Background: an optimization exercise with open tools, aiming at small area and a short achievable clock period. Do not read the settings as production practice. At most, simulation tests tie the RTL to the original design; equivalence was not proved. Some runs may be left out. An edit can pass the tests and still lose a function that they never use. Only the layout flow was run in runs 5 to 13; the RTL was not checked for function there.

Fig. 1: run 1, the metal 3 layer
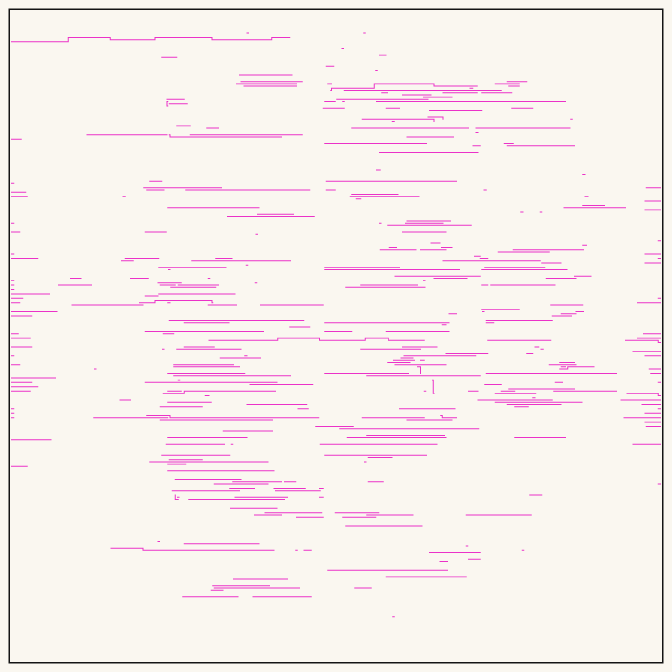
Fig. 2: run 1, sequential cells colored by netlist name
Bar = 50 µm.
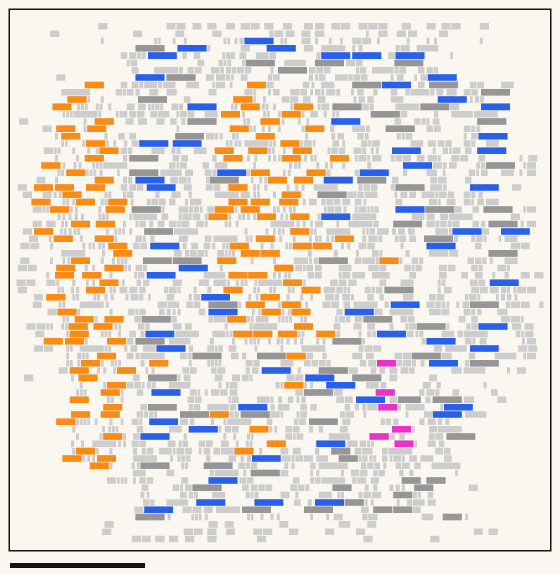
Fig. 3: run 1, routed metal, one color a layer
Only two layers are drawn.
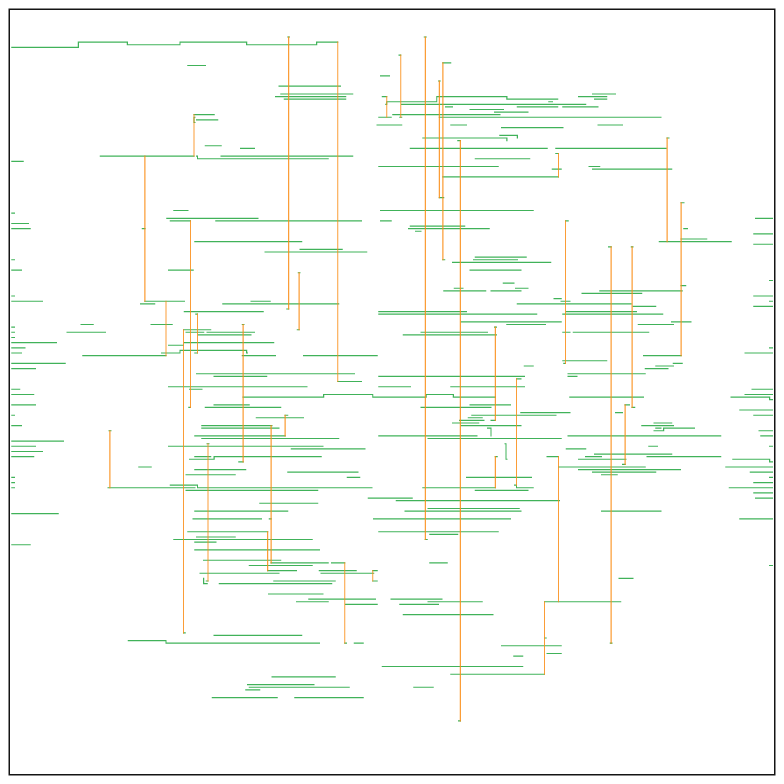
Fig. 4: run 1, clock routing
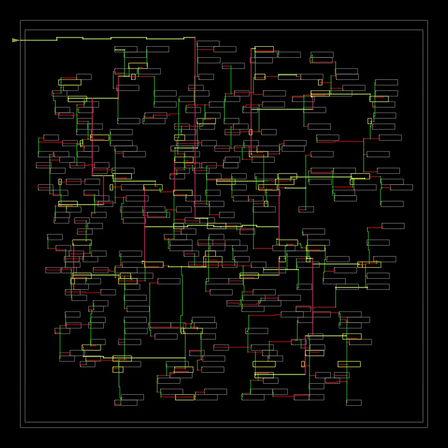
File: run.sh
#!/bin/bash
# synth_recipe.tcl (not shown) runs the flow's synth.tcl, then flattens the netlist and writes it again
# the make line also repeats each setting of config.mk as NAME=value (left out here)
make -C /OpenROAD-flow-scripts/flow DESIGN_CONFIG=/design/flow/config.mk WORK_HOME=/design/flow/orfs CLKGATE_MAP_FILE= SYNTH_SCRIPT=/design/flow/synth_recipe.tcl finish
File: config.mk
export PLATFORM = sky130hd
export DESIGN_NAME = LDMAC
export DESIGN_NICKNAME = LDMAC
export VERILOG_FILES = /design/flow/design.v
export SDC_FILE = /design/flow/constraint.sdc
export NUM_CORES = 4
export LEC_CHECK = 0
export CAP_MARGIN = 20
export CORE_MARGIN = 2
export CORE_UTILIZATION = 40
export SLEW_MARGIN = 20
File: constraint.sdc
create_clock -name core_clock -period 5.0 [get_ports {clk}]
set_input_delay 1.0000 -clock core_clock [delete_from_list [all_inputs] [get_ports {clk}]]
set_output_delay 1.0000 -clock core_clock [all_outputs]
set_load 0.01 [all_outputs]
File: design.v
module XORmessage(a,m,b);
input [63:0] a;
input [63:0] m;
output[63:0] b;
assign b = a ^ m;
endmodule
module GS(a3,a2,a1,a0,sbox_type,
          b3,b2,b1,b0);
input  a3,a2,a1,a0,sbox_type;
output b3,b2,b1,b0;
nand (a0_a2,a0,a2);
xnor (t1,a1,a0_a2);
nand (t1_a3,t1,a3);
xnor (t0,a0,t1_a3);
nor  (t0_t1,t0,t1);
xnor (t2,a2,t0_t1);
xnor (t3,a3,t2);
xnor (s1,t1,t3);
nand (t0_s1,t0,s1);
xnor (s2,t2,t0_s1);
buf  (b3,t0);
buf  (b1,s1);
buf  (b2,s2);
xor  (b0,t3,sbox_type);
endmodule
module SubCells(a0,a1,a2,a3,sbox_type,
                b0,b1,b2,b3);
input [15:0] a0,a1,a2,a3;
input        sbox_type;
output[15:0] b0,b1,b2,b3;
GS u15(a3[15],a2[15],a1[15],a0[15],sbox_type,b3[15],b2[15],b1[15],b0[15]);
GS u14(a3[14],a2[14],a1[14],a0[14],sbox_type,b3[14],b2[14],b1[14],b0[14]);
GS u13(a3[13],a2[13],a1[13],a0[13],sbox_type,b3[13],b2[13],b1[13],b0[13]);
GS u12(a3[12],a2[12],a1[12],a0[12],sbox_type,b3[12],b2[12],b1[12],b0[12]);
GS u11(a3[11],a2[11],a1[11],a0[11],sbox_type,b3[11],b2[11],b1[11],b0[11]);
GS u10(a3[10],a2[10],a1[10],a0[10],sbox_type,b3[10],b2[10],b1[10],b0[10]);
GS u09(a3[ 9],a2[ 9],a1[ 9],a0[ 9],sbox_type,b3[ 9],b2[ 9],b1[ 9],b0[ 9]);
GS u08(a3[ 8],a2[ 8],a1[ 8],a0[ 8],sbox_type,b3[ 8],b2[ 8],b1[ 8],b0[ 8]);
GS u07(a3[ 7],a2[ 7],a1[ 7],a0[ 7],sbox_type,b3[ 7],b2[ 7],b1[ 7],b0[ 7]);
GS u06(a3[ 6],a2[ 6],a1[ 6],a0[ 6],sbox_type,b3[ 6],b2[ 6],b1[ 6],b0[ 6]);
GS u05(a3[ 5],a2[ 5],a1[ 5],a0[ 5],sbox_type,b3[ 5],b2[ 5],b1[ 5],b0[ 5]);
GS u04(a3[ 4],a2[ 4],a1[ 4],a0[ 4],sbox_type,b3[ 4],b2[ 4],b1[ 4],b0[ 4]);
GS u03(a3[ 3],a2[ 3],a1[ 3],a0[ 3],sbox_type,b3[ 3],b2[ 3],b1[ 3],b0[ 3]);
GS u02(a3[ 2],a2[ 2],a1[ 2],a0[ 2],sbox_type,b3[ 2],b2[ 2],b1[ 2],b0[ 2]);
GS u01(a3[ 1],a2[ 1],a1[ 1],a0[ 1],sbox_type,b3[ 1],b2[ 1],b1[ 1],b0[ 1]);
GS u00(a3[ 0],a2[ 0],a1[ 0],a0[ 0],sbox_type,b3[ 0],b2[ 0],b1[ 0],b0[ 0]);
endmodule
module PermBits(a0,a1,a2,a3,
                b0,b1,b2,b3);
input [15:0] a0,a1,a2,a3;
output[15:0] b0,b1,b2,b3;
assign b0[0] = a0[0];
assign b0[12] = a0[1];
assign b0[8] = a0[2];
assign b0[4] = a0[3];
assign b0[1] = a0[4];
assign b0[13] = a0[5];
assign b0[9] = a0[6];
assign b0[5] = a0[7];
assign b0[2] = a0[8];
assign b0[14] = a0[9];
assign b0[10] = a0[10];
assign b0[6] = a0[11];
assign b0[3] = a0[12];
assign b0[15] = a0[13];
assign b0[11] = a0[14];
assign b0[7] = a0[15];
assign b1[4] = a1[0];
assign b1[0] = a1[1];
assign b1[12] = a1[2];
assign b1[8] = a1[3];
assign b1[5] = a1[4];
assign b1[1] = a1[5];
assign b1[13] = a1[6];
assign b1[9] = a1[7];
assign b1[6] = a1[8];
assign b1[2] = a1[9];
assign b1[14] = a1[10];
assign b1[10] = a1[11];
assign b1[7] = a1[12];
assign b1[3] = a1[13];
assign b1[15] = a1[14];
assign b1[11] = a1[15];
assign b2[8] = a2[0];
assign b2[4] = a2[1];
assign b2[0] = a2[2];
assign b2[12] = a2[3];
assign b2[9] = a2[4];
assign b2[5] = a2[5];
assign b2[1] = a2[6];
assign b2[13] = a2[7];
assign b2[10] = a2[8];
assign b2[6] = a2[9];
assign b2[2] = a2[10];
assign b2[14] = a2[11];
assign b2[11] = a2[12];
assign b2[7] = a2[13];
assign b2[3] = a2[14];
assign b2[15] = a2[15];
assign b3[12] = a3[0];
assign b3[8] = a3[1];
assign b3[4] = a3[2];
assign b3[0] = a3[3];
assign b3[13] = a3[4];
assign b3[9] = a3[5];
assign b3[5] = a3[6];
assign b3[1] = a3[7];
assign b3[14] = a3[8];
assign b3[10] = a3[9];
assign b3[6] = a3[10];
assign b3[2] = a3[11];
assign b3[15] = a3[12];
assign b3[11] = a3[13];
assign b3[7] = a3[14];
assign b3[3] = a3[15];
endmodule
module AddRoundKey(a0,a1,a2,a3,
                   key,
                   rc,
                   b0,b1,b2,b3);
input [15:0] a0,a1,a2,a3;
input [31:0] key;
input [5:0]  rc;
output[15:0] b0,b1,b2,b3;
assign b0 = a0 ^ key[15:0];
assign b1 = a1 ^ key[31:16];
assign b2 = a2;
assign b3[15]   = a3[15] ^ 1'b1;
assign b3[14:6] = a3[14:6];
assign b3[5:0]  = a3[5:0] ^ rc;
endmodule
module RoundFunction(a,
                     key,
                     rc,
                     sbox_type,
                     b);
input [63:0] a;
input [31:0] key;
input [5:0]  rc;
input        sbox_type;
output[63:0] b;
wire [15:0] a0,a1,a2,a3;
wire [15:0] s0,s1,s2,s3;
wire [15:0] p0,p1,p2,p3;
wire [15:0] b0,b1,b2,b3;
assign a0 = {a[60],a[56],a[52],a[48],a[44],a[40],a[36],a[32],a[28],a[24],a[20],a[16],a[12],a[8] ,a[4],a[0]};
assign a1 = {a[61],a[57],a[53],a[49],a[45],a[41],a[37],a[33],a[29],a[25],a[21],a[17],a[13],a[9] ,a[5],a[1]};
assign a2 = {a[62],a[58],a[54],a[50],a[46],a[42],a[38],a[34],a[30],a[26],a[22],a[18],a[14],a[10],a[6],a[2]};
assign a3 = {a[63],a[59],a[55],a[51],a[47],a[43],a[39],a[35],a[31],a[27],a[23],a[19],a[15],a[11],a[7],a[3]};
SubCells sc0(a0,a1,a2,a3,
             sbox_type,
             s0,s1,s2,s3);
PermBits pm0(s0,s1,s2,s3,
             p0,p1,p2,p3);
AddRoundKey ak0(p0,p1,p2,p3,
                key,
                rc,
                b0,b1,b2,b3);
assign b={b3[15],b2[15],b1[15],b0[15],
          b3[14],b2[14],b1[14],b0[14],
          b3[13],b2[13],b1[13],b0[13],
          b3[12],b2[12],b1[12],b0[12],
          b3[11],b2[11],b1[11],b0[11],
          b3[10],b2[10],b1[10],b0[10],
          b3[9] ,b2[9] ,b1[9] ,b0[9] ,
          b3[8] ,b2[8] ,b1[8] ,b0[8] ,
          b3[7] ,b2[7] ,b1[7] ,b0[7] ,
          b3[6] ,b2[6] ,b1[6] ,b0[6] ,
          b3[5] ,b2[5] ,b1[5] ,b0[5] ,
          b3[4] ,b2[4] ,b1[4] ,b0[4] ,
          b3[3] ,b2[3] ,b1[3] ,b0[3] ,
          b3[2] ,b2[2] ,b1[2] ,b0[2] ,
          b3[1] ,b2[1] ,b1[1] ,b0[1] ,
          b3[0] ,b2[0] ,b1[0] ,b0[0] };
endmodule
module LFSR(clk,rst,LFSR_out);
input        clk,rst;
output [5:0] LFSR_out;
reg  [5:0] LFSR_out_r;
wire [5:0] LFSR_out_w;
assign LFSR_out_w[5] = LFSR_out_r[4];
assign LFSR_out_w[4] = LFSR_out_r[3];
assign LFSR_out_w[3] = LFSR_out_r[2];
assign LFSR_out_w[2] = LFSR_out_r[1];
assign LFSR_out_w[1] = LFSR_out_r[0];
assign LFSR_out_w[0] = LFSR_out_r[5] ^ LFSR_out_r[4] ^ 1'b1;
always @(posedge clk) begin
    if(rst) begin
        LFSR_out_r[5] <= 0;
        LFSR_out_r[4] <= 0;
        LFSR_out_r[3] <= 0;
        LFSR_out_r[2] <= 0;
        LFSR_out_r[1] <= 0;
        LFSR_out_r[0] <= 0;
    end
    else begin
        LFSR_out_r[5] <= LFSR_out_w[5];
        LFSR_out_r[4] <= LFSR_out_w[4];
        LFSR_out_r[3] <= LFSR_out_w[3];
        LFSR_out_r[2] <= LFSR_out_w[2];
        LFSR_out_r[1] <= LFSR_out_w[1];
        LFSR_out_r[0] <= LFSR_out_w[0];
    end
end
assign LFSR_out = LFSR_out_w;
endmodule
module KeyUpdate(a,
                 b);
input [127:0] a;
output[127:0] b;
wire [31:0] a0,a1,a2,a3;
wire [31:0] b0,b1,b2,b3;
assign a0 = a[31:0];
assign a1 = a[63:32];
assign a2 = a[95:64];
assign a3 = a[127:96];
assign b3[0] = a0[12];
assign b3[1] = a0[13];
assign b3[2] = a0[14];
assign b3[3] = a0[15];
assign b3[4] = a0[0];
assign b3[5] = a0[1];
assign b3[6] = a0[2];
assign b3[7] = a0[3];
assign b3[8] = a0[4];
assign b3[9] = a0[5];
assign b3[10] = a0[6];
assign b3[11] = a0[7];
assign b3[12] = a0[8];
assign b3[13] = a0[9];
assign b3[14] = a0[10];
assign b3[15] = a0[11];
assign b3[16] = a0[18];
assign b3[17] = a0[19];
assign b3[18] = a0[20];
assign b3[19] = a0[21];
assign b3[20] = a0[22];
assign b3[21] = a0[23];
assign b3[22] = a0[24];
assign b3[23] = a0[25];
assign b3[24] = a0[26];
assign b3[25] = a0[27];
assign b3[26] = a0[28];
assign b3[27] = a0[29];
assign b3[28] = a0[30];
assign b3[29] = a0[31];
assign b3[30] = a0[16];
assign b3[31] = a0[17];
assign b0 = a1;
assign b1 = a2;
assign b2 = a3;
assign b = {b3,b2,b1,b0};
endmodule
module LDMAC(clk,rst,
             load_s1,load_s2,
             load_k,
             load_m,
             din,
             dout,
             dout_valid,
             done);
input            clk,rst;
input            load_s1,load_s2;
output reg       load_k;
output reg       load_m;
input     [63:0] din;
output reg[63:0] dout;
output reg       dout_valid;
output reg       done;
reg [63:0]  s1;
reg [63:0]  s2;
reg [127:0] k_enc;
reg         sbox_type;
reg  [63:0] xmi;
wire [63:0] xmo;
reg  [63:0] rfi;
wire [63:0] rfo;
reg         rst_lfsr;
wire [5:0]  LFSR_out;
wire [127:0] kuo;
reg [2:0] state;
reg [4:0] cntr,cntr_limit;
reg       cntr_up;
reg [2:0] blok;
reg       blok_up;
always @(posedge clk) begin 
    if(rst) begin
        state <= 0;
    end
    else begin
        case(state)
        3'd0: state <= 4;                   
        3'd1: state <= (cntr_up) ? 5 : 1;   
        3'd2: state <= (cntr_up) ? 3 : 2;   
        3'd3: state <= (cntr_up) ? 6 : 3;   
        3'd4: state <= (blok_up) ? 2 : 1;   
        3'd5: state <= (cntr_up) ? 0 : 5;   
        3'd6: state <= (cntr_up) ? 7 : 6;   
        3'd7: state <= (cntr_up) ? 0 : 7;   
        default: state <= state;
        endcase
    end
end
always @(*) begin
    case(state)
    3'd1,3'd5: cntr_limit=13;
    3'd3,3'd7: cntr_limit=27;
    default  : cntr_limit=1;
    endcase
end
always @(*) begin
    cntr_up = (cntr==cntr_limit);
end
always @(posedge clk) begin
    case(state)
    3'd0,3'd4: cntr <=0;
    default  : cntr <= (~cntr_up) ? cntr+1 : 0;
    endcase
end
always @(*) begin
    blok_up = (blok==7);
end
always @(posedge clk) begin
    blok <= (rst) ? 0 : blok + (state==3'd4);
end
always @(posedge clk) begin 
    load_m <= (state==3'd4);
end
always @(*) begin  
    case(state)
    3'd2,3'd6: load_k = 1;
    default:   load_k = 0;
    endcase
end
always @(*) begin
    done       = ((state==3'd7) && cntr_up); 
    dout       = rfo;
    dout_valid = ((state==3'd3 || state==3'd7) && cntr_up); 
end
always @(posedge clk) begin
    if(load_s1) begin
        s1 <= din;
    end
    else begin
        case(state)
        3'd0     : s1 <= xmo;
        3'd1,3'd3: s1 <= rfo;
        default  : s1 <= s1;
        endcase
    end
end
always @(posedge clk) begin
    if(load_s2) begin
        s2 <= din;
    end
    else begin
        case(state)
        3'd4     : s2 <= xmo;
        3'd5,3'd7: s2 <= rfo;
        default  : s2 <= s2;
        endcase
    end
end
always @(posedge clk) begin 
    case(state)
    3'd2,3'd6: k_enc <= {k_enc[63:0],din};
    default  : k_enc <= kuo;
    endcase
end
reg [63:0] s1_s2;
always @(*) begin
    s1_s2 = (state[2]==1'b0) ? s1 : s2;
end
always @(*) begin
    xmi = s1_s2;
    rfi = s1_s2;
end
always @(*) begin
    case(state)
    3'd3,3'd7: sbox_type = 0;
    default  : sbox_type = 1;
    endcase
end
always @(*) begin
    case(state)
    3'd4    : rst_lfsr = 1;
    default : rst_lfsr = (cntr_up);
    endcase  
end
XORmessage xm0(xmi,
               din,
               xmo);
RoundFunction rf0(rfi,
                  (k_enc[31:0] & {32{~sbox_type}}),
                  LFSR_out,
                  sbox_type,
                  rfo);
LFSR lf0(clk,rst_lfsr,
         LFSR_out);
KeyUpdate ku0(k_enc,
              kuo);
endmodule
==> run notes, run 1 <==
outcome=complete, no violations; fin crit share=95.9%; Post-DP Area=17000 µm²; CP Max Fanout=28; DRC viols=0; Synthesis Warnings=12; Max Clock Freq=209 MHz; vias in the first global route=12200; Syn Area/Cell=8.91 µm²; DP Wirelength=34.4 mm; Place WS=785 ps; worst-margin pin slew=1090 ps; setup TNS=0 ps; Yosys reg bits=274; Worst Hold Class=flip-flop to flip-flop; async set or reset register ratio after synthesis=0%; crit path launch type=flip-flop; initial drt markers=1532; # diodes=0; share of layout cells above drive strength 1=8.97%; Yosys cell types=56; final instance area=18200 µm²; filler cell count in the final layout=3628; crit end category=output pin; largest net degree at the start of global routing=70; die area=40200 µm²; TritonRoute pass-1 iters=6; most common cell after layout, fill and taps aside=nand2_1; core area=37800 µm²; CTS tree=built; Clock Path Buffers=3; number of synthesized flops with an enable pin=128; initial core utilization=40.8%; first-pass GRT wire length=76.6 mm; clock skew=18.2 ps; IO Port Bufs=135; synthesized area=15500 µm²; I/O pin total=136; postcts setup bufs=0; Main synth FF type=dfxtp_1; # rows=71; CTS buffer count=34; DR vias/cell=5.68; Die Wd=201 µm
Notes on Fig. 1 above:
nets with wire on the layer: 196
wire length on this layer: 3980 µm
main direction: horizontal
wire length after detailed routing: 51.3 mm
Vias: 13300

Notes on Fig. 2 above:
| color | signal | sequential cells |
|---|---|---|
| orange | k_enc | 128 |
| blue | s2 | 64 |
| magenta | lf0.LFSR_out_r | 6 |
not colored: 76
Storage cell area: 6770 µm²
Seq area share: 37.3%

Notes on Fig. 3 above:
| color | layer | wire length |
|---|---|---|
| green | metal 3 | 3980 µm |
| orange | metal 4 | 1320 µm |
GRT Total Usage: 24.8%
wire length per cell: 21.9 µm

Notes on Fig. 4 above:
sequential cells: 274
clk latency of the worst-skew pair: 510 ps

[run 1: flip-flops by register name, indices dropped and copies added (netlist names)]
signal          count
k_enc             128
s1                 64
s2                 64
lf0.LFSR_out_r      6
cntr                5
blok                3
state               3
load_m              1
[run 1: cell families after synthesis]
group	share of synthesized area, %
simple gates	16.6
xor+xnor	5.78
fa+ha+maj	0.243
mux	7.62
compound gates	19.8
flops	43.8
buf+inv	6.23
[run 1: synth_stat cells, drive strengths merged (2+ instances only)]
cell and count:
a211oi 13, a21o 119, a21oi 26, a221oi 3
a22oi 118, and2 8, buf 52, clkbuf 72
dfxtp 146, edfxtp 128, ha 3, inv 74
mux2 11, mux2i 73, nand2 434, nand2b 19
nand3 5, nand4b 11, nor2 120, nor2b 3
nor3 4, nor4 4, nor4b 2, o211ai 7
o21ai 140, o22ai 4, o311a 2, o311ai 10
o32a 4, o32ai 2, or4b 6, xnor2 88
xor2 14
[run 1: per-layer routing]
metal	up-vias	wire length [µm]	GRT usage [%]
li1	6151	-	-
met1	6497	22600	35.8
met2	571	23400	39.3
met3	81	3980	2.60
met4	0	1320	6.93
met5	-	0	0
[run 1: worst max-delay path, stage by stage (launching register included)]
cell and delay (ps):
dfxtp_4 850, buf_4 340, mux2i_1 590, nand2b_1 180
o211ai_2 330, xor2_1 390, inv_1 70, clkdlybuf4s50_1 490
[run 1: cell type report]
type | count | area [µm²] | share of cell area, %
Sequential cell | 274 | 6770 | 37.3
Multi-Input combinational cell | 1263 | 7780 | 42.8
Timing Repair Buffer | 158 | 1550 | 8.54
Clock buffer | 47 | 1000 | 5.52
Inverter | 74 | 280 | 1.54
Clock inverter | 13 | 144 | 0.792
Tap cell | 511 | 639 | 3.52
[run 1: final timing paths]
kind                        from                end  slack, ps  cells past startpoint
min            k_enc[98]$_DFF_P_  k_enc[66]$_DFF_P_        410                      2
min reg2reg    k_enc[98]$_DFF_P_  k_enc[66]$_DFF_P_        410                      2
max          state[2]$_SDFF_PP0_           dout[23]        210                      7
max reg2reg  state[2]$_SDFF_PP0_   s2[39]$_DFFE_PP_       1810                      6
==> run 2: a larger rewrite; changed files in full <==
==> design.v <==
module XORmessage(a,m,b);
input [63:0] a;
input [63:0] m;
output[63:0] b;
assign b = a ^ m;
endmodule
module GS(a3,a2,a1,a0,sbox_type,
          b3,b2,b1,b0);
input  a3,a2,a1,a0,sbox_type;
output b3,b2,b1,b0;
nand (a0_a2,a0,a2);
xnor (t1,a1,a0_a2);
nand (t1_a3,t1,a3);
xnor (t0,a0,t1_a3);
nor  (t0_t1,t0,t1);
xnor (t2,a2,t0_t1);
xnor (t3,a3,t2);
xnor (s1,t1,t3);
nand (t0_s1,t0,s1);
xnor (s2,t2,t0_s1);
buf  (b3,t0);
buf  (b1,s1);
buf  (b2,s2);
xor  (b0,t3,sbox_type);
endmodule
module SubCells(a0,a1,a2,a3,sbox_type,
                b0,b1,b2,b3);
input [15:0] a0,a1,a2,a3;
input        sbox_type;
output[15:0] b0,b1,b2,b3;
GS u15(a3[15],a2[15],a1[15],a0[15],sbox_type,b3[15],b2[15],b1[15],b0[15]);
GS u14(a3[14],a2[14],a1[14],a0[14],sbox_type,b3[14],b2[14],b1[14],b0[14]);
GS u13(a3[13],a2[13],a1[13],a0[13],sbox_type,b3[13],b2[13],b1[13],b0[13]);
GS u12(a3[12],a2[12],a1[12],a0[12],sbox_type,b3[12],b2[12],b1[12],b0[12]);
GS u11(a3[11],a2[11],a1[11],a0[11],sbox_type,b3[11],b2[11],b1[11],b0[11]);
GS u10(a3[10],a2[10],a1[10],a0[10],sbox_type,b3[10],b2[10],b1[10],b0[10]);
GS u09(a3[ 9],a2[ 9],a1[ 9],a0[ 9],sbox_type,b3[ 9],b2[ 9],b1[ 9],b0[ 9]);
GS u08(a3[ 8],a2[ 8],a1[ 8],a0[ 8],sbox_type,b3[ 8],b2[ 8],b1[ 8],b0[ 8]);
GS u07(a3[ 7],a2[ 7],a1[ 7],a0[ 7],sbox_type,b3[ 7],b2[ 7],b1[ 7],b0[ 7]);
GS u06(a3[ 6],a2[ 6],a1[ 6],a0[ 6],sbox_type,b3[ 6],b2[ 6],b1[ 6],b0[ 6]);
GS u05(a3[ 5],a2[ 5],a1[ 5],a0[ 5],sbox_type,b3[ 5],b2[ 5],b1[ 5],b0[ 5]);
GS u04(a3[ 4],a2[ 4],a1[ 4],a0[ 4],sbox_type,b3[ 4],b2[ 4],b1[ 4],b0[ 4]);
GS u03(a3[ 3],a2[ 3],a1[ 3],a0[ 3],sbox_type,b3[ 3],b2[ 3],b1[ 3],b0[ 3]);
GS u02(a3[ 2],a2[ 2],a1[ 2],a0[ 2],sbox_type,b3[ 2],b2[ 2],b1[ 2],b0[ 2]);
GS u01(a3[ 1],a2[ 1],a1[ 1],a0[ 1],sbox_type,b3[ 1],b2[ 1],b1[ 1],b0[ 1]);
GS u00(a3[ 0],a2[ 0],a1[ 0],a0[ 0],sbox_type,b3[ 0],b2[ 0],b1[ 0],b0[ 0]);
endmodule
module PermBits(a0,a1,a2,a3,
                b0,b1,b2,b3);
input [15:0] a0,a1,a2,a3;
output[15:0] b0,b1,b2,b3;
assign b0[0] = a0[0];
assign b0[12] = a0[1];
assign b0[8] = a0[2];
assign b0[4] = a0[3];
assign b0[1] = a0[4];
assign b0[13] = a0[5];
assign b0[9] = a0[6];
assign b0[5] = a0[7];
assign b0[2] = a0[8];
assign b0[14] = a0[9];
assign b0[10] = a0[10];
assign b0[6] = a0[11];
assign b0[3] = a0[12];
assign b0[15] = a0[13];
assign b0[11] = a0[14];
assign b0[7] = a0[15];
assign b1[4] = a1[0];
assign b1[0] = a1[1];
assign b1[12] = a1[2];
assign b1[8] = a1[3];
assign b1[5] = a1[4];
assign b1[1] = a1[5];
assign b1[13] = a1[6];
assign b1[9] = a1[7];
assign b1[6] = a1[8];
assign b1[2] = a1[9];
assign b1[14] = a1[10];
assign b1[10] = a1[11];
assign b1[7] = a1[12];
assign b1[3] = a1[13];
assign b1[15] = a1[14];
assign b1[11] = a1[15];
assign b2[8] = a2[0];
assign b2[4] = a2[1];
assign b2[0] = a2[2];
assign b2[12] = a2[3];
assign b2[9] = a2[4];
assign b2[5] = a2[5];
assign b2[1] = a2[6];
assign b2[13] = a2[7];
assign b2[10] = a2[8];
assign b2[6] = a2[9];
assign b2[2] = a2[10];
assign b2[14] = a2[11];
assign b2[11] = a2[12];
assign b2[7] = a2[13];
assign b2[3] = a2[14];
assign b2[15] = a2[15];
assign b3[12] = a3[0];
assign b3[8] = a3[1];
assign b3[4] = a3[2];
assign b3[0] = a3[3];
assign b3[13] = a3[4];
assign b3[9] = a3[5];
assign b3[5] = a3[6];
assign b3[1] = a3[7];
assign b3[14] = a3[8];
assign b3[10] = a3[9];
assign b3[6] = a3[10];
assign b3[2] = a3[11];
assign b3[15] = a3[12];
assign b3[11] = a3[13];
assign b3[7] = a3[14];
assign b3[3] = a3[15];
endmodule
module AddRoundKey(a0,a1,a2,a3,
                   c,
                   b0,b1,b2,b3);
input [15:0] a0,a1,a2,a3;
input [63:0] c;
output[15:0] b0,b1,b2,b3;
genvar j;
generate
    for (j = 0; j < 16; j = j + 1) begin : g
        assign b0[j] = a0[j] ^ c[4*j];
        assign b1[j] = a1[j] ^ c[4*j+1];
        assign b2[j] = a2[j] ^ c[4*j+2];
        assign b3[j] = a3[j] ^ c[4*j+3];
    end
endgenerate
endmodule
module RoundFunction(a,
                     c,
                     b);
input [63:0] a;
input [63:0] c;
output[63:0] b;
wire [15:0] a0,a1,a2,a3;
wire [15:0] s0,s1,s2,s3;
wire [15:0] p0,p1,p2,p3;
wire [15:0] b0,b1,b2,b3;
genvar j;
generate
    for (j = 0; j < 16; j = j + 1) begin : g
        assign a0[j] = a[4*j];
        assign a1[j] = a[4*j+1];
        assign a2[j] = a[4*j+2];
        assign a3[j] = a[4*j+3];
        assign b[4*j]   = b0[j];
        assign b[4*j+1] = b1[j];
        assign b[4*j+2] = b2[j];
        assign b[4*j+3] = b3[j];
    end
endgenerate
SubCells sc0(a0,a1,a2,a3,
             1'b0,
             s0,s1,s2,s3);
PermBits pm0(s0,s1,s2,s3,
             p0,p1,p2,p3);
AddRoundKey ak0(p0,p1,p2,p3,
                c,
                b0,b1,b2,b3);
endmodule
module LFSR(clk,clr,r,rc);
input        clk,clr;
output reg [5:0] r;
output     [5:0] rc;
assign rc = {r[4:0], ~(r[5] ^ r[4])};
always @(posedge clk) begin
    r <= clr ? 6'd0 : rc;
end
endmodule
module KeyUpdate(a,
                 b);
input [127:0] a;
output[127:0] b;
wire [31:0] a0,a1,a2,a3;
wire [31:0] b0,b1,b2,b3;
assign a0 = a[31:0];
assign a1 = a[63:32];
assign a2 = a[95:64];
assign a3 = a[127:96];
assign b3[0] = a0[12];
assign b3[1] = a0[13];
assign b3[2] = a0[14];
assign b3[3] = a0[15];
assign b3[4] = a0[0];
assign b3[5] = a0[1];
assign b3[6] = a0[2];
assign b3[7] = a0[3];
assign b3[8] = a0[4];
assign b3[9] = a0[5];
assign b3[10] = a0[6];
assign b3[11] = a0[7];
assign b3[12] = a0[8];
assign b3[13] = a0[9];
assign b3[14] = a0[10];
assign b3[15] = a0[11];
assign b3[16] = a0[18];
assign b3[17] = a0[19];
assign b3[18] = a0[20];
assign b3[19] = a0[21];
assign b3[20] = a0[22];
assign b3[21] = a0[23];
assign b3[22] = a0[24];
assign b3[23] = a0[25];
assign b3[24] = a0[26];
assign b3[25] = a0[27];
assign b3[26] = a0[28];
assign b3[27] = a0[29];
assign b3[28] = a0[30];
assign b3[29] = a0[31];
assign b3[30] = a0[16];
assign b3[31] = a0[17];
assign b0 = a1;
assign b1 = a2;
assign b2 = a3;
assign b = {b3,b2,b1,b0};
endmodule
module LDMAC(clk,rst,
             load_s1,load_s2,
             load_k,
             load_m,
             din,
             dout,
             dout_valid,
             done);
input            clk,rst;
input            load_s1,load_s2;
output reg       load_k;
output reg       load_m;
input     [63:0] din;
output    [63:0] dout;
output reg       dout_valid;
output reg       done;
localparam [5:0] F12 = 6'd60;
localparam [5:0] F27 = 6'd5;
reg X1,X2,P1,P2,KA1,KB1,E1,KA2,KB2,E2;
reg fin;             
reg [2:0] blok;
wire blok_up = (blok == 3'd7);
wire [5:0] r, rc;
wire lfsr_clr = X2 | KA1 | KA2 | fin;
always @(posedge clk) begin
    if (rst) begin
        X1 <= 1'b1; X2 <= 1'b0; P1 <= 1'b0; P2 <= 1'b0;
        KA1 <= 1'b0; KB1 <= 1'b0; E1 <= 1'b0;
        KA2 <= 1'b0; KB2 <= 1'b0; E2 <= 1'b0;
    end
    else begin
        X1  <= (P2 | E2) & fin;
        X2  <= X1;
        P1  <= (X2 & ~blok_up) | (P1 & ~fin);
        P2  <= (P1 & fin) | (P2 & ~fin);
        KA1 <= X2 & blok_up;
        KB1 <= KA1;
        E1  <= KB1 | (E1 & ~fin);
        KA2 <= E1 & fin;
        KB2 <= KA2;
        E2  <= KB2 | (E2 & ~fin);
    end
end
wire last_p = ~rst & ~fin & (P1 | P2) & (r == F12);
wire last_e = ~rst & ~fin & (E1 | E2) & (r == F27);
always @(posedge clk) begin
    fin        <= last_p | last_e;
    dout_valid <= last_e;
    done       <= last_e & E2;
    load_k     <= ~rst & (KA1 | KA2 | (X2 & blok_up) | (E1 & fin));
    load_m     <= X2;
    blok       <= rst ? 3'd0 : blok + {2'd0, X2};
end
LFSR lf0(clk, lfsr_clr, r, rc);
reg  [127:0] k;
wire [127:0] kuo;
KeyUpdate ku0(k, kuo);
always @(posedge clk) begin
    if (KA1 | KB1 | KA2 | KB2) k <= {k[63:0], din};
    else                       k <= kuo;
end
wire        kb  = KB1 | KB2;
wire        enc = kb | E1 | E2;
wire [31:0] kw  = kb ? din[31:0] : k[63:32];
reg  [63:0] c;
integer j;
always @(*) begin
    for (j = 0; j < 16; j = j + 1) begin
        c[4*j]   = ~enc | kw[j];
        c[4*j+1] = enc & kw[16+j];
        c[4*j+2] = 1'b0;
        c[4*j+3] = (j == 15) ? 1'b1 : (j < 6) ? rc[j] : 1'b0;
    end
end
reg  [63:0] A, B;
wire [63:0] rfi, rfo;
wire s2A    = P2 | KA2 | KB2 | E2;                
wire mode_e = ~rst & (kb | ((E1 | E2) & ~fin));   
wire mode_p = ~rst & (P1 | P2) & ~fin;            
wire swap   = ~rst & fin;
wire swap_p = swap & (P1 | P2);
wire swap_e = swap & (E1 | E2);
wire m      = ~rst & (s2A ^ fin);                 
wire ld_a   = m ? load_s2 : load_s1;
wire ld_b   = m ? load_s1 : load_s2;
wire ld_r   = mode_e & (s2A ? load_s2 : load_s1);
wire xor_a  = rst | X1;
wire xor_b  = ~rst & X2;
assign rfi = ld_r ? din : A;
RoundFunction rf0(rfi, c, rfo);
always @(posedge clk) begin
    if (mode_e)      A <= rfo;
    else if (ld_a)   A <= din;
    else if (mode_p) A <= rfo;
    else if (swap)   A <= B;
    else if (xor_a)  A <= A ^ din;
end
always @(posedge clk) begin
    if (ld_b)        B <= din;
    else if (swap_p) B <= rfo;
    else if (swap_e) B <= A;
    else if (xor_b)  B <= B ^ din;
end
assign dout = A;
endmodule
==> config.mk <==
export PLATFORM = sky130hd
export DESIGN_NAME = LDMAC
export DESIGN_NICKNAME = LDMAC
export VERILOG_FILES = /design/flow/design.v
export SDC_FILE = /design/flow/constraint.sdc
export NUM_CORES = 4
export LEC_CHECK = 0
export ABC_CLOCK_PERIOD_IN_PS = 2000
export CAP_MARGIN = 20
export CORE_MARGIN = 2
export CORE_UTILIZATION = 40
export SETUP_SLACK_MARGIN = 2.8
export SLEW_MARGIN = 20
==> run notes, run 2 <==
max reg flops=128 (unchanged); crit path launch type=flip-flop; multi-input logic area=12100 µm² (+55%); Die Wd=217 µm (+8.1%); Yosys reg bits=280 (+2.2%); max incr delay on CP=1040 ps (+190 ps); outcome=complete, no violations; cells along the critical path=or2_4, o31ai_2, o211ai_1, o2111ai_2, xnor2_2, o221ai_1; IO Port Bufs=135 (unchanged); count leader, synth=a21oi_1; vias in the first global route=18000 (+47%); postcts setup bufs=151 (+151); # rows=77 (+8.5%); die area=47000 µm² (+17%); Clock Path Buffers=3 (unchanged); DR vias/cell=6.92 (+22%); Synth top cells by count=a21oi_1, clkbuf_1, nor2_1; Syn Area/Cell=8.85 µm² (-0.63%); clk latency of the worst-skew pair=580 ps (+70 ps); first-pass GRT wire length=123 mm (+60%); DRC viols=0 (unchanged); largest net degree at the start of global routing=73 (+4.3%); initial drt markers=3490 (+130%); setup TNS=0 ps (unchanged); Synthesis Warnings=12 (unchanged); CTS buffer count=34 (unchanged); GRT Total Usage=35.5% (+11 points)
-- run 2: cell count changes after synthesis, sizes merged, moves of 89 or more --
cell	delta
nand2	-350
a21oi	+186
clkbuf	+133
mux2	+124
a21o	-119
nor3b	+110
a22oi	-98
o211ai	+89
-- run 2: cell families after synthesis --
| kind of cell | share of synthesized area, % |
|---|---|
| xor+xnor | 6.91 |
| flops | 38.0 |
| simple gates | 15.8 |
| compound gates | 22.6 |
| buf+inv | 5.50 |
| fa+ha+maj | 0.276 |
| mux | 11.0 |
-- run 2: layout make-up --
type | count | area share (%)
multi-input cells | 1521 | 46.8
flip-flops and latches | 280 | 26.8
repair buffers | 415 | 19.2
clock buffers | 48 | 3.63
well taps | 592 | 2.87
clock inverters | 14 | 0.466
inverters | 13 | 0.189
diodes | 4 | 0.0388
-- run 2: final timing paths --
| check | from | end | slack (ps) | cells after the start |
|---|---|---|---|---|
| max reg2reg | KB2$_SDFF_PP0_ | A[20]$_DFFE_PP_ | 2130 | 6 |
| max | KB2$_SDFF_PP0_ | A[20]$_DFFE_PP_ | 2130 | 6 |
| min reg2reg | X2$_SDFF_PP0_ | load_m$_DFF_P_ | 420 | 0 |
| min | X2$_SDFF_PP0_ | load_m$_DFF_P_ | 420 | 0 |
-- run 2: layer usage --
layer  wire, µm  part of all wire, %  GRT usage, %  vias up
met4       9450                   10          27.4        4
met2      37600                   40          51.1     1926
met5         25                0.027             0        -
met3      16100                   17          12.3      648
li1           -                    -             -     8028
met1      30900                   33          43.4     9362
-- run 2: through the flow --
step	hold slack [ps]	setup WS, ps	instance area, µm²	util, %
after CTS	428	2520	24200	54.5
after global routing	444	2140	25800	58.0
after global placement	414	884	19900	44.9
after detailed placement	420	855	19900	44.9
after floorplan	380	2440	18700	-
final	422	2130	25800	58.0
-- run 2: worst max-delay path: cells and delay by family, from the launching register on --
| family | cells | cell delay (ps) |
|---|---|---|
| compound gates | 4 | 1640 |
| xor+xnor | 1 | 150 |
| flops | 1 | 420 |
| simple gates | 1 | 390 |
Fig. 5: run 2, routed metal, one color a layer
Only two layers are drawn.
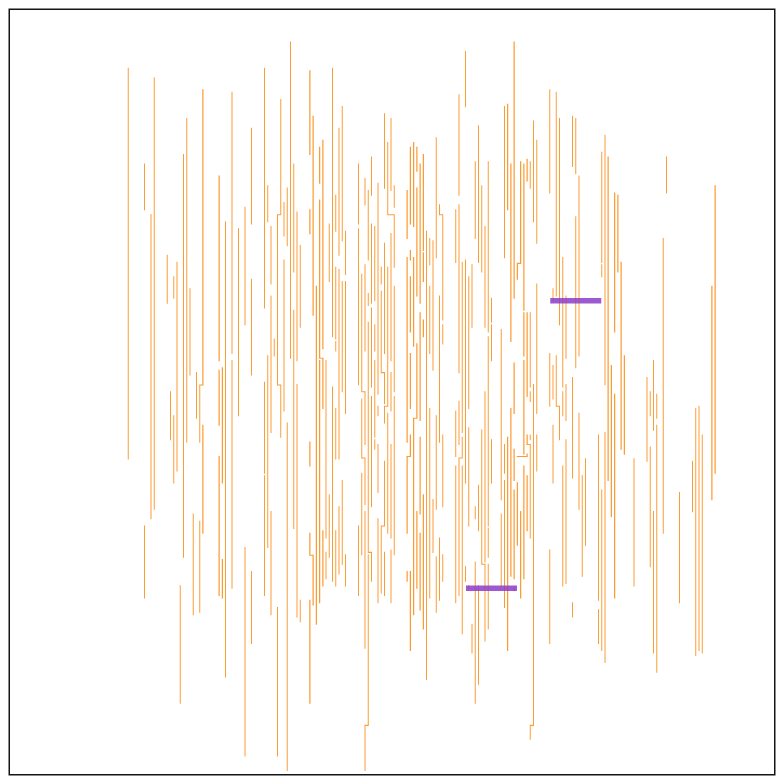
| color | layer | wire length |
|---|---|---|
| purple | metal 5 | 25.8 µm |
| orange | metal 4 | 9450 µm |
Vias: 20000
wire length after detailed routing: 94.1 mm
wire length per cell: 32.6 µm

Fig. 6: run 2, the metal 3 layer
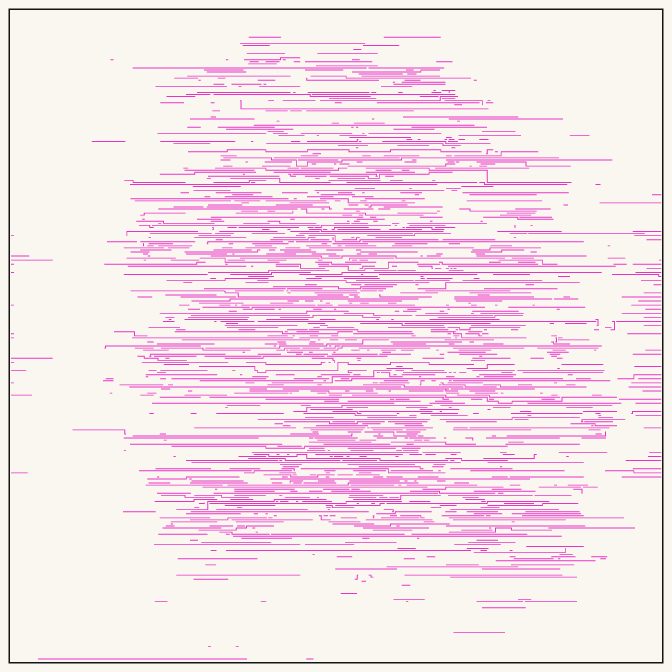
longest straight run: 112 µm
main direction: horizontal
share of all routed wire: 17%
nets with wire on the layer: 501
met3 Use GR: 12.3%

--- run 3 (diff from run 2) ---
--- a/config.mk
+++ b/config.mk
@@ -5,7 +5,6 @@
 export SDC_FILE = /design/flow/constraint.sdc
 export NUM_CORES = 4
 export LEC_CHECK = 0
-export ABC_CLOCK_PERIOD_IN_PS = 2000
 export CAP_MARGIN = 20
 export CORE_MARGIN = 2
 export CORE_UTILIZATION = 40
Fig. 7: run 3, sequential cells colored by netlist name
Bar = 50 µm.
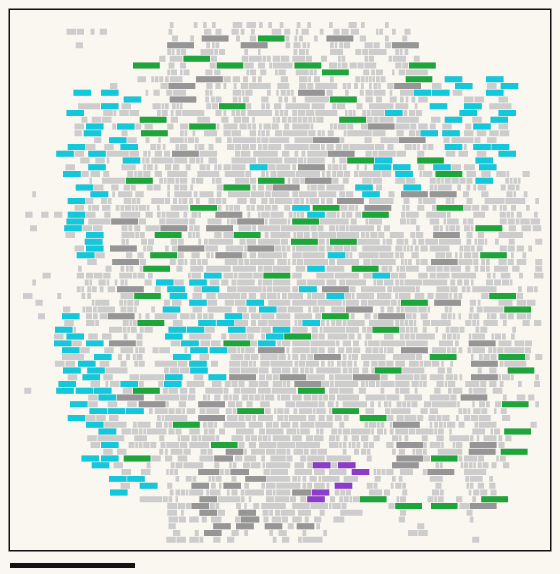
| color | signal | sequential cells |
|---|---|---|
| purple | lf0.r | 6 |
| cyan | k | 128 |
| green | A | 64 |
not colored: 82
Storage cell area: 6900 µm²
Core Util, Final: 58.0%
Seq area share: 26.8%

Fig. 8: run 3, clock routing
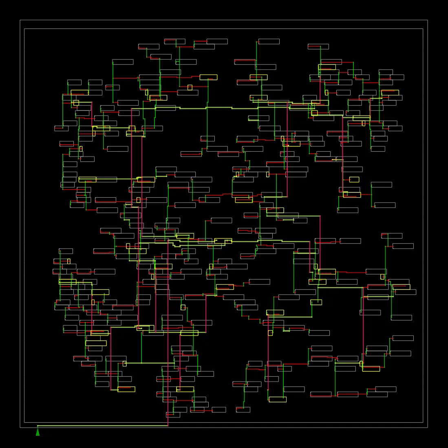
sequential cells: 280
clk latency of the worst-skew pair: 580 ps
Clock Buffer Count: 48
clk sinks: 280

==> run notes, run 3 <==
Vias=20000 (unchanged); met3 Use GR=12.3% (unchanged); CTS buffer count=34 (unchanged); grt total ovfl=0; wire length per cell=32.6 µm (unchanged); DR WL met3=16.1 mm (unchanged); GRT Total Usage=35.5% (unchanged); initial drt markers=3490 (unchanged); Clock Path Buffers=3 (unchanged); uppermost layer routed=met5; crit path launch type=flip-flop; R2R Setup Slk=2130 ps (about the same); Syn Area/Cell=8.85 µm² (unchanged); DRC viols=0 (unchanged); outcome=complete, no violations; Synth Instances=2047; DP Wirelength=45.6 mm; # rows=77 (unchanged); number of synthesized flops with an enable pin=128; vias in the first global route=18000 (unchanged); count leader, synth=a21oi_1; wire length after detailed routing=94.1 mm (unchanged); largest register by flop count=k; max reg flops=128 (unchanged); IO Port Bufs=135 (unchanged); crit path to=A[20]$_DFFE_PP_; Metal-1 WL=30.9 mm (unchanged); critical path class=flip-flop to flip-flop; fin nets=2337; final instance area=25800 µm² (unchanged); largest net degree at the start of global routing=73 (unchanged); hold_buf cts=0; layer with the highest usage=met2; async set or reset register ratio after synthesis=0%; Synth top cells by count=a21oi_1, clkbuf_1, nor2_1; Critical Path Start=KB2$_SDFF_PP0_; grt met2 use=51.1% (unchanged); Die Wd=217 µm (unchanged); Synthesis Warnings=12 (unchanged); DR WL met2=37.6 mm (unchanged); r2r endpoint=A[20]$_DFFE_PP_; die area=47000 µm² (unchanged); worst r2r src=KB2$_SDFF_PP0_; path depth of the worst reg2reg path=6 (unchanged); first-pass GRT wire length=123 mm (unchanged); DR vias/cell=6.92 (unchanged); setup TNS=0 ps (unchanged); worst-margin pin slew=1230 ps; met1 usage=43.4% (unchanged); Post-DP Area=19900 µm² (unchanged); RSZ-0062 raised after global routing=yes; Yosys reg bits=280 (unchanged)
## run 3: cell counts after synthesis
Identical to the previous run, type by type.
## run 3: final cells by class
type | count | area (µm²)
Antenna cell | 4 | 10.0
Clock buffer | 48 | 935
Clock inverter | 14 | 120
Fill cell | 3534 | 18600
Inverter | 13 | 48.8
Multi-Input combinational cell | 1521 | 12100
Sequential cell | 280 | 6900
Tap cell | 592 | 741
Timing Repair Buffer | 415 | 4950
## run 3: repair_timing
item,CTS,global route
setup endpoints to repair,454,381
cloned,34,19
resized for setup,619,161
pin swaps,59,69
buffers inserted,151,41
## run 3: cells by family after synthesis
| kind of cell | Yosys count | share of synthesized area [%] |
|---|---|---|
| AOI/OAI and AO/OA | 648 | 22.6 |
| xor gates and xnor gates | 135 | 6.91 |
| adders and majority gates | 4 | 0.276 |
| buffers and inverters | 251 | 5.50 |
| DFF | 280 | 38.0 |
| muxes | 181 | 11.0 |
| and+or+nand+nor | 548 | 15.8 |
## run 3: critical path, stage by stage, from the launching register on
cell,delay (ps)
dfxtp_2,420
or2_4,390
o31ai_2,1040
o211ai_1,270
o2111ai_2,190
xnor2_2,150
o221ai_1,140
## run 3: worst min path at each step
| stage | cells past startpoint | slack [ps] | start | to |
|---|---|---|---|---|
| after global placement | 2 | 410 | k[95]$_DFF_P_ | k[63]$_DFF_P_ |
| final | 0 | 420 | X2$_SDFF_PP0_ | load_m$_DFF_P_ |
| after global routing | 0 | 440 | X2$_SDFF_PP0_ | load_m$_DFF_P_ |
| after floorplan | 0 | 380 | X2$_SDFF_PP0_ | load_m$_DFF_P_ |
| after detailed placement | 2 | 420 | k[95]$_DFF_P_ | k[63]$_DFF_P_ |
| after CTS | 2 | 430 | k[95]$_DFF_P_ | k[63]$_DFF_P_ |
## run 3: stage by stage
| step | setup WS [ps] | hold slack, ps |
|---|---|---|
| 2_1_floorplan | 2440 | 380 |
| 3_3_place_gp | 884 | 414 |
| 3_5_place_dp | 855 | 420 |
| 4_1_cts | 2520 | 428 |
| 5_1_grt | 2140 | 444 |
| 6_report | 2130 | 422 |
--- run 4 (diff from run 3) ---
--- a/config.mk
+++ b/config.mk
@@ -8,5 +8,4 @@
 export CAP_MARGIN = 20
 export CORE_MARGIN = 2
 export CORE_UTILIZATION = 40
-export SETUP_SLACK_MARGIN = 2.8
 export SLEW_MARGIN = 20
Fig. 9: run 4, clock routing
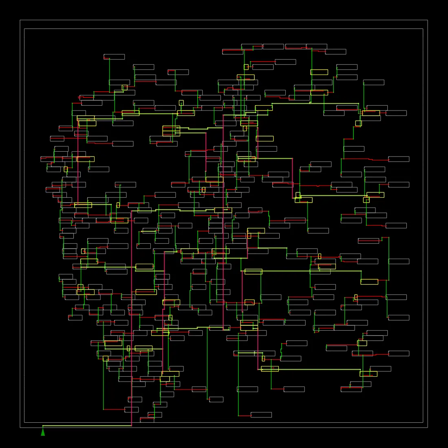
clk latency of the worst-skew pair: 540 ps
CTS buffer count: 34

Fig. 10: run 4, routed metal, one color a layer
Only two layers are drawn.
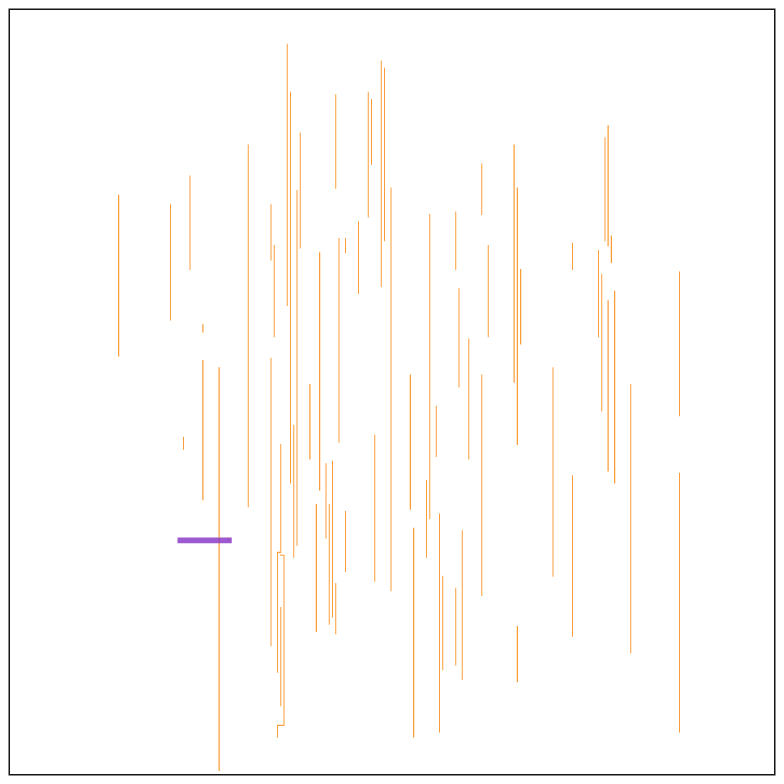
| color | layer | wire length |
|---|---|---|
| purple | metal 5 | 13.8 µm |
| orange | metal 4 | 2950 µm |
GRT Total Usage: 29.6%
wire length after detailed routing: 71.3 mm
wire length per cell: 26.9 µm
Vias: 16900

==> run notes, run 4 <==
outcome=complete, no violations; number of synthesized flops with an enable pin=128 (unchanged); Syn Area/Cell=8.85 µm² (unchanged); Synth top cells by count=a21oi_1, clkbuf_1, nor2_1; first-pass GRT wire length=105 mm (-15%); largest net degree at the start of global routing=129 (+77%); DR vias/cell=6.37 (-8.0%); max incr delay on CP=620 ps (-420 ps); fin nets=2103 (-10%); max reg flops=128 (unchanged); uppermost layer routed=met5; async set or reset register ratio after synthesis=0% (unchanged); worst-margin pin slew=1260 ps (+37.2 ps); Area Growth Syn to Fin=15.9%; crit path launch type=input port; DR WL met3=7.98 mm (-50%); Metal-1 WL=28.3 mm (-8.5%); Die Wd=217 µm (unchanged); most common cell after layout, fill and taps aside=a21oi_1; RSZ-0062 raised after global routing=no; # rows=77 (unchanged); initial drt markers=2073 (-41%); largest register by flop count=k; crit-path leading delay family=simple AND/OR/NAND/NOR gates; die area=47000 µm² (unchanged); IO Port Bufs=135 (unchanged); postcts setup bufs=0 (-100%); critical path class=input port to flip-flop; count leader, synth=a21oi_1; Core Util, Final=47.3% (-11 points); clk sinks=280 (unchanged); setup TNS=0 ps (unchanged); Resized cells post-CTS=0 (-100%); slowest stage cell, crit path=nand3_4; cells along the critical path=clkdlybuf4s50_1, buf_4, nand2b_1, nor2_1, nor2_1, nand3_4, buf_4; vias in the first global route=15500 (-14%); sequential fraction of the synthesis area=38.0%; DR WL met2=32.1 mm (-15%); grt total ovfl=0 (unchanged); Synthesis Warnings=12 (unchanged); DP Wirelength=47.4 mm (+4.0%); post-route minimum period=3690 ps; biggest regs=k (128), A (64), B (64); WP buf/inv=3 (+3); Fin. Hold Viols=0; Clock Path Buffers=3 (unchanged); DRC viols=0 (unchanged); fin crit share=73.8%; hold_buf cts=0 (unchanged); Yosys reg bits=280 (unchanged); Synth Instances=2047 (unchanged); max-cap violations=0
## run 4: cell counts after synthesis
Identical to the previous run, type by type.
## run 4: per-stage QoR
step                worst slack [ps]  hold WS, ps  cell area (µm²)
floorplan                        912          380            18100
global placement                 845          415            19800
detailed placement               835          412            19800
CTS                             1380          418            21000
global route                    1230          429            21000
finish                          1310          421            21000
## run 4: routing by layer
layer | vias to the layer above | global-route usage, %
met5 | - | 0
met2 | 1063 | 46.2
met4 | 2 | 12.6
met1 | 8156 | 40.3
met3 | 153 | 5.52
li1 | 7508 | -
## run 4: area by class of cell
type / count / area [µm²]
Sequential cell: 280 / 6890
Antenna cell: 3 / 7.51
Timing Repair Buffer: 186 / 1810
Tap cell: 592 / 741
Inverter: 13 / 48.8
Clock inverter: 13 / 106
Multi-Input combinational cell: 1516 / 10400
Fill cell: 4199 / 23400
Clock buffer: 49 / 1050
## run 4: path summary, 6_finish.rpt
kind	from	slack, ps	endpoint	cells past startpoint
max	rst	1310	B[10]$_DFFE_PP_	7
min	X2$_SDFF_PP0_	420	load_m$_DFF_P_	0
max reg2reg	flip-flop	1420	B[57]$_DFFE_PP_	7
min reg2reg	X2$_SDFF_PP0_	420	load_m$_DFF_P_	0
## run 4: kinds of logic after synthesis
| kind of cell | after synthesis | share of synthesized area (%) |
|---|---|---|
| mux | 181 | 11.0 |
| fa+ha+maj | 4 | 0.276 |
| buf+inv | 251 | 5.50 |
| flops | 280 | 38.0 |
| compound gates | 648 | 22.6 |
| xor+xnor | 135 | 6.91 |
| simple gates | 548 | 15.8 |
## run 4: worst reg2reg max path: cells and delay by family, from the launching register on
kind	cells	cell delay (ps)
simple gates	2	1200
xor+xnor	1	210
flops	1	410
mux	2	990
compound gates	1	150
buf+inv	1	330
--- run 5 (diff from run 4) ---
--- a/design.v
+++ b/design.v
@@ -293,33 +293,26 @@
     end
 end
 reg  [63:0] A, B;
-wire [63:0] rfi, rfo;
-wire s2A    = P2 | KA2 | KB2 | E2;                
-wire mode_e = ~rst & (kb | ((E1 | E2) & ~fin));   
-wire mode_p = ~rst & (P1 | P2) & ~fin;            
-wire swap   = ~rst & fin;
-wire swap_p = swap & (P1 | P2);
-wire swap_e = swap & (E1 | E2);
-wire m      = ~rst & (s2A ^ fin);                 
-wire ld_a   = m ? load_s2 : load_s1;
-wire ld_b   = m ? load_s1 : load_s2;
-wire ld_r   = mode_e & (s2A ? load_s2 : load_s1);
-wire xor_a  = rst | X1;
-wire xor_b  = ~rst & X2;
-assign rfi = ld_r ? din : A;
-RoundFunction rf0(rfi, c, rfo);
+wire [63:0] a, rfo;
+wire s2A  = ~rst & (X2 | P2 | KA2 | KB2 | E2);     
+wire ldc  = s2A ? load_s2 : load_s1;               
+wire ldo  = s2A ? load_s1 : load_s2;               
+wire dx   = rst | X1 | X2;                         
+wire swp  = ~rst & (X1 | X2 | fin);                
+wire rnd  = ~rst & (kb | ((E1 | E2 | ((P1 | P2) & ~ldc)) & ~fin));
+wire bx   = ~rst & (X1 | X2 | ((E1 | E2) & fin));  
+wire bp   = ~rst & (P1 | P2) & fin;                
+assign a = ldc ? din : (dx ? A ^ din : A);
+RoundFunction rf0(a, c, rfo);
 always @(posedge clk) begin
-    if (mode_e)      A <= rfo;
-    else if (ld_a)   A <= din;
-    else if (mode_p) A <= rfo;
-    else if (swap)   A <= B;
-    else if (xor_a)  A <= A ^ din;
+    if (swp)      A <= ldo ? din : B;
+    else if (rnd) A <= rfo;
+    else          A <= a;
 end
 always @(posedge clk) begin
-    if (ld_b)        B <= din;
-    else if (swap_p) B <= rfo;
-    else if (swap_e) B <= A;
-    else if (xor_b)  B <= B ^ din;
+    if (bx | (bp & ldc)) B <= a;
+    else if (bp)         B <= rfo;
+    else if (ldo)        B <= din;
 end
 assign dout = A;
 endmodule
Fig. 11: run 5, clock routing
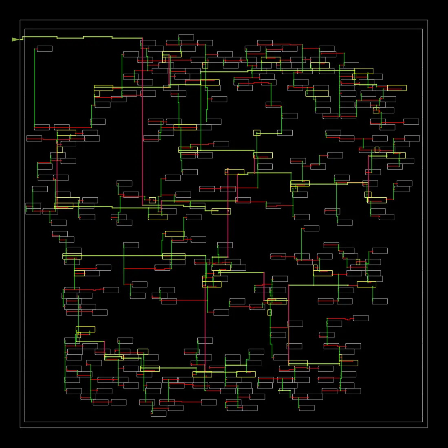
clock skew: 32.1 ps
clk latency of the worst-skew pair: 590 ps
Clock Buffer Count: 36
CTS buffer count: 31

==> run notes, run 5 <==
WP buf/inv=2 (-1); r2r endpoint=A[7]$_DFF_P_; postcts setup bufs=0 (unchanged); crit path launch type=input port; cells along the critical path=clkdlybuf4s50_1, or3_4, buf_4, o21ai_2, a21oi_4, o21ai_1, a32oi_1, mux2i_1, o311a_1; critical path depth=9 (+2); filler cell count in the final layout=3459 (-18%); die area=39000 µm² (-17%); first-pass GRT wire length=78.1 mm (-25%); GRT Total Usage=26.6% (-3.1 points); RSZ-0062 raised after global routing=no; # rows=70 (-9.1%); Clock Path Buffers=3 (unchanged); Synth top cells by count=dfxtp_1, mux2_2, nor2_1; biggest regs=k (128), A (64), B (64); Syn Area/Cell=9.35 µm² (+5.7%); Synthesis Warnings=12 (unchanged); Fin. Hold Viols=0 (unchanged); setup TNS=0 ps (unchanged); Die Wd=197 µm (-8.9%); Vias=13200 (-22%); hold_buf cts=0 (unchanged); multi-input logic area=8810 µm² (-15%); max-cap violations=0 (unchanged); R2R Setup Slk=1630 ps (+210 ps); max reg flops=128 (unchanged); # diodes=0 (-3); max incr delay on CP=700 ps (+80 ps); vias in the first global route=12300 (-21%); DP Wirelength=37.6 mm (-21%); largest register by flop count=k; Synth Instances=1601 (-22%); Resized cells post-CTS=0 (unchanged); outcome=complete, no violations; fin nets=1758 (-16%); clk sinks=280 (unchanged); Yosys reg bits=280 (unchanged); count leader, synth=dfxtp_1; slowest stage cell, crit path=or3_4; post-route minimum period=3910 ps (+225 ps); DRC viols=0 (unchanged); IO Port Bufs=135 (unchanged); crit path to=A[7]$_DFF_P_; path depth of the worst reg2reg path=9 (+2); most common cell after layout, fill and taps aside=dfxtp_1
Fig. 12: run 5, sequential cells colored by netlist name
Bar = 50 µm.
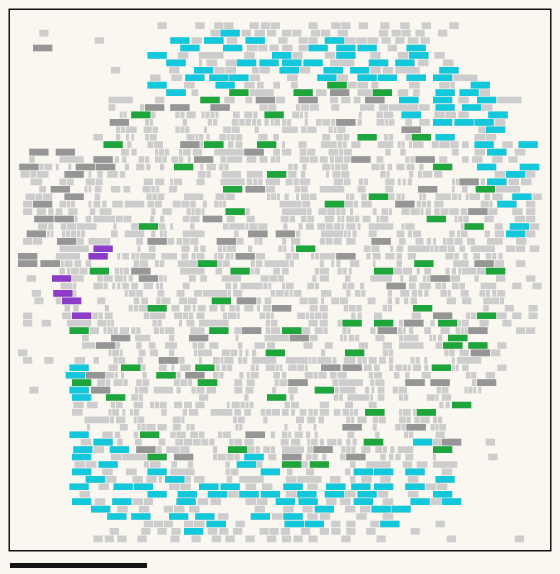
| color | signal | sequential cells |
|---|---|---|
| purple | lf0.r | 6 |
| green | A | 64 |
| cyan | k | 128 |
not colored: 82
Seq area share: 31.5%
Core Util, Final: 48.5%
Storage cell area: 5610 µm²

## run 5: stage by stage
stage | hold WS [ps] | setup slack [ps] | area (µm²) | std cells
4_1_cts | 453 | 1190 | 17800 | 2176
6_report | 450 | 1090 | 17800 | 2176
5_1_grt | 458 | 951 | 17800 | 2176
3_3_place_gp | 434 | 627 | 16700 | 2121
2_1_floorplan | 427 | 1850 | 15000 | 1601
3_5_place_dp | 439 | 598 | 16700 | 2121
## run 5: final cells by class
| cell class | count | share of cell area, % |
|---|---|---|
| Clock buffer | 36 | 4.58 |
| Clock inverter | 19 | 1.26 |
| Inverter | 4 | 0.0844 |
| Multi-Input combinational cell | 1196 | 49.6 |
| Sequential cell | 280 | 31.5 |
| Tap cell | 468 | 3.29 |
| Timing Repair Buffer | 173 | 9.70 |
## run 5: worst min-delay path by stage
stage                     endpoint  slack (ps)  cells after the start     startpoint
global route         k[36]$_DFF_P_         460                      1  k[68]$_DFF_P_
CTS                  k[37]$_DFF_P_         450                      1  k[69]$_DFF_P_
floorplan           load_m$_DFF_P_         430                      0  X2$_SDFF_PP0_
detailed placement   k[49]$_DFF_P_         440                      1  k[81]$_DFF_P_
global placement     k[39]$_DFF_P_         430                      1  k[71]$_DFF_P_
finish               k[37]$_DFF_P_         450                      1  k[69]$_DFF_P_
## run 5: cells by family (layout without fill, tap and decap cells)
kind of cell / after synthesis / count (layout) / share of synthesized area (%)
adder cells (fa/ha/maj): 4 / 4 / 0.334
AND/OR/NAND/NOR: 335 / 335 / 10.4
multiplexers: 225 / 225 / 16.2
buffers and inverters: 125 / 232 / 4.34
flip-flops: 280 / 280 / 37.4
XOR/XNOR: 84 / 84 / 5.83
AO/OA/AOI/OAI: 548 / 548 / 25.5
## run 5: per-layer routing
metal | up-vias | share of wire [%] | track usage [%]
met5 | - | 0 | 0
met4 | 0 | 5.0 | 12.6
met3 | 112 | 8.3 | 5.34
met2 | 591 | 44 | 41.0
met1 | 6365 | 43 | 35.5
li1 | 6160 | - | -
Fig. 13: run 5, routed metal, one color a layer
Only two layers are drawn.
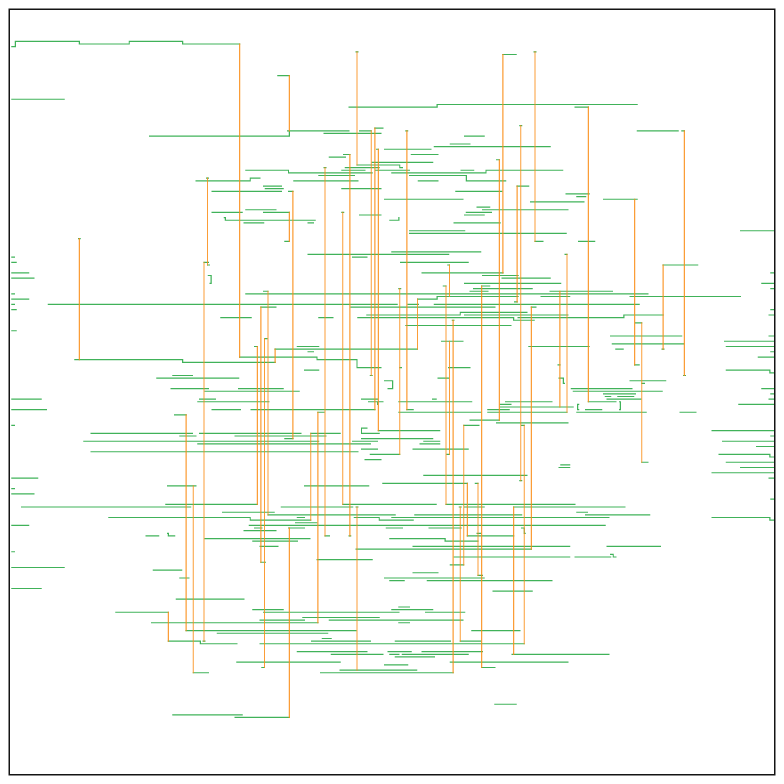

--- run 6 (diff from run 5) ---
--- a/config.mk
+++ b/config.mk
@@ -8,4 +8,5 @@
 export CAP_MARGIN = 20
 export CORE_MARGIN = 2
 export CORE_UTILIZATION = 40
+export SETUP_SLACK_MARGIN = 2.6
 export SLEW_MARGIN = 20
Fig. 14: run 6, routed metal, one color a layer
Only two layers are drawn.
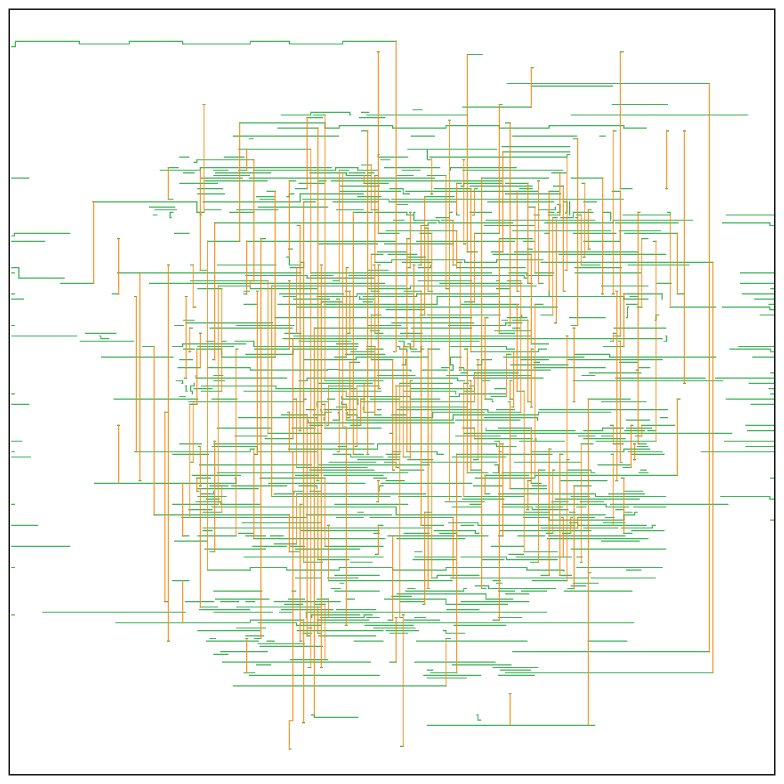
| color | layer | wire length |
|---|---|---|
| green | metal 3 | 9530 µm |
| orange | metal 4 | 6290 µm |
GRT Total Usage: 32.8%
wire length per cell: 29.7 µm
wire length after detailed routing: 74.1 mm
Vias: 16700

Fig. 15: run 6, cell area per tile
Bar = 50 µm. The die is cut into 20 by 20 equal tiles; dark purple is low, yellow is high, 0 to 100% covered.
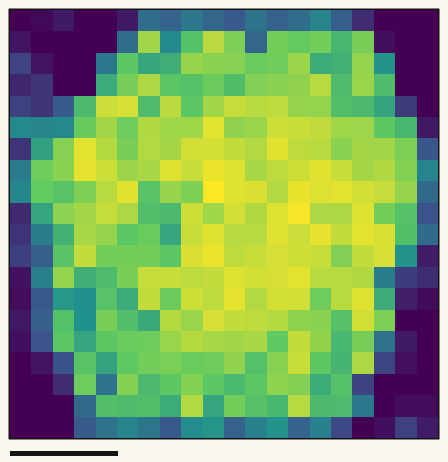
nearly empty tiles: 9.8%
mean over tiles: 61%
fullest tile: 100%
densest ninth of the die: center
tiles over 75% full: 50%
Core Util, Final: 66.8%
core area: 36700 µm²
initial core utilization: 40.8%

==> run notes, run 6 <==
clk latency of the worst-skew pair=580 ps (about the same); crit path launch type=flip-flop; RSZ-0062 raised after global routing=yes; setup TNS=0 ps (unchanged); cells along the critical path=nor3_4, mux2i_4, and2_4, buf_6, buf_12, buf_16, a21oi_4, buf_4, buf_4, o211ai_1, nor2_1, a221oi_2; die area=39000 µm² (unchanged); IO Port Bufs=135 (unchanged); largest register by flop count=k; largest family of logic cells by synthesized area=compound AO/OA/AOI/OAI gates; max incr delay on CP=700 ps (about the same); outcome=complete, no violations; Synth Area in Simple Gates=10.4% (unchanged); Die Wd=197 µm (unchanged); Place WS=815 ps (+217 ps); DP Wirelength=38.2 mm (+1.5%); count leader, synth=dfxtp_1; Fin. Hold Viols=0 (unchanged); Clock Path Buffers=3 (unchanged); post-synthesis adder-cell area fraction=0.334% (unchanged); setup ws final=1760 ps (+677 ps); DRC viols=0 (unchanged); max-cap violations=0 (unchanged); Yosys reg bits=280 (unchanged); vias in the first global route=14800 (+21%)
==> run 6: cell counts after synthesis <==
Identical to the previous run, type by type.
==> run 6: per-stage QoR <==
step	area (µm²)	hold WS, ps	std cells
floorplan	15500	427	1601
global placement	17300	435	2124
detailed placement	17300	440	2124
CTS	22200	453	2392
global route	24500	457	2498
finish	24500	450	2499
==> run 6: cell type report <==
class,instances,area [µm²]
multi-input cells,1197,11500
diodes,1,2.50
flip-flops and latches,280,5700
clock buffers,48,1010
inverters,4,15.0
fillers,2526,12200
repair buffers,487,5400
well taps,468,586
clock inverters,14,249
==> run 6: path summary, 6_finish.rpt <==
path	slack (ps)	to	startpoint	cells after the start
max	1760	B[18]$_DFF_P_	KA2$_SDFF_PP0_	12
min	450	k[33]$_DFF_P_	k[65]$_DFF_P_	1
max reg2reg	1760	B[18]$_DFF_P_	KA2$_SDFF_PP0_	12
min reg2reg	450	k[33]$_DFF_P_	k[65]$_DFF_P_	1
==> run 6: metal layers <==
layer / wire length [µm] / vias up / GRT usage [%]
met5: 0 / - / 0
li1: - / 6833 / -
met3: 9530 / 456 / 7.05
met2: 31500 / 1450 / 50.2
met4: 6290 / 0 / 21.1
met1: 26800 / 7968 / 41.9
==> run 6: cells by family after synthesis <==
group,Yosys count
adders and majority gates,4
DFF,280
AOI/OAI and AO/OA,548
muxes,225
and+or+nand+nor,335
buffers and inverters,125
xor gates and xnor gates,84
==> run 6: worst max-delay path: cells and delay by family (launching register included) <==
family | cells | cell delay [ps]
multiplexers | 1 | 350
AO/OA/AOI/OAI | 3 | 1010
buffers and inverters | 5 | 750
flip-flops | 1 | 360
AND/OR/NAND/NOR | 3 | 660
==> run 6: what timing repair did <==
| action | 4_1_cts | 5_1_grt |
|---|---|---|
| gates resized for setup | 453 | 242 |
| gates cloned | 18 | 11 |
| buffers inserted | 188 | 95 |
| endpoints found under the setup margin | 195 | 259 |
| pin swaps | 131 | 166 |
Fig. 16: run 6, sequential cells colored by netlist name
Bar = 50 µm.
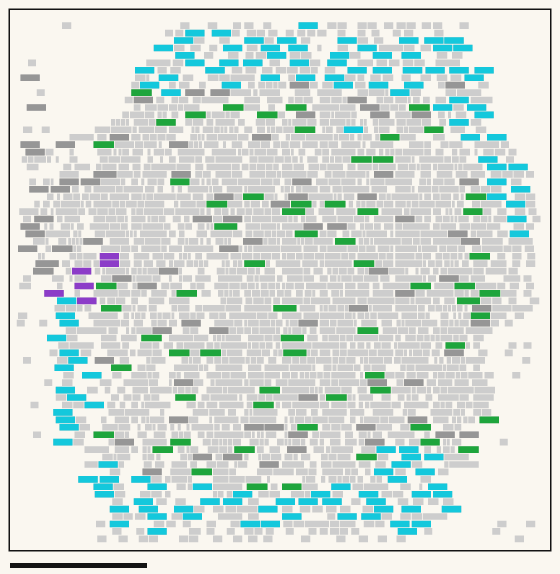

--- run 7 (diff from run 6) ---
--- a/config.mk
+++ b/config.mk
@@ -10,3 +10,4 @@
 export CORE_UTILIZATION = 40
 export SETUP_SLACK_MARGIN = 2.6
 export SLEW_MARGIN = 20
+export TNS_END_PERCENT = 0
Fig. 17: run 7, sequential cells colored by netlist name
Bar = 50 µm.
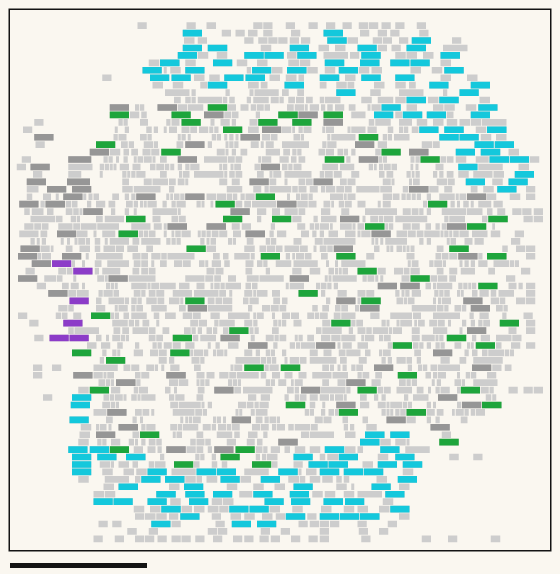
| color | signal | sequential cells |
|---|---|---|
| cyan | k | 128 |
| purple | lf0.r | 6 |
| green | A | 64 |
Core Util, Final: 51.7%
Seq area share: 29.6%

Fig. 18: run 7, clock routing
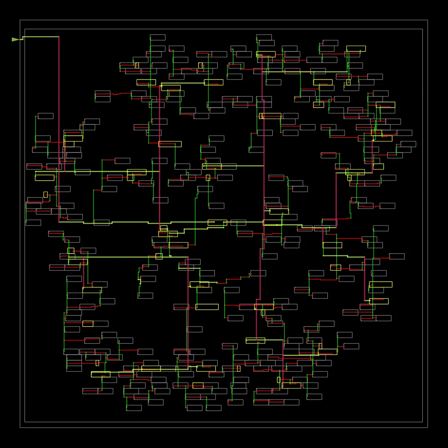
Clock Buffer Count: 44
clock skew: 19.8 ps
clk latency of the worst-skew pair: 580 ps

==> run notes, run 7 <==
cell taking the most area after synthesis=dfxtp_1; RSZ-0062 raised after global routing=yes; Die Wd=197 µm (unchanged); hold_ws=452 ps (+2.54 ps); wire length per cell=25.2 µm (-15%); Post-Place Cells=2119 (-0.24%); R2R Setup Slk=2120 ps (+360 ps); Hold Path Sink=k[57]$_DFF_P_; DRC viols=0 (unchanged); die area=39000 µm² (unchanged); count leader, synth=dfxtp_1; IO Port Bufs=135 (unchanged); r2r endpoint=B[46]$_DFF_P_; synth top area cells=dfxtp_1, mux2_2, mux2i_1, xnor2_1, o21ai_0; depth of the CTS H-tree=1; Clock Path Buffers=3 (unchanged); Yosys reg bits=280 (unchanged); Layout Cells excl Fill=2258 (-9.6%); initial drt markers=1844; Worst EP required=5500 ps; max-cap violations=0 (unchanged); GRT Total Usage=28.3% (-4.5 points); DP Wirelength=37.0 mm (-3.1%); outcome=complete, no violations; hold depth=1 (unchanged); largest register by flop count=k; vias in the first global route=13000 (-12%); Syn Area/Cell=9.35 µm²; path depth of the worst reg2reg path=11 (-1); initial core utilization=40.8% (unchanged); hold_sp=k[89]$_DFF_P_; Vias=14100 (-16%); worst r2r src=KB2$_SDFF_PP0_; core area=36700 µm² (unchanged); Worst Hold Class=flip-flop to flip-flop; Fin. Hold Viols=0 (unchanged); Die Y=197 µm; Pins Over Slew Limit=0; setup TNS=0 ps (unchanged); crit path launch type=input port
-- run 7: cell counts after synthesis --
No cell type changed its count.
-- run 7: worst max-delay path: stages --
cell,delay [ps]
buf_12,110
buf_8,120
nor2b_4,140
mux2i_4,90
buf_12,160
and2_4,240
buf_4,170
buf_16,150
a21oi_4,310
nand2_1,140
a32oi_2,230
buf_4,190
mux2i_1,190
o311a_1,160
-- run 7: final cells by class --
cell class / count / area [µm²]
Antenna cell: 1 / 2.50
Clock buffer: 44 / 895
Clock inverter: 13 / 155
Fill cell: 3312 / 17700
Inverter: 4 / 15.0
Multi-Input combinational cell: 1200 / 9160
Sequential cell: 280 / 5610
Tap cell: 468 / 586
Timing Repair Buffer: 248 / 2560
-- run 7: worst max-delay path by stage --
stage	endpoint	slack, ps	from	cells after the start
after global placement	A[26]$_DFF_P_	740	load_s1	10
final	A[7]$_DFF_P_	2080	rst	14
after CTS	A[12]$_DFF_P_	2140	KB2$_SDFF_PP0_	10
after detailed placement	A[26]$_DFF_P_	700	load_s1	10
after floorplan	A[15]$_DFF_P_	1920	rst	11
after global routing	B[3]$_DFF_P_	2040	KB2$_SDFF_PP0_	10
-- run 7: timing repair --
| action | in CTS | in global routing |
|---|---|---|
| gates cloned | 10 | 1 |
| endpoints found under the setup margin | 196 | 197 |
| buffers inserted | 54 | 15 |
| hold endpoints to repair | 0 | 0 |
| pin swaps | 17 | 12 |
| gates resized for setup | 73 | 26 |
-- run 7: cell families after synthesis --
logic type	Yosys count	synth area share, %
compound gates	548	25.5
flops	280	37.4
xor+xnor	84	5.83
simple gates	335	10.4
mux	225	16.2
fa+ha+maj	4	0.334
buf+inv	125	4.34
-- run 7: layer usage --
layer	up-vias	wire, µm	track usage [%]
met5	-	0	0
met4	0	2880	13.1
met1	6855	23600	38.5
li1	6328	-	-
met3	137	5170	4.03
met2	738	25200	44.4
-- run 7: metrics by stage --
stage / setup slack, ps / area, µm²
floorplan: 1920 / 15000
global placement: 742 / 16700
detailed placement: 698 / 16700
CTS: 2140 / 18700
global route: 2040 / 19000
finish: 2080 / 19000
--- run 8 (diff from run 7) ---
--- a/config.mk
+++ b/config.mk
@@ -8,6 +8,6 @@
 export CAP_MARGIN = 20
 export CORE_MARGIN = 2
 export CORE_UTILIZATION = 40
-export SETUP_SLACK_MARGIN = 2.6
+export SETUP_SLACK_MARGIN = 3.2
 export SLEW_MARGIN = 20
 export TNS_END_PERCENT = 0
Fig. 19: run 8, cell area per tile
Bar = 50 µm. The die is cut into 20 by 20 equal tiles; dark purple is low, yellow is high, 0 to 100% covered.
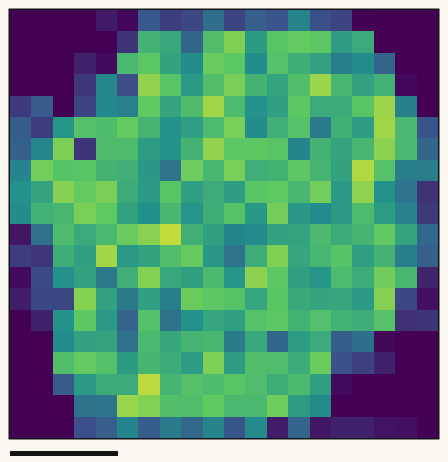
mean over tiles: 47%
fullest tile: 91%
nearly empty tiles: 14%
tiles over 75% full: 12%

Fig. 20: run 8, the metal 3 layer
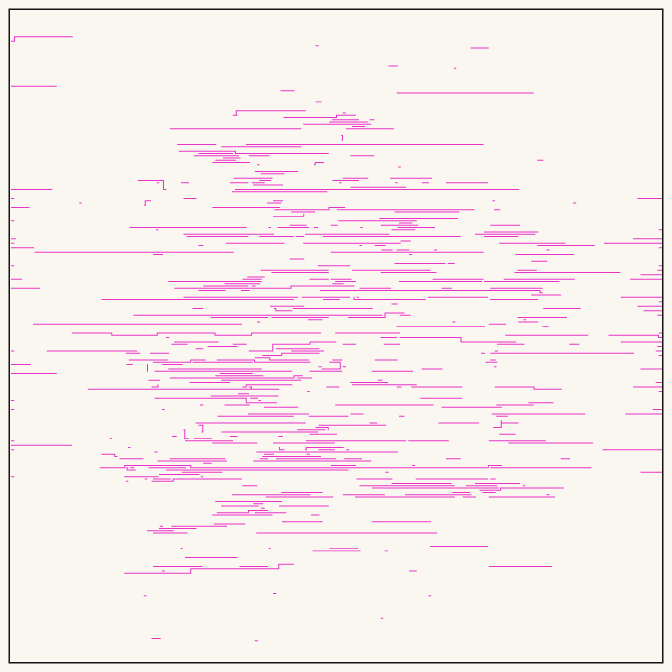
nets with wire on the layer: 245
wire length on this layer: 5170 µm
main direction: horizontal
Vias: 14100
wire length after detailed routing: 56.9 mm
met3 Use GR: 4.03%

==> run notes, run 8 <==
outcome=complete, no violations; CP Max Fanout=8; synth top area cells=dfxtp_1, mux2_2, mux2i_1, xnor2_1, o21ai_0; Worst EP required=5500 ps (about the same); filler cell count in the final layout=3312 (unchanged); Storage cell area=5610 µm² (unchanged); Worst Hold Class=flip-flop to flip-flop; hold_ws=452 ps (unchanged); crit path launch type=input port; Layout Cells excl Fill=2258 (unchanged); count leader, synth=dfxtp_1; Die Wd=197 µm (unchanged); largest register by flop count=k; multi-input logic area=9160 µm² (unchanged); cell taking the most area after synthesis=dfxtp_1; die area=39000 µm² (unchanged); post-route minimum period=2920 ps; Yosys reg bits=280 (unchanged); Routed Antenna Nets=0; DRC viols=0 (unchanged); Syn Area/Cell=9.35 µm² (unchanged); depth of the CTS H-tree=1 (unchanged); Post-DP Area=16700 µm² (unchanged); Clock Path Buffers=3 (unchanged); final instance area=19000 µm² (unchanged); fin crit share=58.4%; vias in the first global route=13000 (unchanged); clk latency of the worst-skew pair=580 ps (about the same); IO Port Bufs=135 (unchanged); setup TNS=0 ps (unchanged); RSZ-0062 raised after global routing=yes; clock skew=19.8 ps (unchanged); max-cap violations=0 (unchanged); DP Wirelength=37.0 mm (unchanged); Fin. Hold Viols=0 (unchanged)
-- run 8: final timing paths --
path	startpoint	to	slack [ps]	cells past startpoint
worst max-delay path	rst	A[7]$_DFF_P_	2080	14
worst min-delay path	k[89]$_DFF_P_	k[57]$_DFF_P_	450	1
worst max register to register	KB2$_SDFF_PP0_	B[46]$_DFF_P_	2120	11
worst min register to register	k[89]$_DFF_P_	k[57]$_DFF_P_	450	1
-- run 8: metal layers --
metal | global-route usage [%] | wire [µm]
met1 | 38.5 | 23600
met2 | 44.4 | 25200
met3 | 4.03 | 5170
met4 | 13.1 | 2880
met5 | 0 | 0
-- run 8: cell families (layout without fill, tap and decap cells) --
logic type      count (synthesis)  after routing  synth area share [%]
flops                         280            280                  37.4
other cells                     0              1                     0
xor+xnor                       84             84                  5.83
compound gates                548            548                  25.5
mux                           225            225                  16.2
simple gates                  335            339                  10.4
fa+ha+maj                       4              4                 0.334
buf+inv                       125            309                  4.34
-- run 8: cell type report --
class	count	share of cell area [%]
Multi-Input combinational cell	1200	48.2
Inverter	4	0.0791
Sequential cell	280	29.6
Antenna cell	1	0.0132
Clock inverter	13	0.817
Tap cell	468	3.08
Clock buffer	44	4.71
Timing Repair Buffer	248	13.5
-- run 8: worst max-delay path, stage by stage --
cell     delay (ps)
buf_12          110
buf_8           120
nor2b_4         140
mux2i_4          90
buf_12          160
and2_4          240
buf_4           170
buf_16          150
a21oi_4         310
nand2_1         140
a32oi_2         230
buf_4           190
mux2i_1         190
o311a_1         160
-- run 8: per-stage QoR --
step	utilization [%]	setup WS (ps)
after CTS	51.0	2140
after global placement	45.6	742
final	51.7	2080
after detailed placement	45.6	698
after global routing	51.7	2040
after floorplan	-	1920
-- run 8: what timing repair did --
action | 4_1_cts | 5_1_grt
cloned | 10 | 1
pin swaps | 17 | 12
resized for setup | 73 | 26
endpoints found under the setup margin | 327 | 324
setup buffers | 54 | 15
--- run 9 (diff from run 8) ---
--- a/config.mk
+++ b/config.mk
@@ -7,7 +7,7 @@
 export LEC_CHECK = 0
 export CAP_MARGIN = 20
 export CORE_MARGIN = 2
-export CORE_UTILIZATION = 40
-export SETUP_SLACK_MARGIN = 3.2
+export CORE_UTILIZATION = 60
+export SETUP_SLACK_MARGIN = 2.6
 export SLEW_MARGIN = 20
 export TNS_END_PERCENT = 0
Fig. 21: run 9, routed metal, one color a layer
Only two layers are drawn.
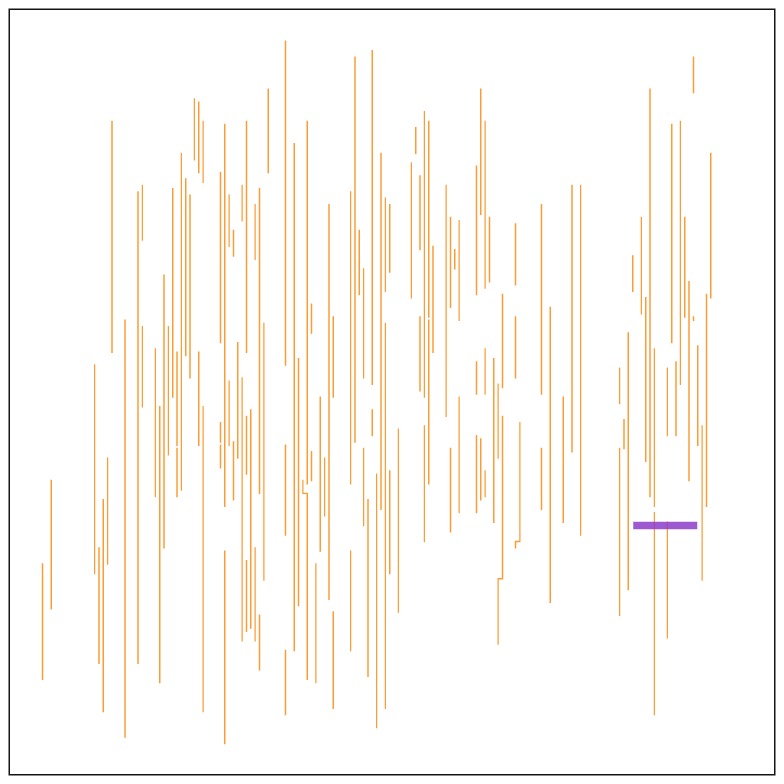
| color | layer | wire length |
|---|---|---|
| purple | metal 5 | 12.0 µm |
| orange | metal 4 | 4460 µm |
Vias: 14800
wire length per cell: 26.7 µm
wire length after detailed routing: 57.4 mm
GRT Total Usage: 42.3%

Fig. 22: run 9, the metal 3 layer
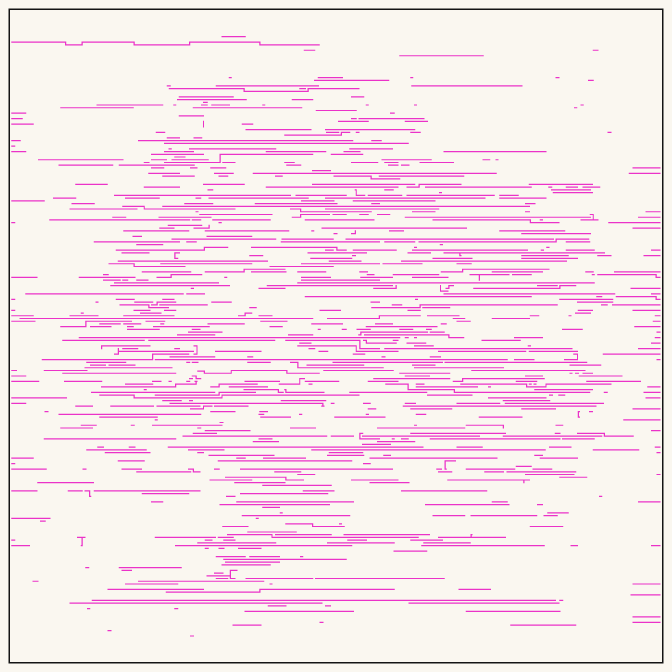
share of all routed wire: 13%
main direction: horizontal
met3 Use GR: 10.2%

==> run notes, run 9 <==
outcome=complete, no violations; fin crit share=58.0% (-0.32 points); Worst EP required=5420 ps (-80 ps); count leader, synth=dfxtp_1; Routed Antenna Nets=0 (unchanged); CP Max Fanout=13 (+5); vias in the first global route=13800 (+6.7%); depth of the CTS H-tree=1 (unchanged); Fin. Hold Viols=0 (unchanged); cell taking the most area after synthesis=dfxtp_1; grt met2 use=63.0% (+19 points); post-synthesis adder-cell area fraction=0.334% (unchanged); Syn Area/Cell=9.35 µm² (unchanged); die area=26200 µm² (-33%); Die Wd=162 µm (-18%); RSZ-0062 raised after global routing=yes; Clock Path Buffers=3 (unchanged); Synth Area in Compound Gates=25.5% (unchanged); clock skew=14.1 ps (-5.74 ps); post-route minimum period=2900 ps (-16.2 ps); clk latency of the worst-skew pair=570 ps (about the same); Worst Hold Class=flip-flop to flip-flop; Synth Area in Simple Gates=10.4% (unchanged); mux contribution to synthesized area=16.2% (unchanged); XOR/XNOR Fraction of Synth Area=5.83% (unchanged); synth top area cells=dfxtp_1, mux2_2, mux2i_1, xnor2_1, o21ai_0; DP Wirelength=34.6 mm (-6.5%)
run 9: cell counts after synthesis:
No cell type changed its count.
run 9: final timing paths:
kind,from,end,slack (ps),cells past startpoint
max,load_s2,B[42]$_DFF_P_,2100,9
min,k[68]$_DFF_P_,k[36]$_DFF_P_,450,1
max reg2reg,X2$_SDFF_PP0_,A[63]$_DFF_P_,2120,13
min reg2reg,k[68]$_DFF_P_,k[36]$_DFF_P_,450,1
run 9: cell families (layout without fill, tap and decap cells):
group | count (synthesis) | in the layout
fa+ha+maj | 4 | 4
simple gates | 335 | 339
other cells | 0 | 1
xor+xnor | 84 | 84
flops | 280 | 280
mux | 225 | 225
compound gates | 548 | 548
buf+inv | 125 | 344
run 9: metal layers:
layer / part of all wire [%] / vias to the layer above / wire (µm)
met3: 13 / 306 / 7580
met4: 7.8 / 2 / 4460
li1: - / 6404 / -
met5: 0.019 / - / 11
met2: 42 / 1134 / 24200
met1: 37 / 6981 / 21100
run 9: critical path: stages:
cell	delay, ps
clkdlybuf4s15_2	210
nor2b_4	140
a22oi_2	140
buf_4	180
nand2_1	200
a21oi_4	450
nand2_1	580
nor2_1	330
a221oi_1	80
run 9: layout make-up:
type	count	area, µm²
inverter	4	15.0
fill	1611	4960
clock buffer	40	857
antenna	1	2.50
multi-input combinational	1200	9300
tap	324	405
timing repair buffer	287	3040
sequential	280	5610
clock inverter	13	199
run 9: what timing repair did:
| action | 4_1_cts | 5_1_grt |
|---|---|---|
| setup buffers | 84 | 20 |
| gates resized for setup | 103 | 21 |
| endpoints found under the setup margin | 195 | 221 |
| pin swaps | 46 | 16 |
| cloned | 17 | 0 |
run 9: metrics by stage:
step / setup WS (ps) / utilization, % / area [µm²] / hold WS (ps)
after floorplan: 1920 / - / 15000 / 427
after global placement: 945 / 68.0 / 16600 / 434
after detailed placement: 876 / 68.0 / 16600 / 439
after CTS: 2160 / 78.6 / 19200 / 452
after global routing: 2040 / 79.7 / 19400 / 467
final: 2100 / 79.7 / 19400 / 449
--- run 10 (diff from run 9) ---
--- a/config.mk
+++ b/config.mk
@@ -7,7 +7,7 @@
 export LEC_CHECK = 0
 export CAP_MARGIN = 20
 export CORE_MARGIN = 2
-export CORE_UTILIZATION = 60
+export CORE_UTILIZATION = 40
 export SETUP_SLACK_MARGIN = 2.6
 export SLEW_MARGIN = 20
-export TNS_END_PERCENT = 0
+export TNS_END_PERCENT = 5
==> run notes, run 10 <==
Synth Area in Simple Gates=10.4% (unchanged); mux contribution to synthesized area=16.2% (unchanged); Worst Hold Class=flip-flop to flip-flop; multi-input logic area=9580 µm² (+3.0%); max incr delay on CP=440 ps (-140 ps); die area=39000 µm² (+49%); RSZ-0062 raised after global routing=yes; synth top area cells=dfxtp_1, mux2_2, mux2i_1, xnor2_1, o21ai_0; post-route minimum period=2930 ps (+27.0 ps); count leader, synth=dfxtp_1; Hold Path Sink=k[78]$_DFF_P_; WP buf/inv=5 (+3); DP Wirelength=37.1 mm (+7.2%); depth of the CTS H-tree=2 (+1); Synth Area in Compound Gates=25.5% (unchanged); filler cell count in the final layout=3212 (+99%); GRT Total Usage=29.3% (-13 points); setup ws final=2070 ps (-27.0 ps); Storage cell area=5610 µm² (about the same); # diodes=0 (-1); cells along the critical path=buf_6, buf_8, or3_4, buf_6, buf_16, nand3_1, o21ai_2, a21o_1, buf_4, o211ai_1, o211ai_1, o21ai_0, o21ai_0; outcome=complete, no violations; wire length per cell=25.9 µm (-2.9%); path depth of the worst reg2reg path=9 (-4); Place WS=808 ps (-67.8 ps); worst r2r src=X2$_SDFF_PP0_
run 10: cell counts after synthesis:
No cell type changed its count.
run 10: per-layer routing:
metal | track usage [%] | wire [µm] | up-vias
li1 | - | - | 6451
met1 | 39.2 | 24300 | 7077
met2 | 46.0 | 26400 | 896
met3 | 5.00 | 5580 | 210
met4 | 13.5 | 3540 | 0
met5 | 0 | 0 | -
run 10: cell type report:
cell class / count / share of cell area (%)
clock inverter: 15 / 0.586
multi-input combinational: 1201 / 47.7
timing repair buffer: 294 / 15.7
tap: 468 / 2.92
clock buffer: 46 / 5.08
inverter: 4 / 0.0748
sequential: 280 / 28.0
run 10: worst register-to-register path: stages (launching register included):
cell and delay (ps):
dfxtp_4 420, nor3_4 280, mux2i_4 380, buf_8 300
a31oi_1 240, a21o_2 310, or3_1 390, o211ai_1 210
a21oi_1 120, a21oi_1 130
run 10: worst max path at each step:
stage | depth (start not counted) | to | slack (ps)
2_1_floorplan | 11 | A[15]$_DFF_P_ | 1940
3_3_place_gp | 12 | A[27]$_DFF_P_ | 840
3_5_place_dp | 12 | A[27]$_DFF_P_ | 810
4_1_cts | 9 | B[17]$_DFF_P_ | 2110
5_1_grt | 13 | A[54]$_DFF_P_ | 1970
6_report | 13 | A[54]$_DFF_P_ | 2070
run 10: stage by stage:
stage          instance area [µm²]  hold WS (ps)  std cells
3_5_place_dp                 16800           440       2117
2_1_floorplan                15000           427       1601
4_1_cts                      19300           450       2261
5_1_grt                      20100           464       2308
6_report                     20100           448       2308
3_3_place_gp                 16800           434       2117
run 10: cells by family (layout without fill, tap and decap cells):
logic type                 after synthesis  count (layout)
AOI/OAI and AO/OA                      548             549
and+or+nand+nor                        335             339
DFF                                    280             280
muxes                                  225             225
buffers and inverters                  125             359
xor gates and xnor gates                84              84
adders and majority gates                4               4
run 10: what timing repair did:
item	4_1_cts	5_1_grt
pin swaps	51	42
setup endpoints to repair	193	283
hold buffers	0	0
cloned	14	5
setup buffers	69	42
gates resized for setup	122	84
Fig. 23: run 10, cell area per tile
Bar = 50 µm. The die is cut into 20 by 20 equal tiles; dark purple is low, yellow is high, 0 to 100% covered.
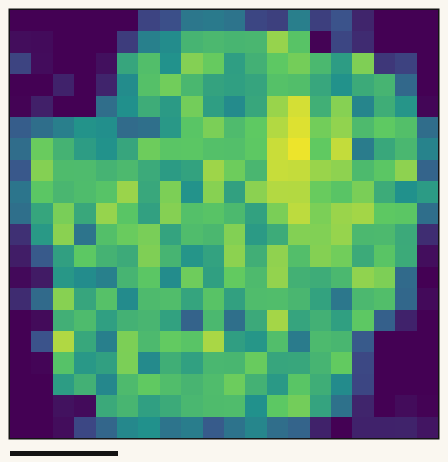
emptiest ninth of the die: north-west
tiles over 75% full: 19%
mean over tiles: 50%
nearly empty tiles: 13%
fullest tile: 97%
Core Util, Final: 54.7%

Fig. 24: run 10, clock routing
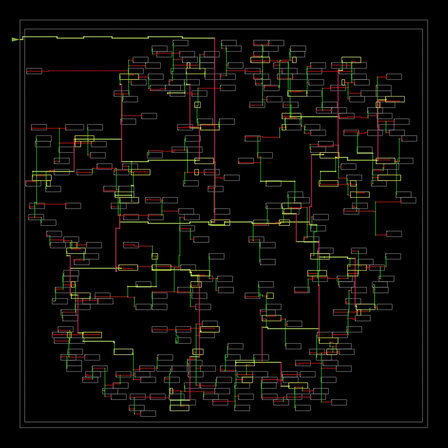
clk latency of the worst-skew pair: 530 ps
CTS buffer count: 34
Clock Buffer Count: 46
clock skew: 16.0 ps

--- run 11 (diff from run 10) ---
==> flow/run.sh (new file) <==
#!/bin/bash
set -euo pipefail
export BUFFER_PORTS_ARGS="-buffer_cell sky130_fd_sc_hd__buf_2"
bash standard.sh > standard_flow.log 2>&1
==> standard.sh (new file) <==
#!/bin/bash
# synth_recipe.tcl (not shown) runs the flow's synth.tcl, then flattens the netlist and writes it again
# the make line also repeats each setting of config.mk as NAME=value (left out here)
make -C /OpenROAD-flow-scripts/flow DESIGN_CONFIG=/design/flow/config.mk WORK_HOME=/design/flow/orfs CLKGATE_MAP_FILE= SYNTH_SCRIPT=/design/flow/synth_recipe.tcl "${@:-finish}"
--- a/config.mk
+++ b/config.mk
@@ -10,4 +10,4 @@
 export CORE_UTILIZATION = 40
 export SETUP_SLACK_MARGIN = 2.6
 export SLEW_MARGIN = 20
-export TNS_END_PERCENT = 5
+export TNS_END_PERCENT = 0
removed: run.sh
Fig. 25: run 11, cell area per tile
Bar = 50 µm. The die is cut into 20 by 20 equal tiles; dark purple is low, yellow is high, 0 to 100% covered.
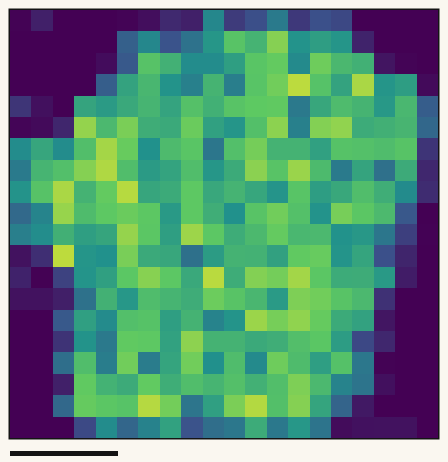
mean over tiles: 47%
fullest tile: 90%
tiles over 75% full: 15%
nearly empty tiles: 16%
emptiest ninth of the die: north-west
Core Util, Final: 51.7%

Fig. 26: run 11, clock routing
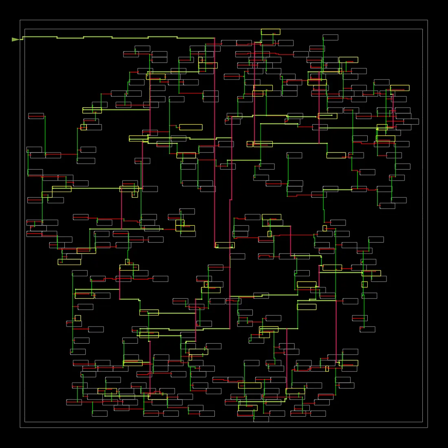
clk latency of the worst-skew pair: 550 ps
Clock Buffer Count: 44
clock skew: 18.8 ps
CTS buffer count: 35

==> run notes, run 11 <==
GRT Total Usage=29.7% (+0.41 points); synth top area cells=dfxtp_1, mux2_2, mux2i_1, xnor2_1, o21ai_0; depth of the CTS H-tree=2 (unchanged); Critical Path AT=3230 ps; final instance area=19000 µm² (-5.5%); Post-Place Cells=2118 (+0.047%); Layout Cells excl Fill=2290 (-0.78%); WP buf/inv=3 (-2); Vias=14300; max incr delay on CP=490 ps (+50 ps); setup ws final=2180 ps (+111 ps); RSZ-0062 raised after global routing=yes; wire length per cell=25.7 µm (-0.79%); # diodes=0 (unchanged); DP Wirelength=37.0 mm (about the same); crit-path leading delay family=compound AO/OA/AOI/OAI gates; outcome=complete, no violations; hold_ws=451 ps (+3.04 ps); Synthesis Warnings=12; I/O pin total=136; filler cell count in the final layout=3284 (+2.2%); Post-DP Area=16100 µm² (-4.2%); # rows=70; Synth top cells by count=dfxtp_1, mux2_2, nor2_1; Worst Hold Class=flip-flop to flip-flop; count leader, synth=dfxtp_1
[run 11: changes by cell type in the layout (fill, tap and decap cells not counted), sizes merged, moves of 2 or more]
cell / change
clkdlybuf4s50: -132
buf: +113
clkinv: -5
bufbuf: +4
clkbuf: -4
and2: +2
bufinv: +2
[run 11: what timing repair did]
item / CTS / global route
gates resized for setup: 118 / 20
cloned: 15 / 3
buffers inserted: 85 / 11
hold buffers: 0 / 0
endpoints found under the setup margin: 128 / 128
pin swaps: 50 / 12
[run 11: kinds of logic (layout without fill, tap and decap cells)]
logic type / count (synthesis) / in the layout / share of synthesized area (%)
AO/OA/AOI/OAI: 548 / 549 / 25.5
flip-flops: 280 / 280 / 37.4
AND/OR/NAND/NOR: 335 / 341 / 10.4
adder cells (fa/ha/maj): 4 / 4 / 0.334
multiplexers: 225 / 225 / 16.2
XOR/XNOR: 84 / 84 / 5.83
buffers and inverters: 125 / 339 / 4.34
[run 11: area by class of cell]
type	instances	area [µm²]	share of cell area, %
clock buffers	44	992	5.23
clock inverters	14	164	0.864
inverters	4	15.0	0.0792
multi-input cells	1203	9320	49.1
flip-flops and latches	280	5610	29.6
well taps	468	586	3.09
repair buffers	277	2280	12.0
[run 11: worst paths after layout]
| path | slack [ps] | depth (start not counted) | start | endpoint |
|---|---|---|---|---|
| worst max-delay path | 2180 | 11 | load_s2 | A[44]$_DFF_P_ |
| worst min-delay path | 450 | 1 | k[119]$_DFF_P_ | k[87]$_DFF_P_ |
| worst max register to register | 2240 | 10 | X2$_SDFF_PP0_ | A[15]$_DFF_P_ |
| worst min register to register | 450 | 1 | k[119]$_DFF_P_ | k[87]$_DFF_P_ |
[run 11: worst reg2reg max path: stages, from the launching register on]
cell and delay, ps:
dfxtp_4 360, nor3_4 250, mux2i_4 300, buf_6 150, and2_4 190, bufbuf_16 280
a21oi_2 110, o211a_1 250, or4_4 520, nand3_2 100, a22oi_1 70
[run 11: per-layer routing]
metal	up-vias	part of all wire, %	track usage, %
met2	806	44	45.9
met1	6928	41	38.6
met4	2	6.1	16.4
li1	6404	-	-
met3	161	9.6	6.18
met5	-	0.022	0
## Run 12: files that changed since run 11, shown whole
removed: flow/run.sh
removed: standard.sh
==> design.v <==
module Slice(A, B, din, rfo,
             nld, g,
             aD, aB, aR, aA,
             bD, bB, bR, bA,
             a, an, bn);
input  A, B, din, rfo;
input  nld, g;
input  aD, aB, aR, aA;
input  bD, bB, bR, bA;
output a, an, bn;
assign a  = (A & nld) ^ (din & g);
assign an = (din & aD) | (B & aB) | (rfo & aR) | (a & aA);
assign bn = (din & bD) | (B & bB) | (rfo & bR) | (a & bA);
endmodule
module GS(a3,a2,a1,a0,sbox_type,
          b3,b2,b1,b0);
input  a3,a2,a1,a0,sbox_type;
output b3,b2,b1,b0;
nand (a0_a2,a0,a2);
xnor (t1,a1,a0_a2);
nand (t1_a3,t1,a3);
xnor (t0,a0,t1_a3);
nor  (t0_t1,t0,t1);
xnor (t2,a2,t0_t1);
xnor (t3,a3,t2);
xnor (s1,t1,t3);
nand (t0_s1,t0,s1);
xnor (s2,t2,t0_s1);
buf  (b3,t0);
buf  (b1,s1);
buf  (b2,s2);
xor  (b0,t3,sbox_type);
endmodule
module RoundFunction(a,
                     c,
                     b);
input [63:0] a;
input [63:0] c;
output[63:0] b;
wire [15:0] s [0:3];
wire [15:0] p [0:3];
genvar i, m;
generate
    for (i = 0; i < 16; i = i + 1) begin : g
        GS sb(a[4*i+3], a[4*i+2], a[4*i+1], a[4*i], 1'b0,
              s[3][i], s[2][i], s[1][i], s[0][i]);
        for (m = 0; m < 4; m = m + 1) begin : h
            assign p[m][4*((m-i+16)%4) + i/4] = s[m][i];
            assign b[4*i+m] = p[m][i] ^ c[4*i+m];
        end
    end
endgenerate
endmodule
module LDMAC(clk,rst,
             load_s1,load_s2,
             load_k,
             load_m,
             din,
             dout,
             dout_valid,
             done);
input            clk,rst;
input            load_s1,load_s2;
output reg       load_k;
output reg       load_m;
input     [63:0] din;
output    [63:0] dout;
output reg       dout_valid;
output reg       done;
localparam [5:0] F12 = 6'd60;
localparam [5:0] F27 = 6'd5;
reg X1,X2,P1,P1F,P2,P2F,KA1,KB1,E1,E1F,KA2,KB2,E2,E2F;
reg [2:0] blok;
wire bu  = (blok == 3'd7);
wire [5:0] rc;
wire t12 = (r == F12);
wire t27 = (r == F27);
wire lfsr_clr = X2 | KA1 | KA2 | P1F | P2F | E1F | E2F;
always @(posedge clk) begin
    if (rst) begin
        X1 <= 1'b1; X2 <= 1'b0;
        P1 <= 1'b0; P1F <= 1'b0; P2 <= 1'b0; P2F <= 1'b0;
        KA1 <= 1'b0; KB1 <= 1'b0; E1 <= 1'b0; E1F <= 1'b0;
        KA2 <= 1'b0; KB2 <= 1'b0; E2 <= 1'b0; E2F <= 1'b0;
    end
    else begin
        X1  <= P2F | E2F;
        X2  <= X1;
        P1  <= (X2 & ~bu) | (P1 & ~t12);
        P1F <= P1 & t12;
        P2  <= P1F | (P2 & ~t12);
        P2F <= P2 & t12;
        KA1 <= X2 & bu;
        KB1 <= KA1;
        E1  <= KB1 | (E1 & ~t27);
        E1F <= E1 & t27;
        KA2 <= E1F;
        KB2 <= KA2;
        E2  <= KB2 | (E2 & ~t27);
        E2F <= E2 & t27;
    end
end
always @(posedge clk) begin
    dout_valid <= ~rst & (E1 | E2) & t27;
    done       <= ~rst & E2 & t27;
    load_k     <= ~rst & ((X2 & bu) | KA1 | E1F | KA2);
    load_m     <= X2;
    blok       <= rst ? 3'd0 : blok + {2'd0, X2};
end
reg [5:0] r;
assign rc = {r[4:0], ~(r[5] ^ r[4])};
always @(posedge clk) begin
    r <= lfsr_clr ? 6'd0 : rc;
end
reg  [127:0] k;
wire [127:0] kuo;
assign kuo = {k[17:16], k[31:18], k[11:0], k[15:12], k[127:32]};
always @(posedge clk) begin
    if (KA1 | KB1 | KA2 | KB2) k <= {k[63:0], din};
    else                       k <= kuo;
end
wire        kb  = KB1 | KB2;
wire        enc = kb | E1 | E2;
wire [31:0] kw  = kb ? din[31:0] : k[63:32];
reg  [63:0] c;
integer j;
always @(*) begin
    for (j = 0; j < 16; j = j + 1) begin
        c[4*j]   = ~enc | kw[j];
        c[4*j+1] = enc & kw[16+j];
        c[4*j+2] = 1'b0;
        c[4*j+3] = (j == 15) ? 1'b1 : (j < 6) ? rc[j] : 1'b0;
    end
end
wire s2A = X2 | P2 | P2F | KA2 | KB2 | E2 | E2F;   
wire em  = kb | E1 | E2;                           
wire pm  = P1 | P2;                                
wire ka  = KA1 | KA2;
wire xph = X1 | X2;
wire sw  = xph | P1F | P2F | E1F | E2F;            
wire pf  = P1F | P2F;                              
wire sel2 = s2A & ~rst;
wire ldc  = sel2 ? load_s2 : load_s1;              
wire ldo  = sel2 ? load_s1 : load_s2;              
wire dx   = rst | xph;                             
wire swp  = ~rst & sw;                             
wire rnd  = ~rst & (em | (pm & ~ldc));             
wire bx   = ~rst & sw & ~pf;                       
wire bp   = ~rst & pf;                             
reg  [63:0] A, B;
wire [63:0] a, an, bn, rfo;
wire bA_ = bx | (bp & ldc);
wire aD = swp & ldo;
wire aB = swp & ~ldo;
wire aR = ~swp & rnd;
wire aA = ~swp & ~rnd;
wire bA = bA_;
wire bR = ~bA_ & bp;
wire bD = ~bA_ & ~bp & ldo;
wire bB = ~bA_ & ~bp & ~ldo;
RoundFunction rf0(a, c, rfo);
genvar i;
generate
    for (i = 0; i < 64; i = i + 1) begin : g_bit
        Slice sl(A[i], B[i], din[i], rfo[i],
                 ~ldc, ldc | dx,
                 aD, aB, aR, aA,
                 bD, bB, bR, bA,
                 a[i], an[i], bn[i]);
    end
endgenerate
always @(posedge clk) begin
    A <= an;
    B <= bn;
end
assign dout = A;
endmodule
==> run.sh <==
#!/bin/bash
# synth_recipe.tcl (not shown) runs the flow's synth.tcl, then flattens the netlist and writes it again
# the make line also repeats each setting of config.mk as NAME=value (left out here)
make -C /OpenROAD-flow-scripts/flow DESIGN_CONFIG=/design/flow/config.mk WORK_HOME=/design/flow/orfs CLKGATE_MAP_FILE= SYNTH_SCRIPT=/design/flow/synth_recipe.tcl finish
==> config.mk <==
export PLATFORM = sky130hd
export DESIGN_NAME = LDMAC
export DESIGN_NICKNAME = LDMAC
export VERILOG_FILES = /design/flow/design.v
export SDC_FILE = /design/flow/constraint.sdc
export NUM_CORES = 4
export LEC_CHECK = 0
export CAP_MARGIN = 20
export CORE_MARGIN = 2
export CORE_UTILIZATION = 40
export SETUP_SLACK_MARGIN = 2.6
export SLEW_MARGIN = 20
export SYNTH_HIERARCHICAL = 1
export TNS_END_PERCENT = 0
Fig. 27: run 12, the metal 3 layer
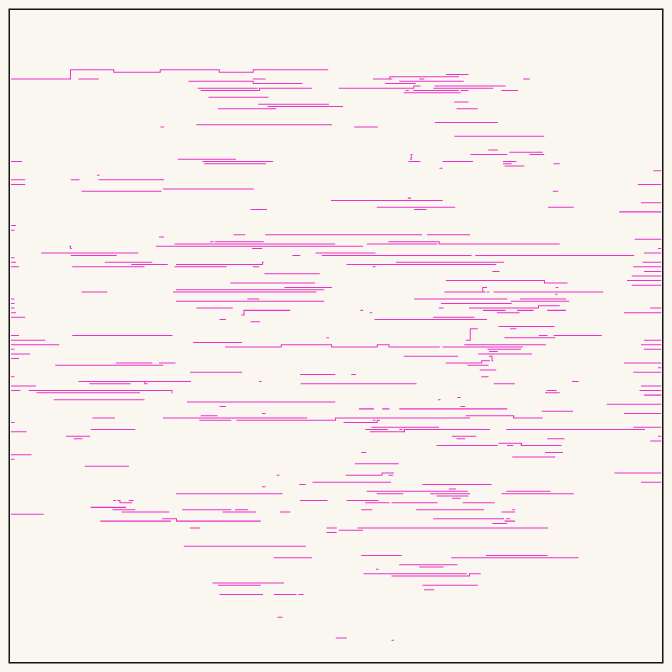
share of all routed wire: 8.2%
longest straight run: 61.2 µm
Vias: 12800
met3 Use GR: 3.49%

==> run notes, run 12 <==
hold_ws=435 ps (-16.6 ps); synth top area cells=dfxtp_1, a222oi_1, mux2_1, xnor2_1, nand2_1; Worst Hold Class=flip-flop to flip-flop; # rows=69 (-1.4%); depth of the CTS H-tree=2 (unchanged); WP buf/inv=3 (unchanged); GRT Total Usage=24.6% (-5.1 points); final instance area=19100 µm² (+0.72%); share of the synthesized area in the top cell type=39.4%; Post-DP Area=16400 µm² (+2.4%); setup ws final=1390 ps (-788 ps); Synthesis Warnings=18 (+6); RSZ-0062 raised after global routing=yes; outcome=complete, no violations; r2r endpoint=A[28]$_DFF_P_; # setup viols final=0; filler cell count in the final layout=3217 (-2.0%); Core Util, Final=53.8% (+2.2 points); Layout Cells excl Fill=2317 (+1.2%); R2R Setup Slk=1390 ps (-850 ps); I/O pin total=136 (unchanged); Post-Place Cells=2186 (+3.2%); clock skew=22.1 ps (+3.36 ps); clk latency of the worst-skew pair=510 ps (-40 ps); slowest stage cell, crit path=or4_4; hold_buf cts=0 (unchanged); layer with the highest usage=met2; Hold Path Sink=k[48]$_DFF_P_; grt met2 use=40.2% (-5.7 points); DP Wirelength=29.3 mm (-21%); multi-input logic area=8700 µm² (-6.7%); # diodes=0 (unchanged); met1 usage=32.7% (-5.9 points); hold depth=1 (unchanged); Max Clock Freq=277 MHz; Synth top cells by count=dfxtp_1, nand2_1, inv_1; count leader, synth=dfxtp_1; cell taking the most area after synthesis=dfxtp_1; Storage cell area=5680 µm² (+1.1%)
Fig. 28: run 12, routed metal, one color a layer
Only two layers are drawn.
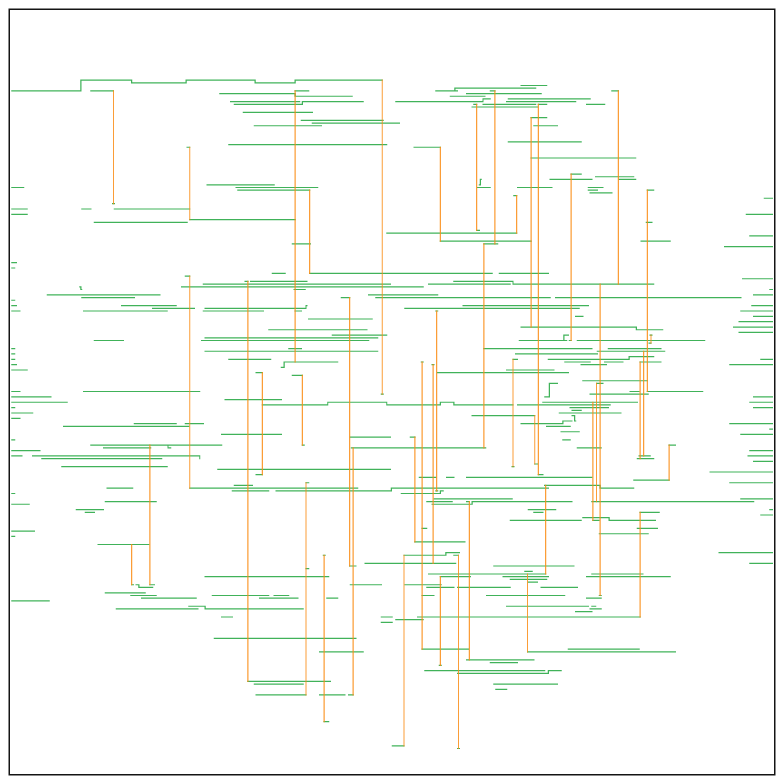
| color | layer | wire length |
|---|---|---|
| orange | metal 4 | 1800 µm |
| green | metal 3 | 3940 µm |
wire length after detailed routing: 47.8 mm
wire length per cell: 20.6 µm

run 12: cell types whose count changed in the layout (fill, tap and decap cells not counted), moves of 45 or more:
cell	previous run	this run
clkdlybuf4s50_1	0	132
inv_1	4	136
buf_2	132	1
a222oi_1	6	128
mux2_2	135	20
nand2_1	86	197
mux2_1	0	108
nor2_1	101	11
o21ai_1	53	138
o21ai_0	80	0
a31oi_1	64	0
inv_2	0	58
mux2i_1	83	32
xnor2_2	11	56
run 12: kinds of logic (layout without fill, tap and decap cells):
kind of cell / count (synthesis) / count (layout) / share of synthesized area [%]
compound gates: 347 / 347 / 17.0
simple gates: 342 / 342 / 10.7
flops: 283 / 283 / 39.4
buf+inv: 239 / 483 / 7.46
xor+xnor: 193 / 193 / 12.6
mux: 162 / 162 / 12.4
fa+ha+maj: 4 / 4 / 0.348
other cells: 3 / 42 / 0.0784
run 12: how the worst max path moves through the flow:
stage                         from            end  depth (start not counted)
floorplan                      rst   A[0]$_DFF_P_                         13
global placement               rst  A[16]$_DFF_P_                         14
detailed placement             rst  A[16]$_DFF_P_                         14
CTS                 KB2$_SDFF_PP0_  A[48]$_DFF_P_                         15
global route         E2$_SDFF_PP0_  A[24]$_DFF_P_                         15
finish               E2$_SDFF_PP0_  A[28]$_DFF_P_                         15
run 12: Yosys stat by module, one instance, submodules excluded:
module	copies in the design	flops+latches	area, µm²
GS	16	0	123
LDMAC	1	283	8160
RoundFunction	1	0	564
Slice	64	0	57.6
run 12: routing by layer:
layer	routed length (µm)	vias up	part of all wire (%)
met4	1800	0	3.8
met1	20100	6099	42
met2	22000	541	46
met3	3940	102	8.2
met5	0	-	0
li1	-	6017	-
run 12: area by class of cell:
cell class	count	area share (%)
well taps	461	3.02
clock buffers	45	4.89
multi-input cells	1090	45.5
repair buffers	228	12.0
flip-flops and latches	283	29.7
clock inverters	13	0.917
inverters	197	3.92
run 12: timing repair:
item	4_1_cts	5_1_grt
pin swaps	117	24
buffers inserted	60	7
endpoints found under the setup margin	251	265
cloned	5	0
hold endpoints to repair	0	0
resized for setup	202	32
--- run 13 (diff from run 12) ---
--- a/design.v
+++ b/design.v
@@ -12,42 +12,48 @@
 assign an = (din & aD) | (B & aB) | (rfo & aR) | (a & aA);
 assign bn = (din & bD) | (B & bB) | (rfo & bR) | (a & bA);
 endmodule
-module GS(a3,a2,a1,a0,sbox_type,
+module GS(a3,a2,a1,a0,
           b3,b2,b1,b0);
-input  a3,a2,a1,a0,sbox_type;
+input  a3,a2,a1,a0;
 output b3,b2,b1,b0;
-nand (a0_a2,a0,a2);
-xnor (t1,a1,a0_a2);
-nand (t1_a3,t1,a3);
-xnor (t0,a0,t1_a3);
-nor  (t0_t1,t0,t1);
-xnor (t2,a2,t0_t1);
-xnor (t3,a3,t2);
-xnor (s1,t1,t3);
-nand (t0_s1,t0,s1);
-xnor (s2,t2,t0_s1);
-buf  (b3,t0);
-buf  (b1,s1);
-buf  (b2,s2);
-xor  (b0,t3,sbox_type);
+wire t1 = a1 ^ (a0 & a2);
+wire t0 = a0 ^ (t1 & a3);
+wire t2 = a2 ^ (t0 | t1);
+wire t3 = a3 ^ ~t2;
+wire s1 = t1 ^ ~t3;
+wire s2 = t2 ^ (t0 & s1);
+assign b3 = t0;
+assign b2 = s2;
+assign b1 = s1;
+assign b0 = t3;
 endmodule
 module RoundFunction(a,
-                     c,
+                     ck,
+                     rc,
                      b);
 input [63:0] a;
-input [63:0] c;
+input [31:0] ck;
+input [5:0]  rc;
 output[63:0] b;
 wire [15:0] s [0:3];
 wire [15:0] p [0:3];
 genvar i, m;
 generate
     for (i = 0; i < 16; i = i + 1) begin : g
-        GS sb(a[4*i+3], a[4*i+2], a[4*i+1], a[4*i], 1'b0,
+        GS sb(a[4*i+3], a[4*i+2], a[4*i+1], a[4*i],
               s[3][i], s[2][i], s[1][i], s[0][i]);
         for (m = 0; m < 4; m = m + 1) begin : h
             assign p[m][4*((m-i+16)%4) + i/4] = s[m][i];
-            assign b[4*i+m] = p[m][i] ^ c[4*i+m];
         end
+        assign b[4*i]   = p[0][i] ^ ck[i];
+        assign b[4*i+1] = p[1][i] ^ ck[16+i];
+        assign b[4*i+2] = p[2][i];
+        if (i < 6)
+            assign b[4*i+3] = p[3][i] ^ rc[i];
+        else if (i == 15)
+            assign b[4*i+3] = ~p[3][i];
+        else
+            assign b[4*i+3] = p[3][i];
     end
 endgenerate
 endmodule
@@ -122,16 +128,9 @@
 wire        kb  = KB1 | KB2;
 wire        enc = kb | E1 | E2;
 wire [31:0] kw  = kb ? din[31:0] : k[63:32];
-reg  [63:0] c;
-integer j;
-always @(*) begin
-    for (j = 0; j < 16; j = j + 1) begin
-        c[4*j]   = ~enc | kw[j];
-        c[4*j+1] = enc & kw[16+j];
-        c[4*j+2] = 1'b0;
-        c[4*j+3] = (j == 15) ? 1'b1 : (j < 6) ? rc[j] : 1'b0;
-    end
-end
+wire [31:0] ck;
+assign ck[15:0]  = {16{~enc}} | kw[15:0];
+assign ck[31:16] = {16{enc}} & kw[31:16];
 wire s2A = X2 | P2 | P2F | KA2 | KB2 | E2 | E2F;   
 wire em  = kb | E1 | E2;                           
 wire pm  = P1 | P2;                                
@@ -158,7 +157,7 @@
 wire bR = ~bA_ & bp;
 wire bD = ~bA_ & ~bp & ldo;
 wire bB = ~bA_ & ~bp & ~ldo;
-RoundFunction rf0(a, c, rfo);
+RoundFunction rf0(a, ck, rc, rfo);
 genvar i;
 generate
     for (i = 0; i < 64; i = i + 1) begin : g_bit
==> flow/run.sh (new file) <==
#!/bin/bash
set -euo pipefail
export BUFFER_PORTS_ARGS="-buffer_cell sky130_fd_sc_hd__buf_2"
bash standard.sh > standard_flow.log 2>&1
==> standard.sh (new file) <==
#!/bin/bash
# synth_recipe.tcl (not shown) runs the flow's synth.tcl, then flattens the netlist and writes it again
# the make line also repeats each setting of config.mk as NAME=value (left out here)
make -C /OpenROAD-flow-scripts/flow DESIGN_CONFIG=/design/flow/config.mk WORK_HOME=/design/flow/orfs CLKGATE_MAP_FILE= SYNTH_SCRIPT=/design/flow/synth_recipe.tcl "${@:-finish}"
removed: run.sh
Fig. 29: run 13, routed metal, one color a layer
Only two layers are drawn.
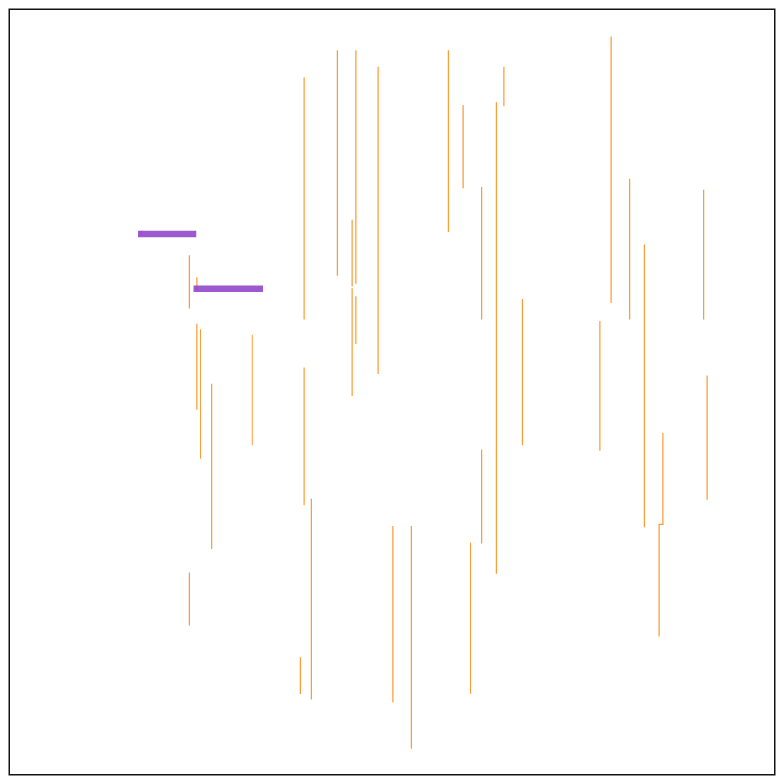
| color | layer | wire length |
|---|---|---|
| purple | metal 5 | 28.5 µm |
| orange | metal 4 | 1280 µm |
wire length per cell: 20.8 µm
GRT Total Usage: 24.3%
Vias: 11900
wire length after detailed routing: 44.8 mm

==> run notes, run 13 <==
critical path depth=14 (-1); Worst Hold Class=flip-flop to flip-flop; clock skew=16.5 ps (-5.62 ps); Synthesis Warnings=8 (-10); RSZ-0062 raised after global routing=yes; DP Wirelength=28.6 mm (-2.4%); # setup viols final=0 (unchanged); filler cell count in the final layout=3223 (+0.19%); depth of the CTS H-tree=2 (unchanged); outcome=complete, no violations; count leader, synth=dfxtp_1; r2r endpoint=B[23]$_DFF_P_; cell taking the most area after synthesis=dfxtp_1; largest family of logic cells by synthesized area=compound AO/OA/AOI/OAI gates; share of the synthesized area in the top cell type=40.9% (+1.5 points); Max Clock Freq=273 MHz (-1.6%); I/O pin total=136 (unchanged); slowest stage cell, crit path=or4_4; Synth Area in Compound Gates=17.6% (+0.65 points); mux contribution to synthesized area=12.9% (+0.47 points); Synth Area in Simple Gates=10.8% (+0.12 points)
Fig. 30: run 13, cell area per tile
Bar = 50 µm. The die is cut into 19 by 19 equal tiles; dark purple is low, yellow is high, 0 to 100% covered.
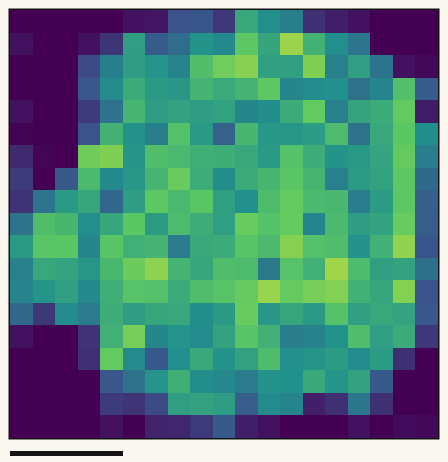
densest ninth of the die: center
mean over tiles: 44%
fullest tile: 85%
nearly empty tiles: 15%
tiles over 75% full: 7.8%
initial core utilization: 40.4%
core area: 34300 µm²
Core Util, Final: 47.5%

[run 13: final cells by class]
type	count	area (µm²)	share of cell area, %
repair buffers	156	898	5.52
clock buffers	45	983	6.04
flip-flops and latches	283	5670	34.8
well taps	455	569	3.50
diodes	3	7.51	0.0461
clock inverters	14	181	1.11
inverters	198	747	4.59
multi-input cells	1006	7240	44.4
[run 13: timing repair]
item,4_1_cts,5_1_grt
resized for setup,35,3
pin swaps,10,6
cloned,1,0
endpoints found under the hold margin,0,0
endpoints found under the setup margin,239,250
setup buffers,1,1
[run 13: metal layers]
| layer | wire length [µm] | vias up | track usage (%) |
|---|---|---|---|
| met1 | 19600 | 5663 | 33.2 |
| met5 | 28 | - | 0 |
| met4 | 1280 | 4 | 7.66 |
| met3 | 3590 | 81 | 4.08 |
| met2 | 20400 | 468 | 39.1 |
| li1 | - | 5712 | - |
[run 13: how the worst max path moves through the flow]
stage / start / endpoint / slack (ps)
detailed placement: rst / B[25]$_DFF_P_ / 850
finish: P2$_SDFF_PP0_ / B[23]$_DFF_P_ / 1330
global placement: rst / A[29]$_DFF_P_ / 900
floorplan: rst / A[0]$_DFF_P_ / 1420
CTS: KB2$_SDFF_PP0_ / B[49]$_DFF_P_ / 1380
global route: P2$_SDFF_PP0_ / A[49]$_DFF_P_ / 1140
[run 13: cell families (layout without fill, tap and decap cells)]
kind of cell,after synthesis,in the layout
AOI/OAI and AO/OA,347,347
and+or+nand+nor,342,342
DFF,283,283
buffers and inverters,249,413
muxes,162,162
xor gates and xnor gates,151,151
adders and majority gates,4,4
other,0,3
[run 13: through the flow]
| stage | std cells | hold slack (ps) | setup slack, ps |
|---|---|---|---|
| 6_report | 2160 | 436 | 1330 |
| 5_1_grt | 2157 | 449 | 1140 |
| 4_1_cts | 2156 | 439 | 1380 |
| 3_5_place_dp | 2095 | 425 | 848 |
| 3_3_place_gp | 2095 | 420 | 902 |
| 2_1_floorplan | 1538 | 396 | 1420 |

## afterwards: timing with drivers on the ports
The results above use ideal ports. As a check the final layouts listed here were re-extracted and re-timed, cells and wires unchanged.
Step 1: set_driving_cell puts a clkbuf_16 on clk and a buf_2 on each other input, an assumption about the parent block.
Step 2 moves the port delays by t, midway between the first and last clock arrival at a register: inputs arrive t later, outputs are due t later. That takes back most of the time a late clock gives input paths.
Three values: ideal ports, drivers, drivers and shift; two values: the first two.
run	shift t [ns]	setup slack, ns	hold slack, ns	worst setup path after step 2	worst register clock-pin slew, ns
run 1	0.557	0.206 / 0.153 / 0.710	0.412 / 0.412 / 0.412	register to output	0.06 / 0.06
run 2	0.621	2.132 / 2.132 / 1.736	0.422 / 0.422 / 0.422	input to register	0.07 / 0.07
run 3	0.621	2.132 / 2.132 / 1.736	0.422 / 0.422 / 0.422	input to register	0.07 / 0.07
run 4	0.579	1.310 / 1.343 / 0.764	0.421 / 0.421 / 0.421	input to register	0.07 / 0.07
run 5	0.625	1.085 / 1.117 / 0.491	0.450 / 0.450 / 0.450	input to register	0.07 / 0.07
run 6	0.623	1.762 / 1.762 / 1.192	0.450 / 0.450 / 0.450	input to register	0.07 / 0.07
run 7	0.621	2.082 / 2.090 / 1.469	0.452 / 0.452 / 0.452	input to register	0.07 / 0.07
run 8	0.621	2.082 / 2.090 / 1.469	0.452 / 0.452 / 0.452	input to register	0.07 / 0.07
run 9	0.614	2.098 / 2.119 / 1.509	0.449 / 0.449 / 0.449	input to register	0.07 / 0.07
run 10	0.571	2.071 / 2.090 / 1.519	0.448 / 0.448 / 0.448	input to register	0.07 / 0.07
run 11	0.593	2.181 / 2.200 / 1.607	0.451 / 0.451 / 0.451	input to register	0.06 / 0.06
run 12	0.550	1.393 / 1.393 / 0.967	0.435 / 0.435 / 0.435	input to register	0.06 / 0.06
run 13	0.548	1.333 / 1.333 / 0.910	0.436 / 0.436 / 0.436	input to register	0.06 / 0.06
After both steps every run listed still meets setup and hold.
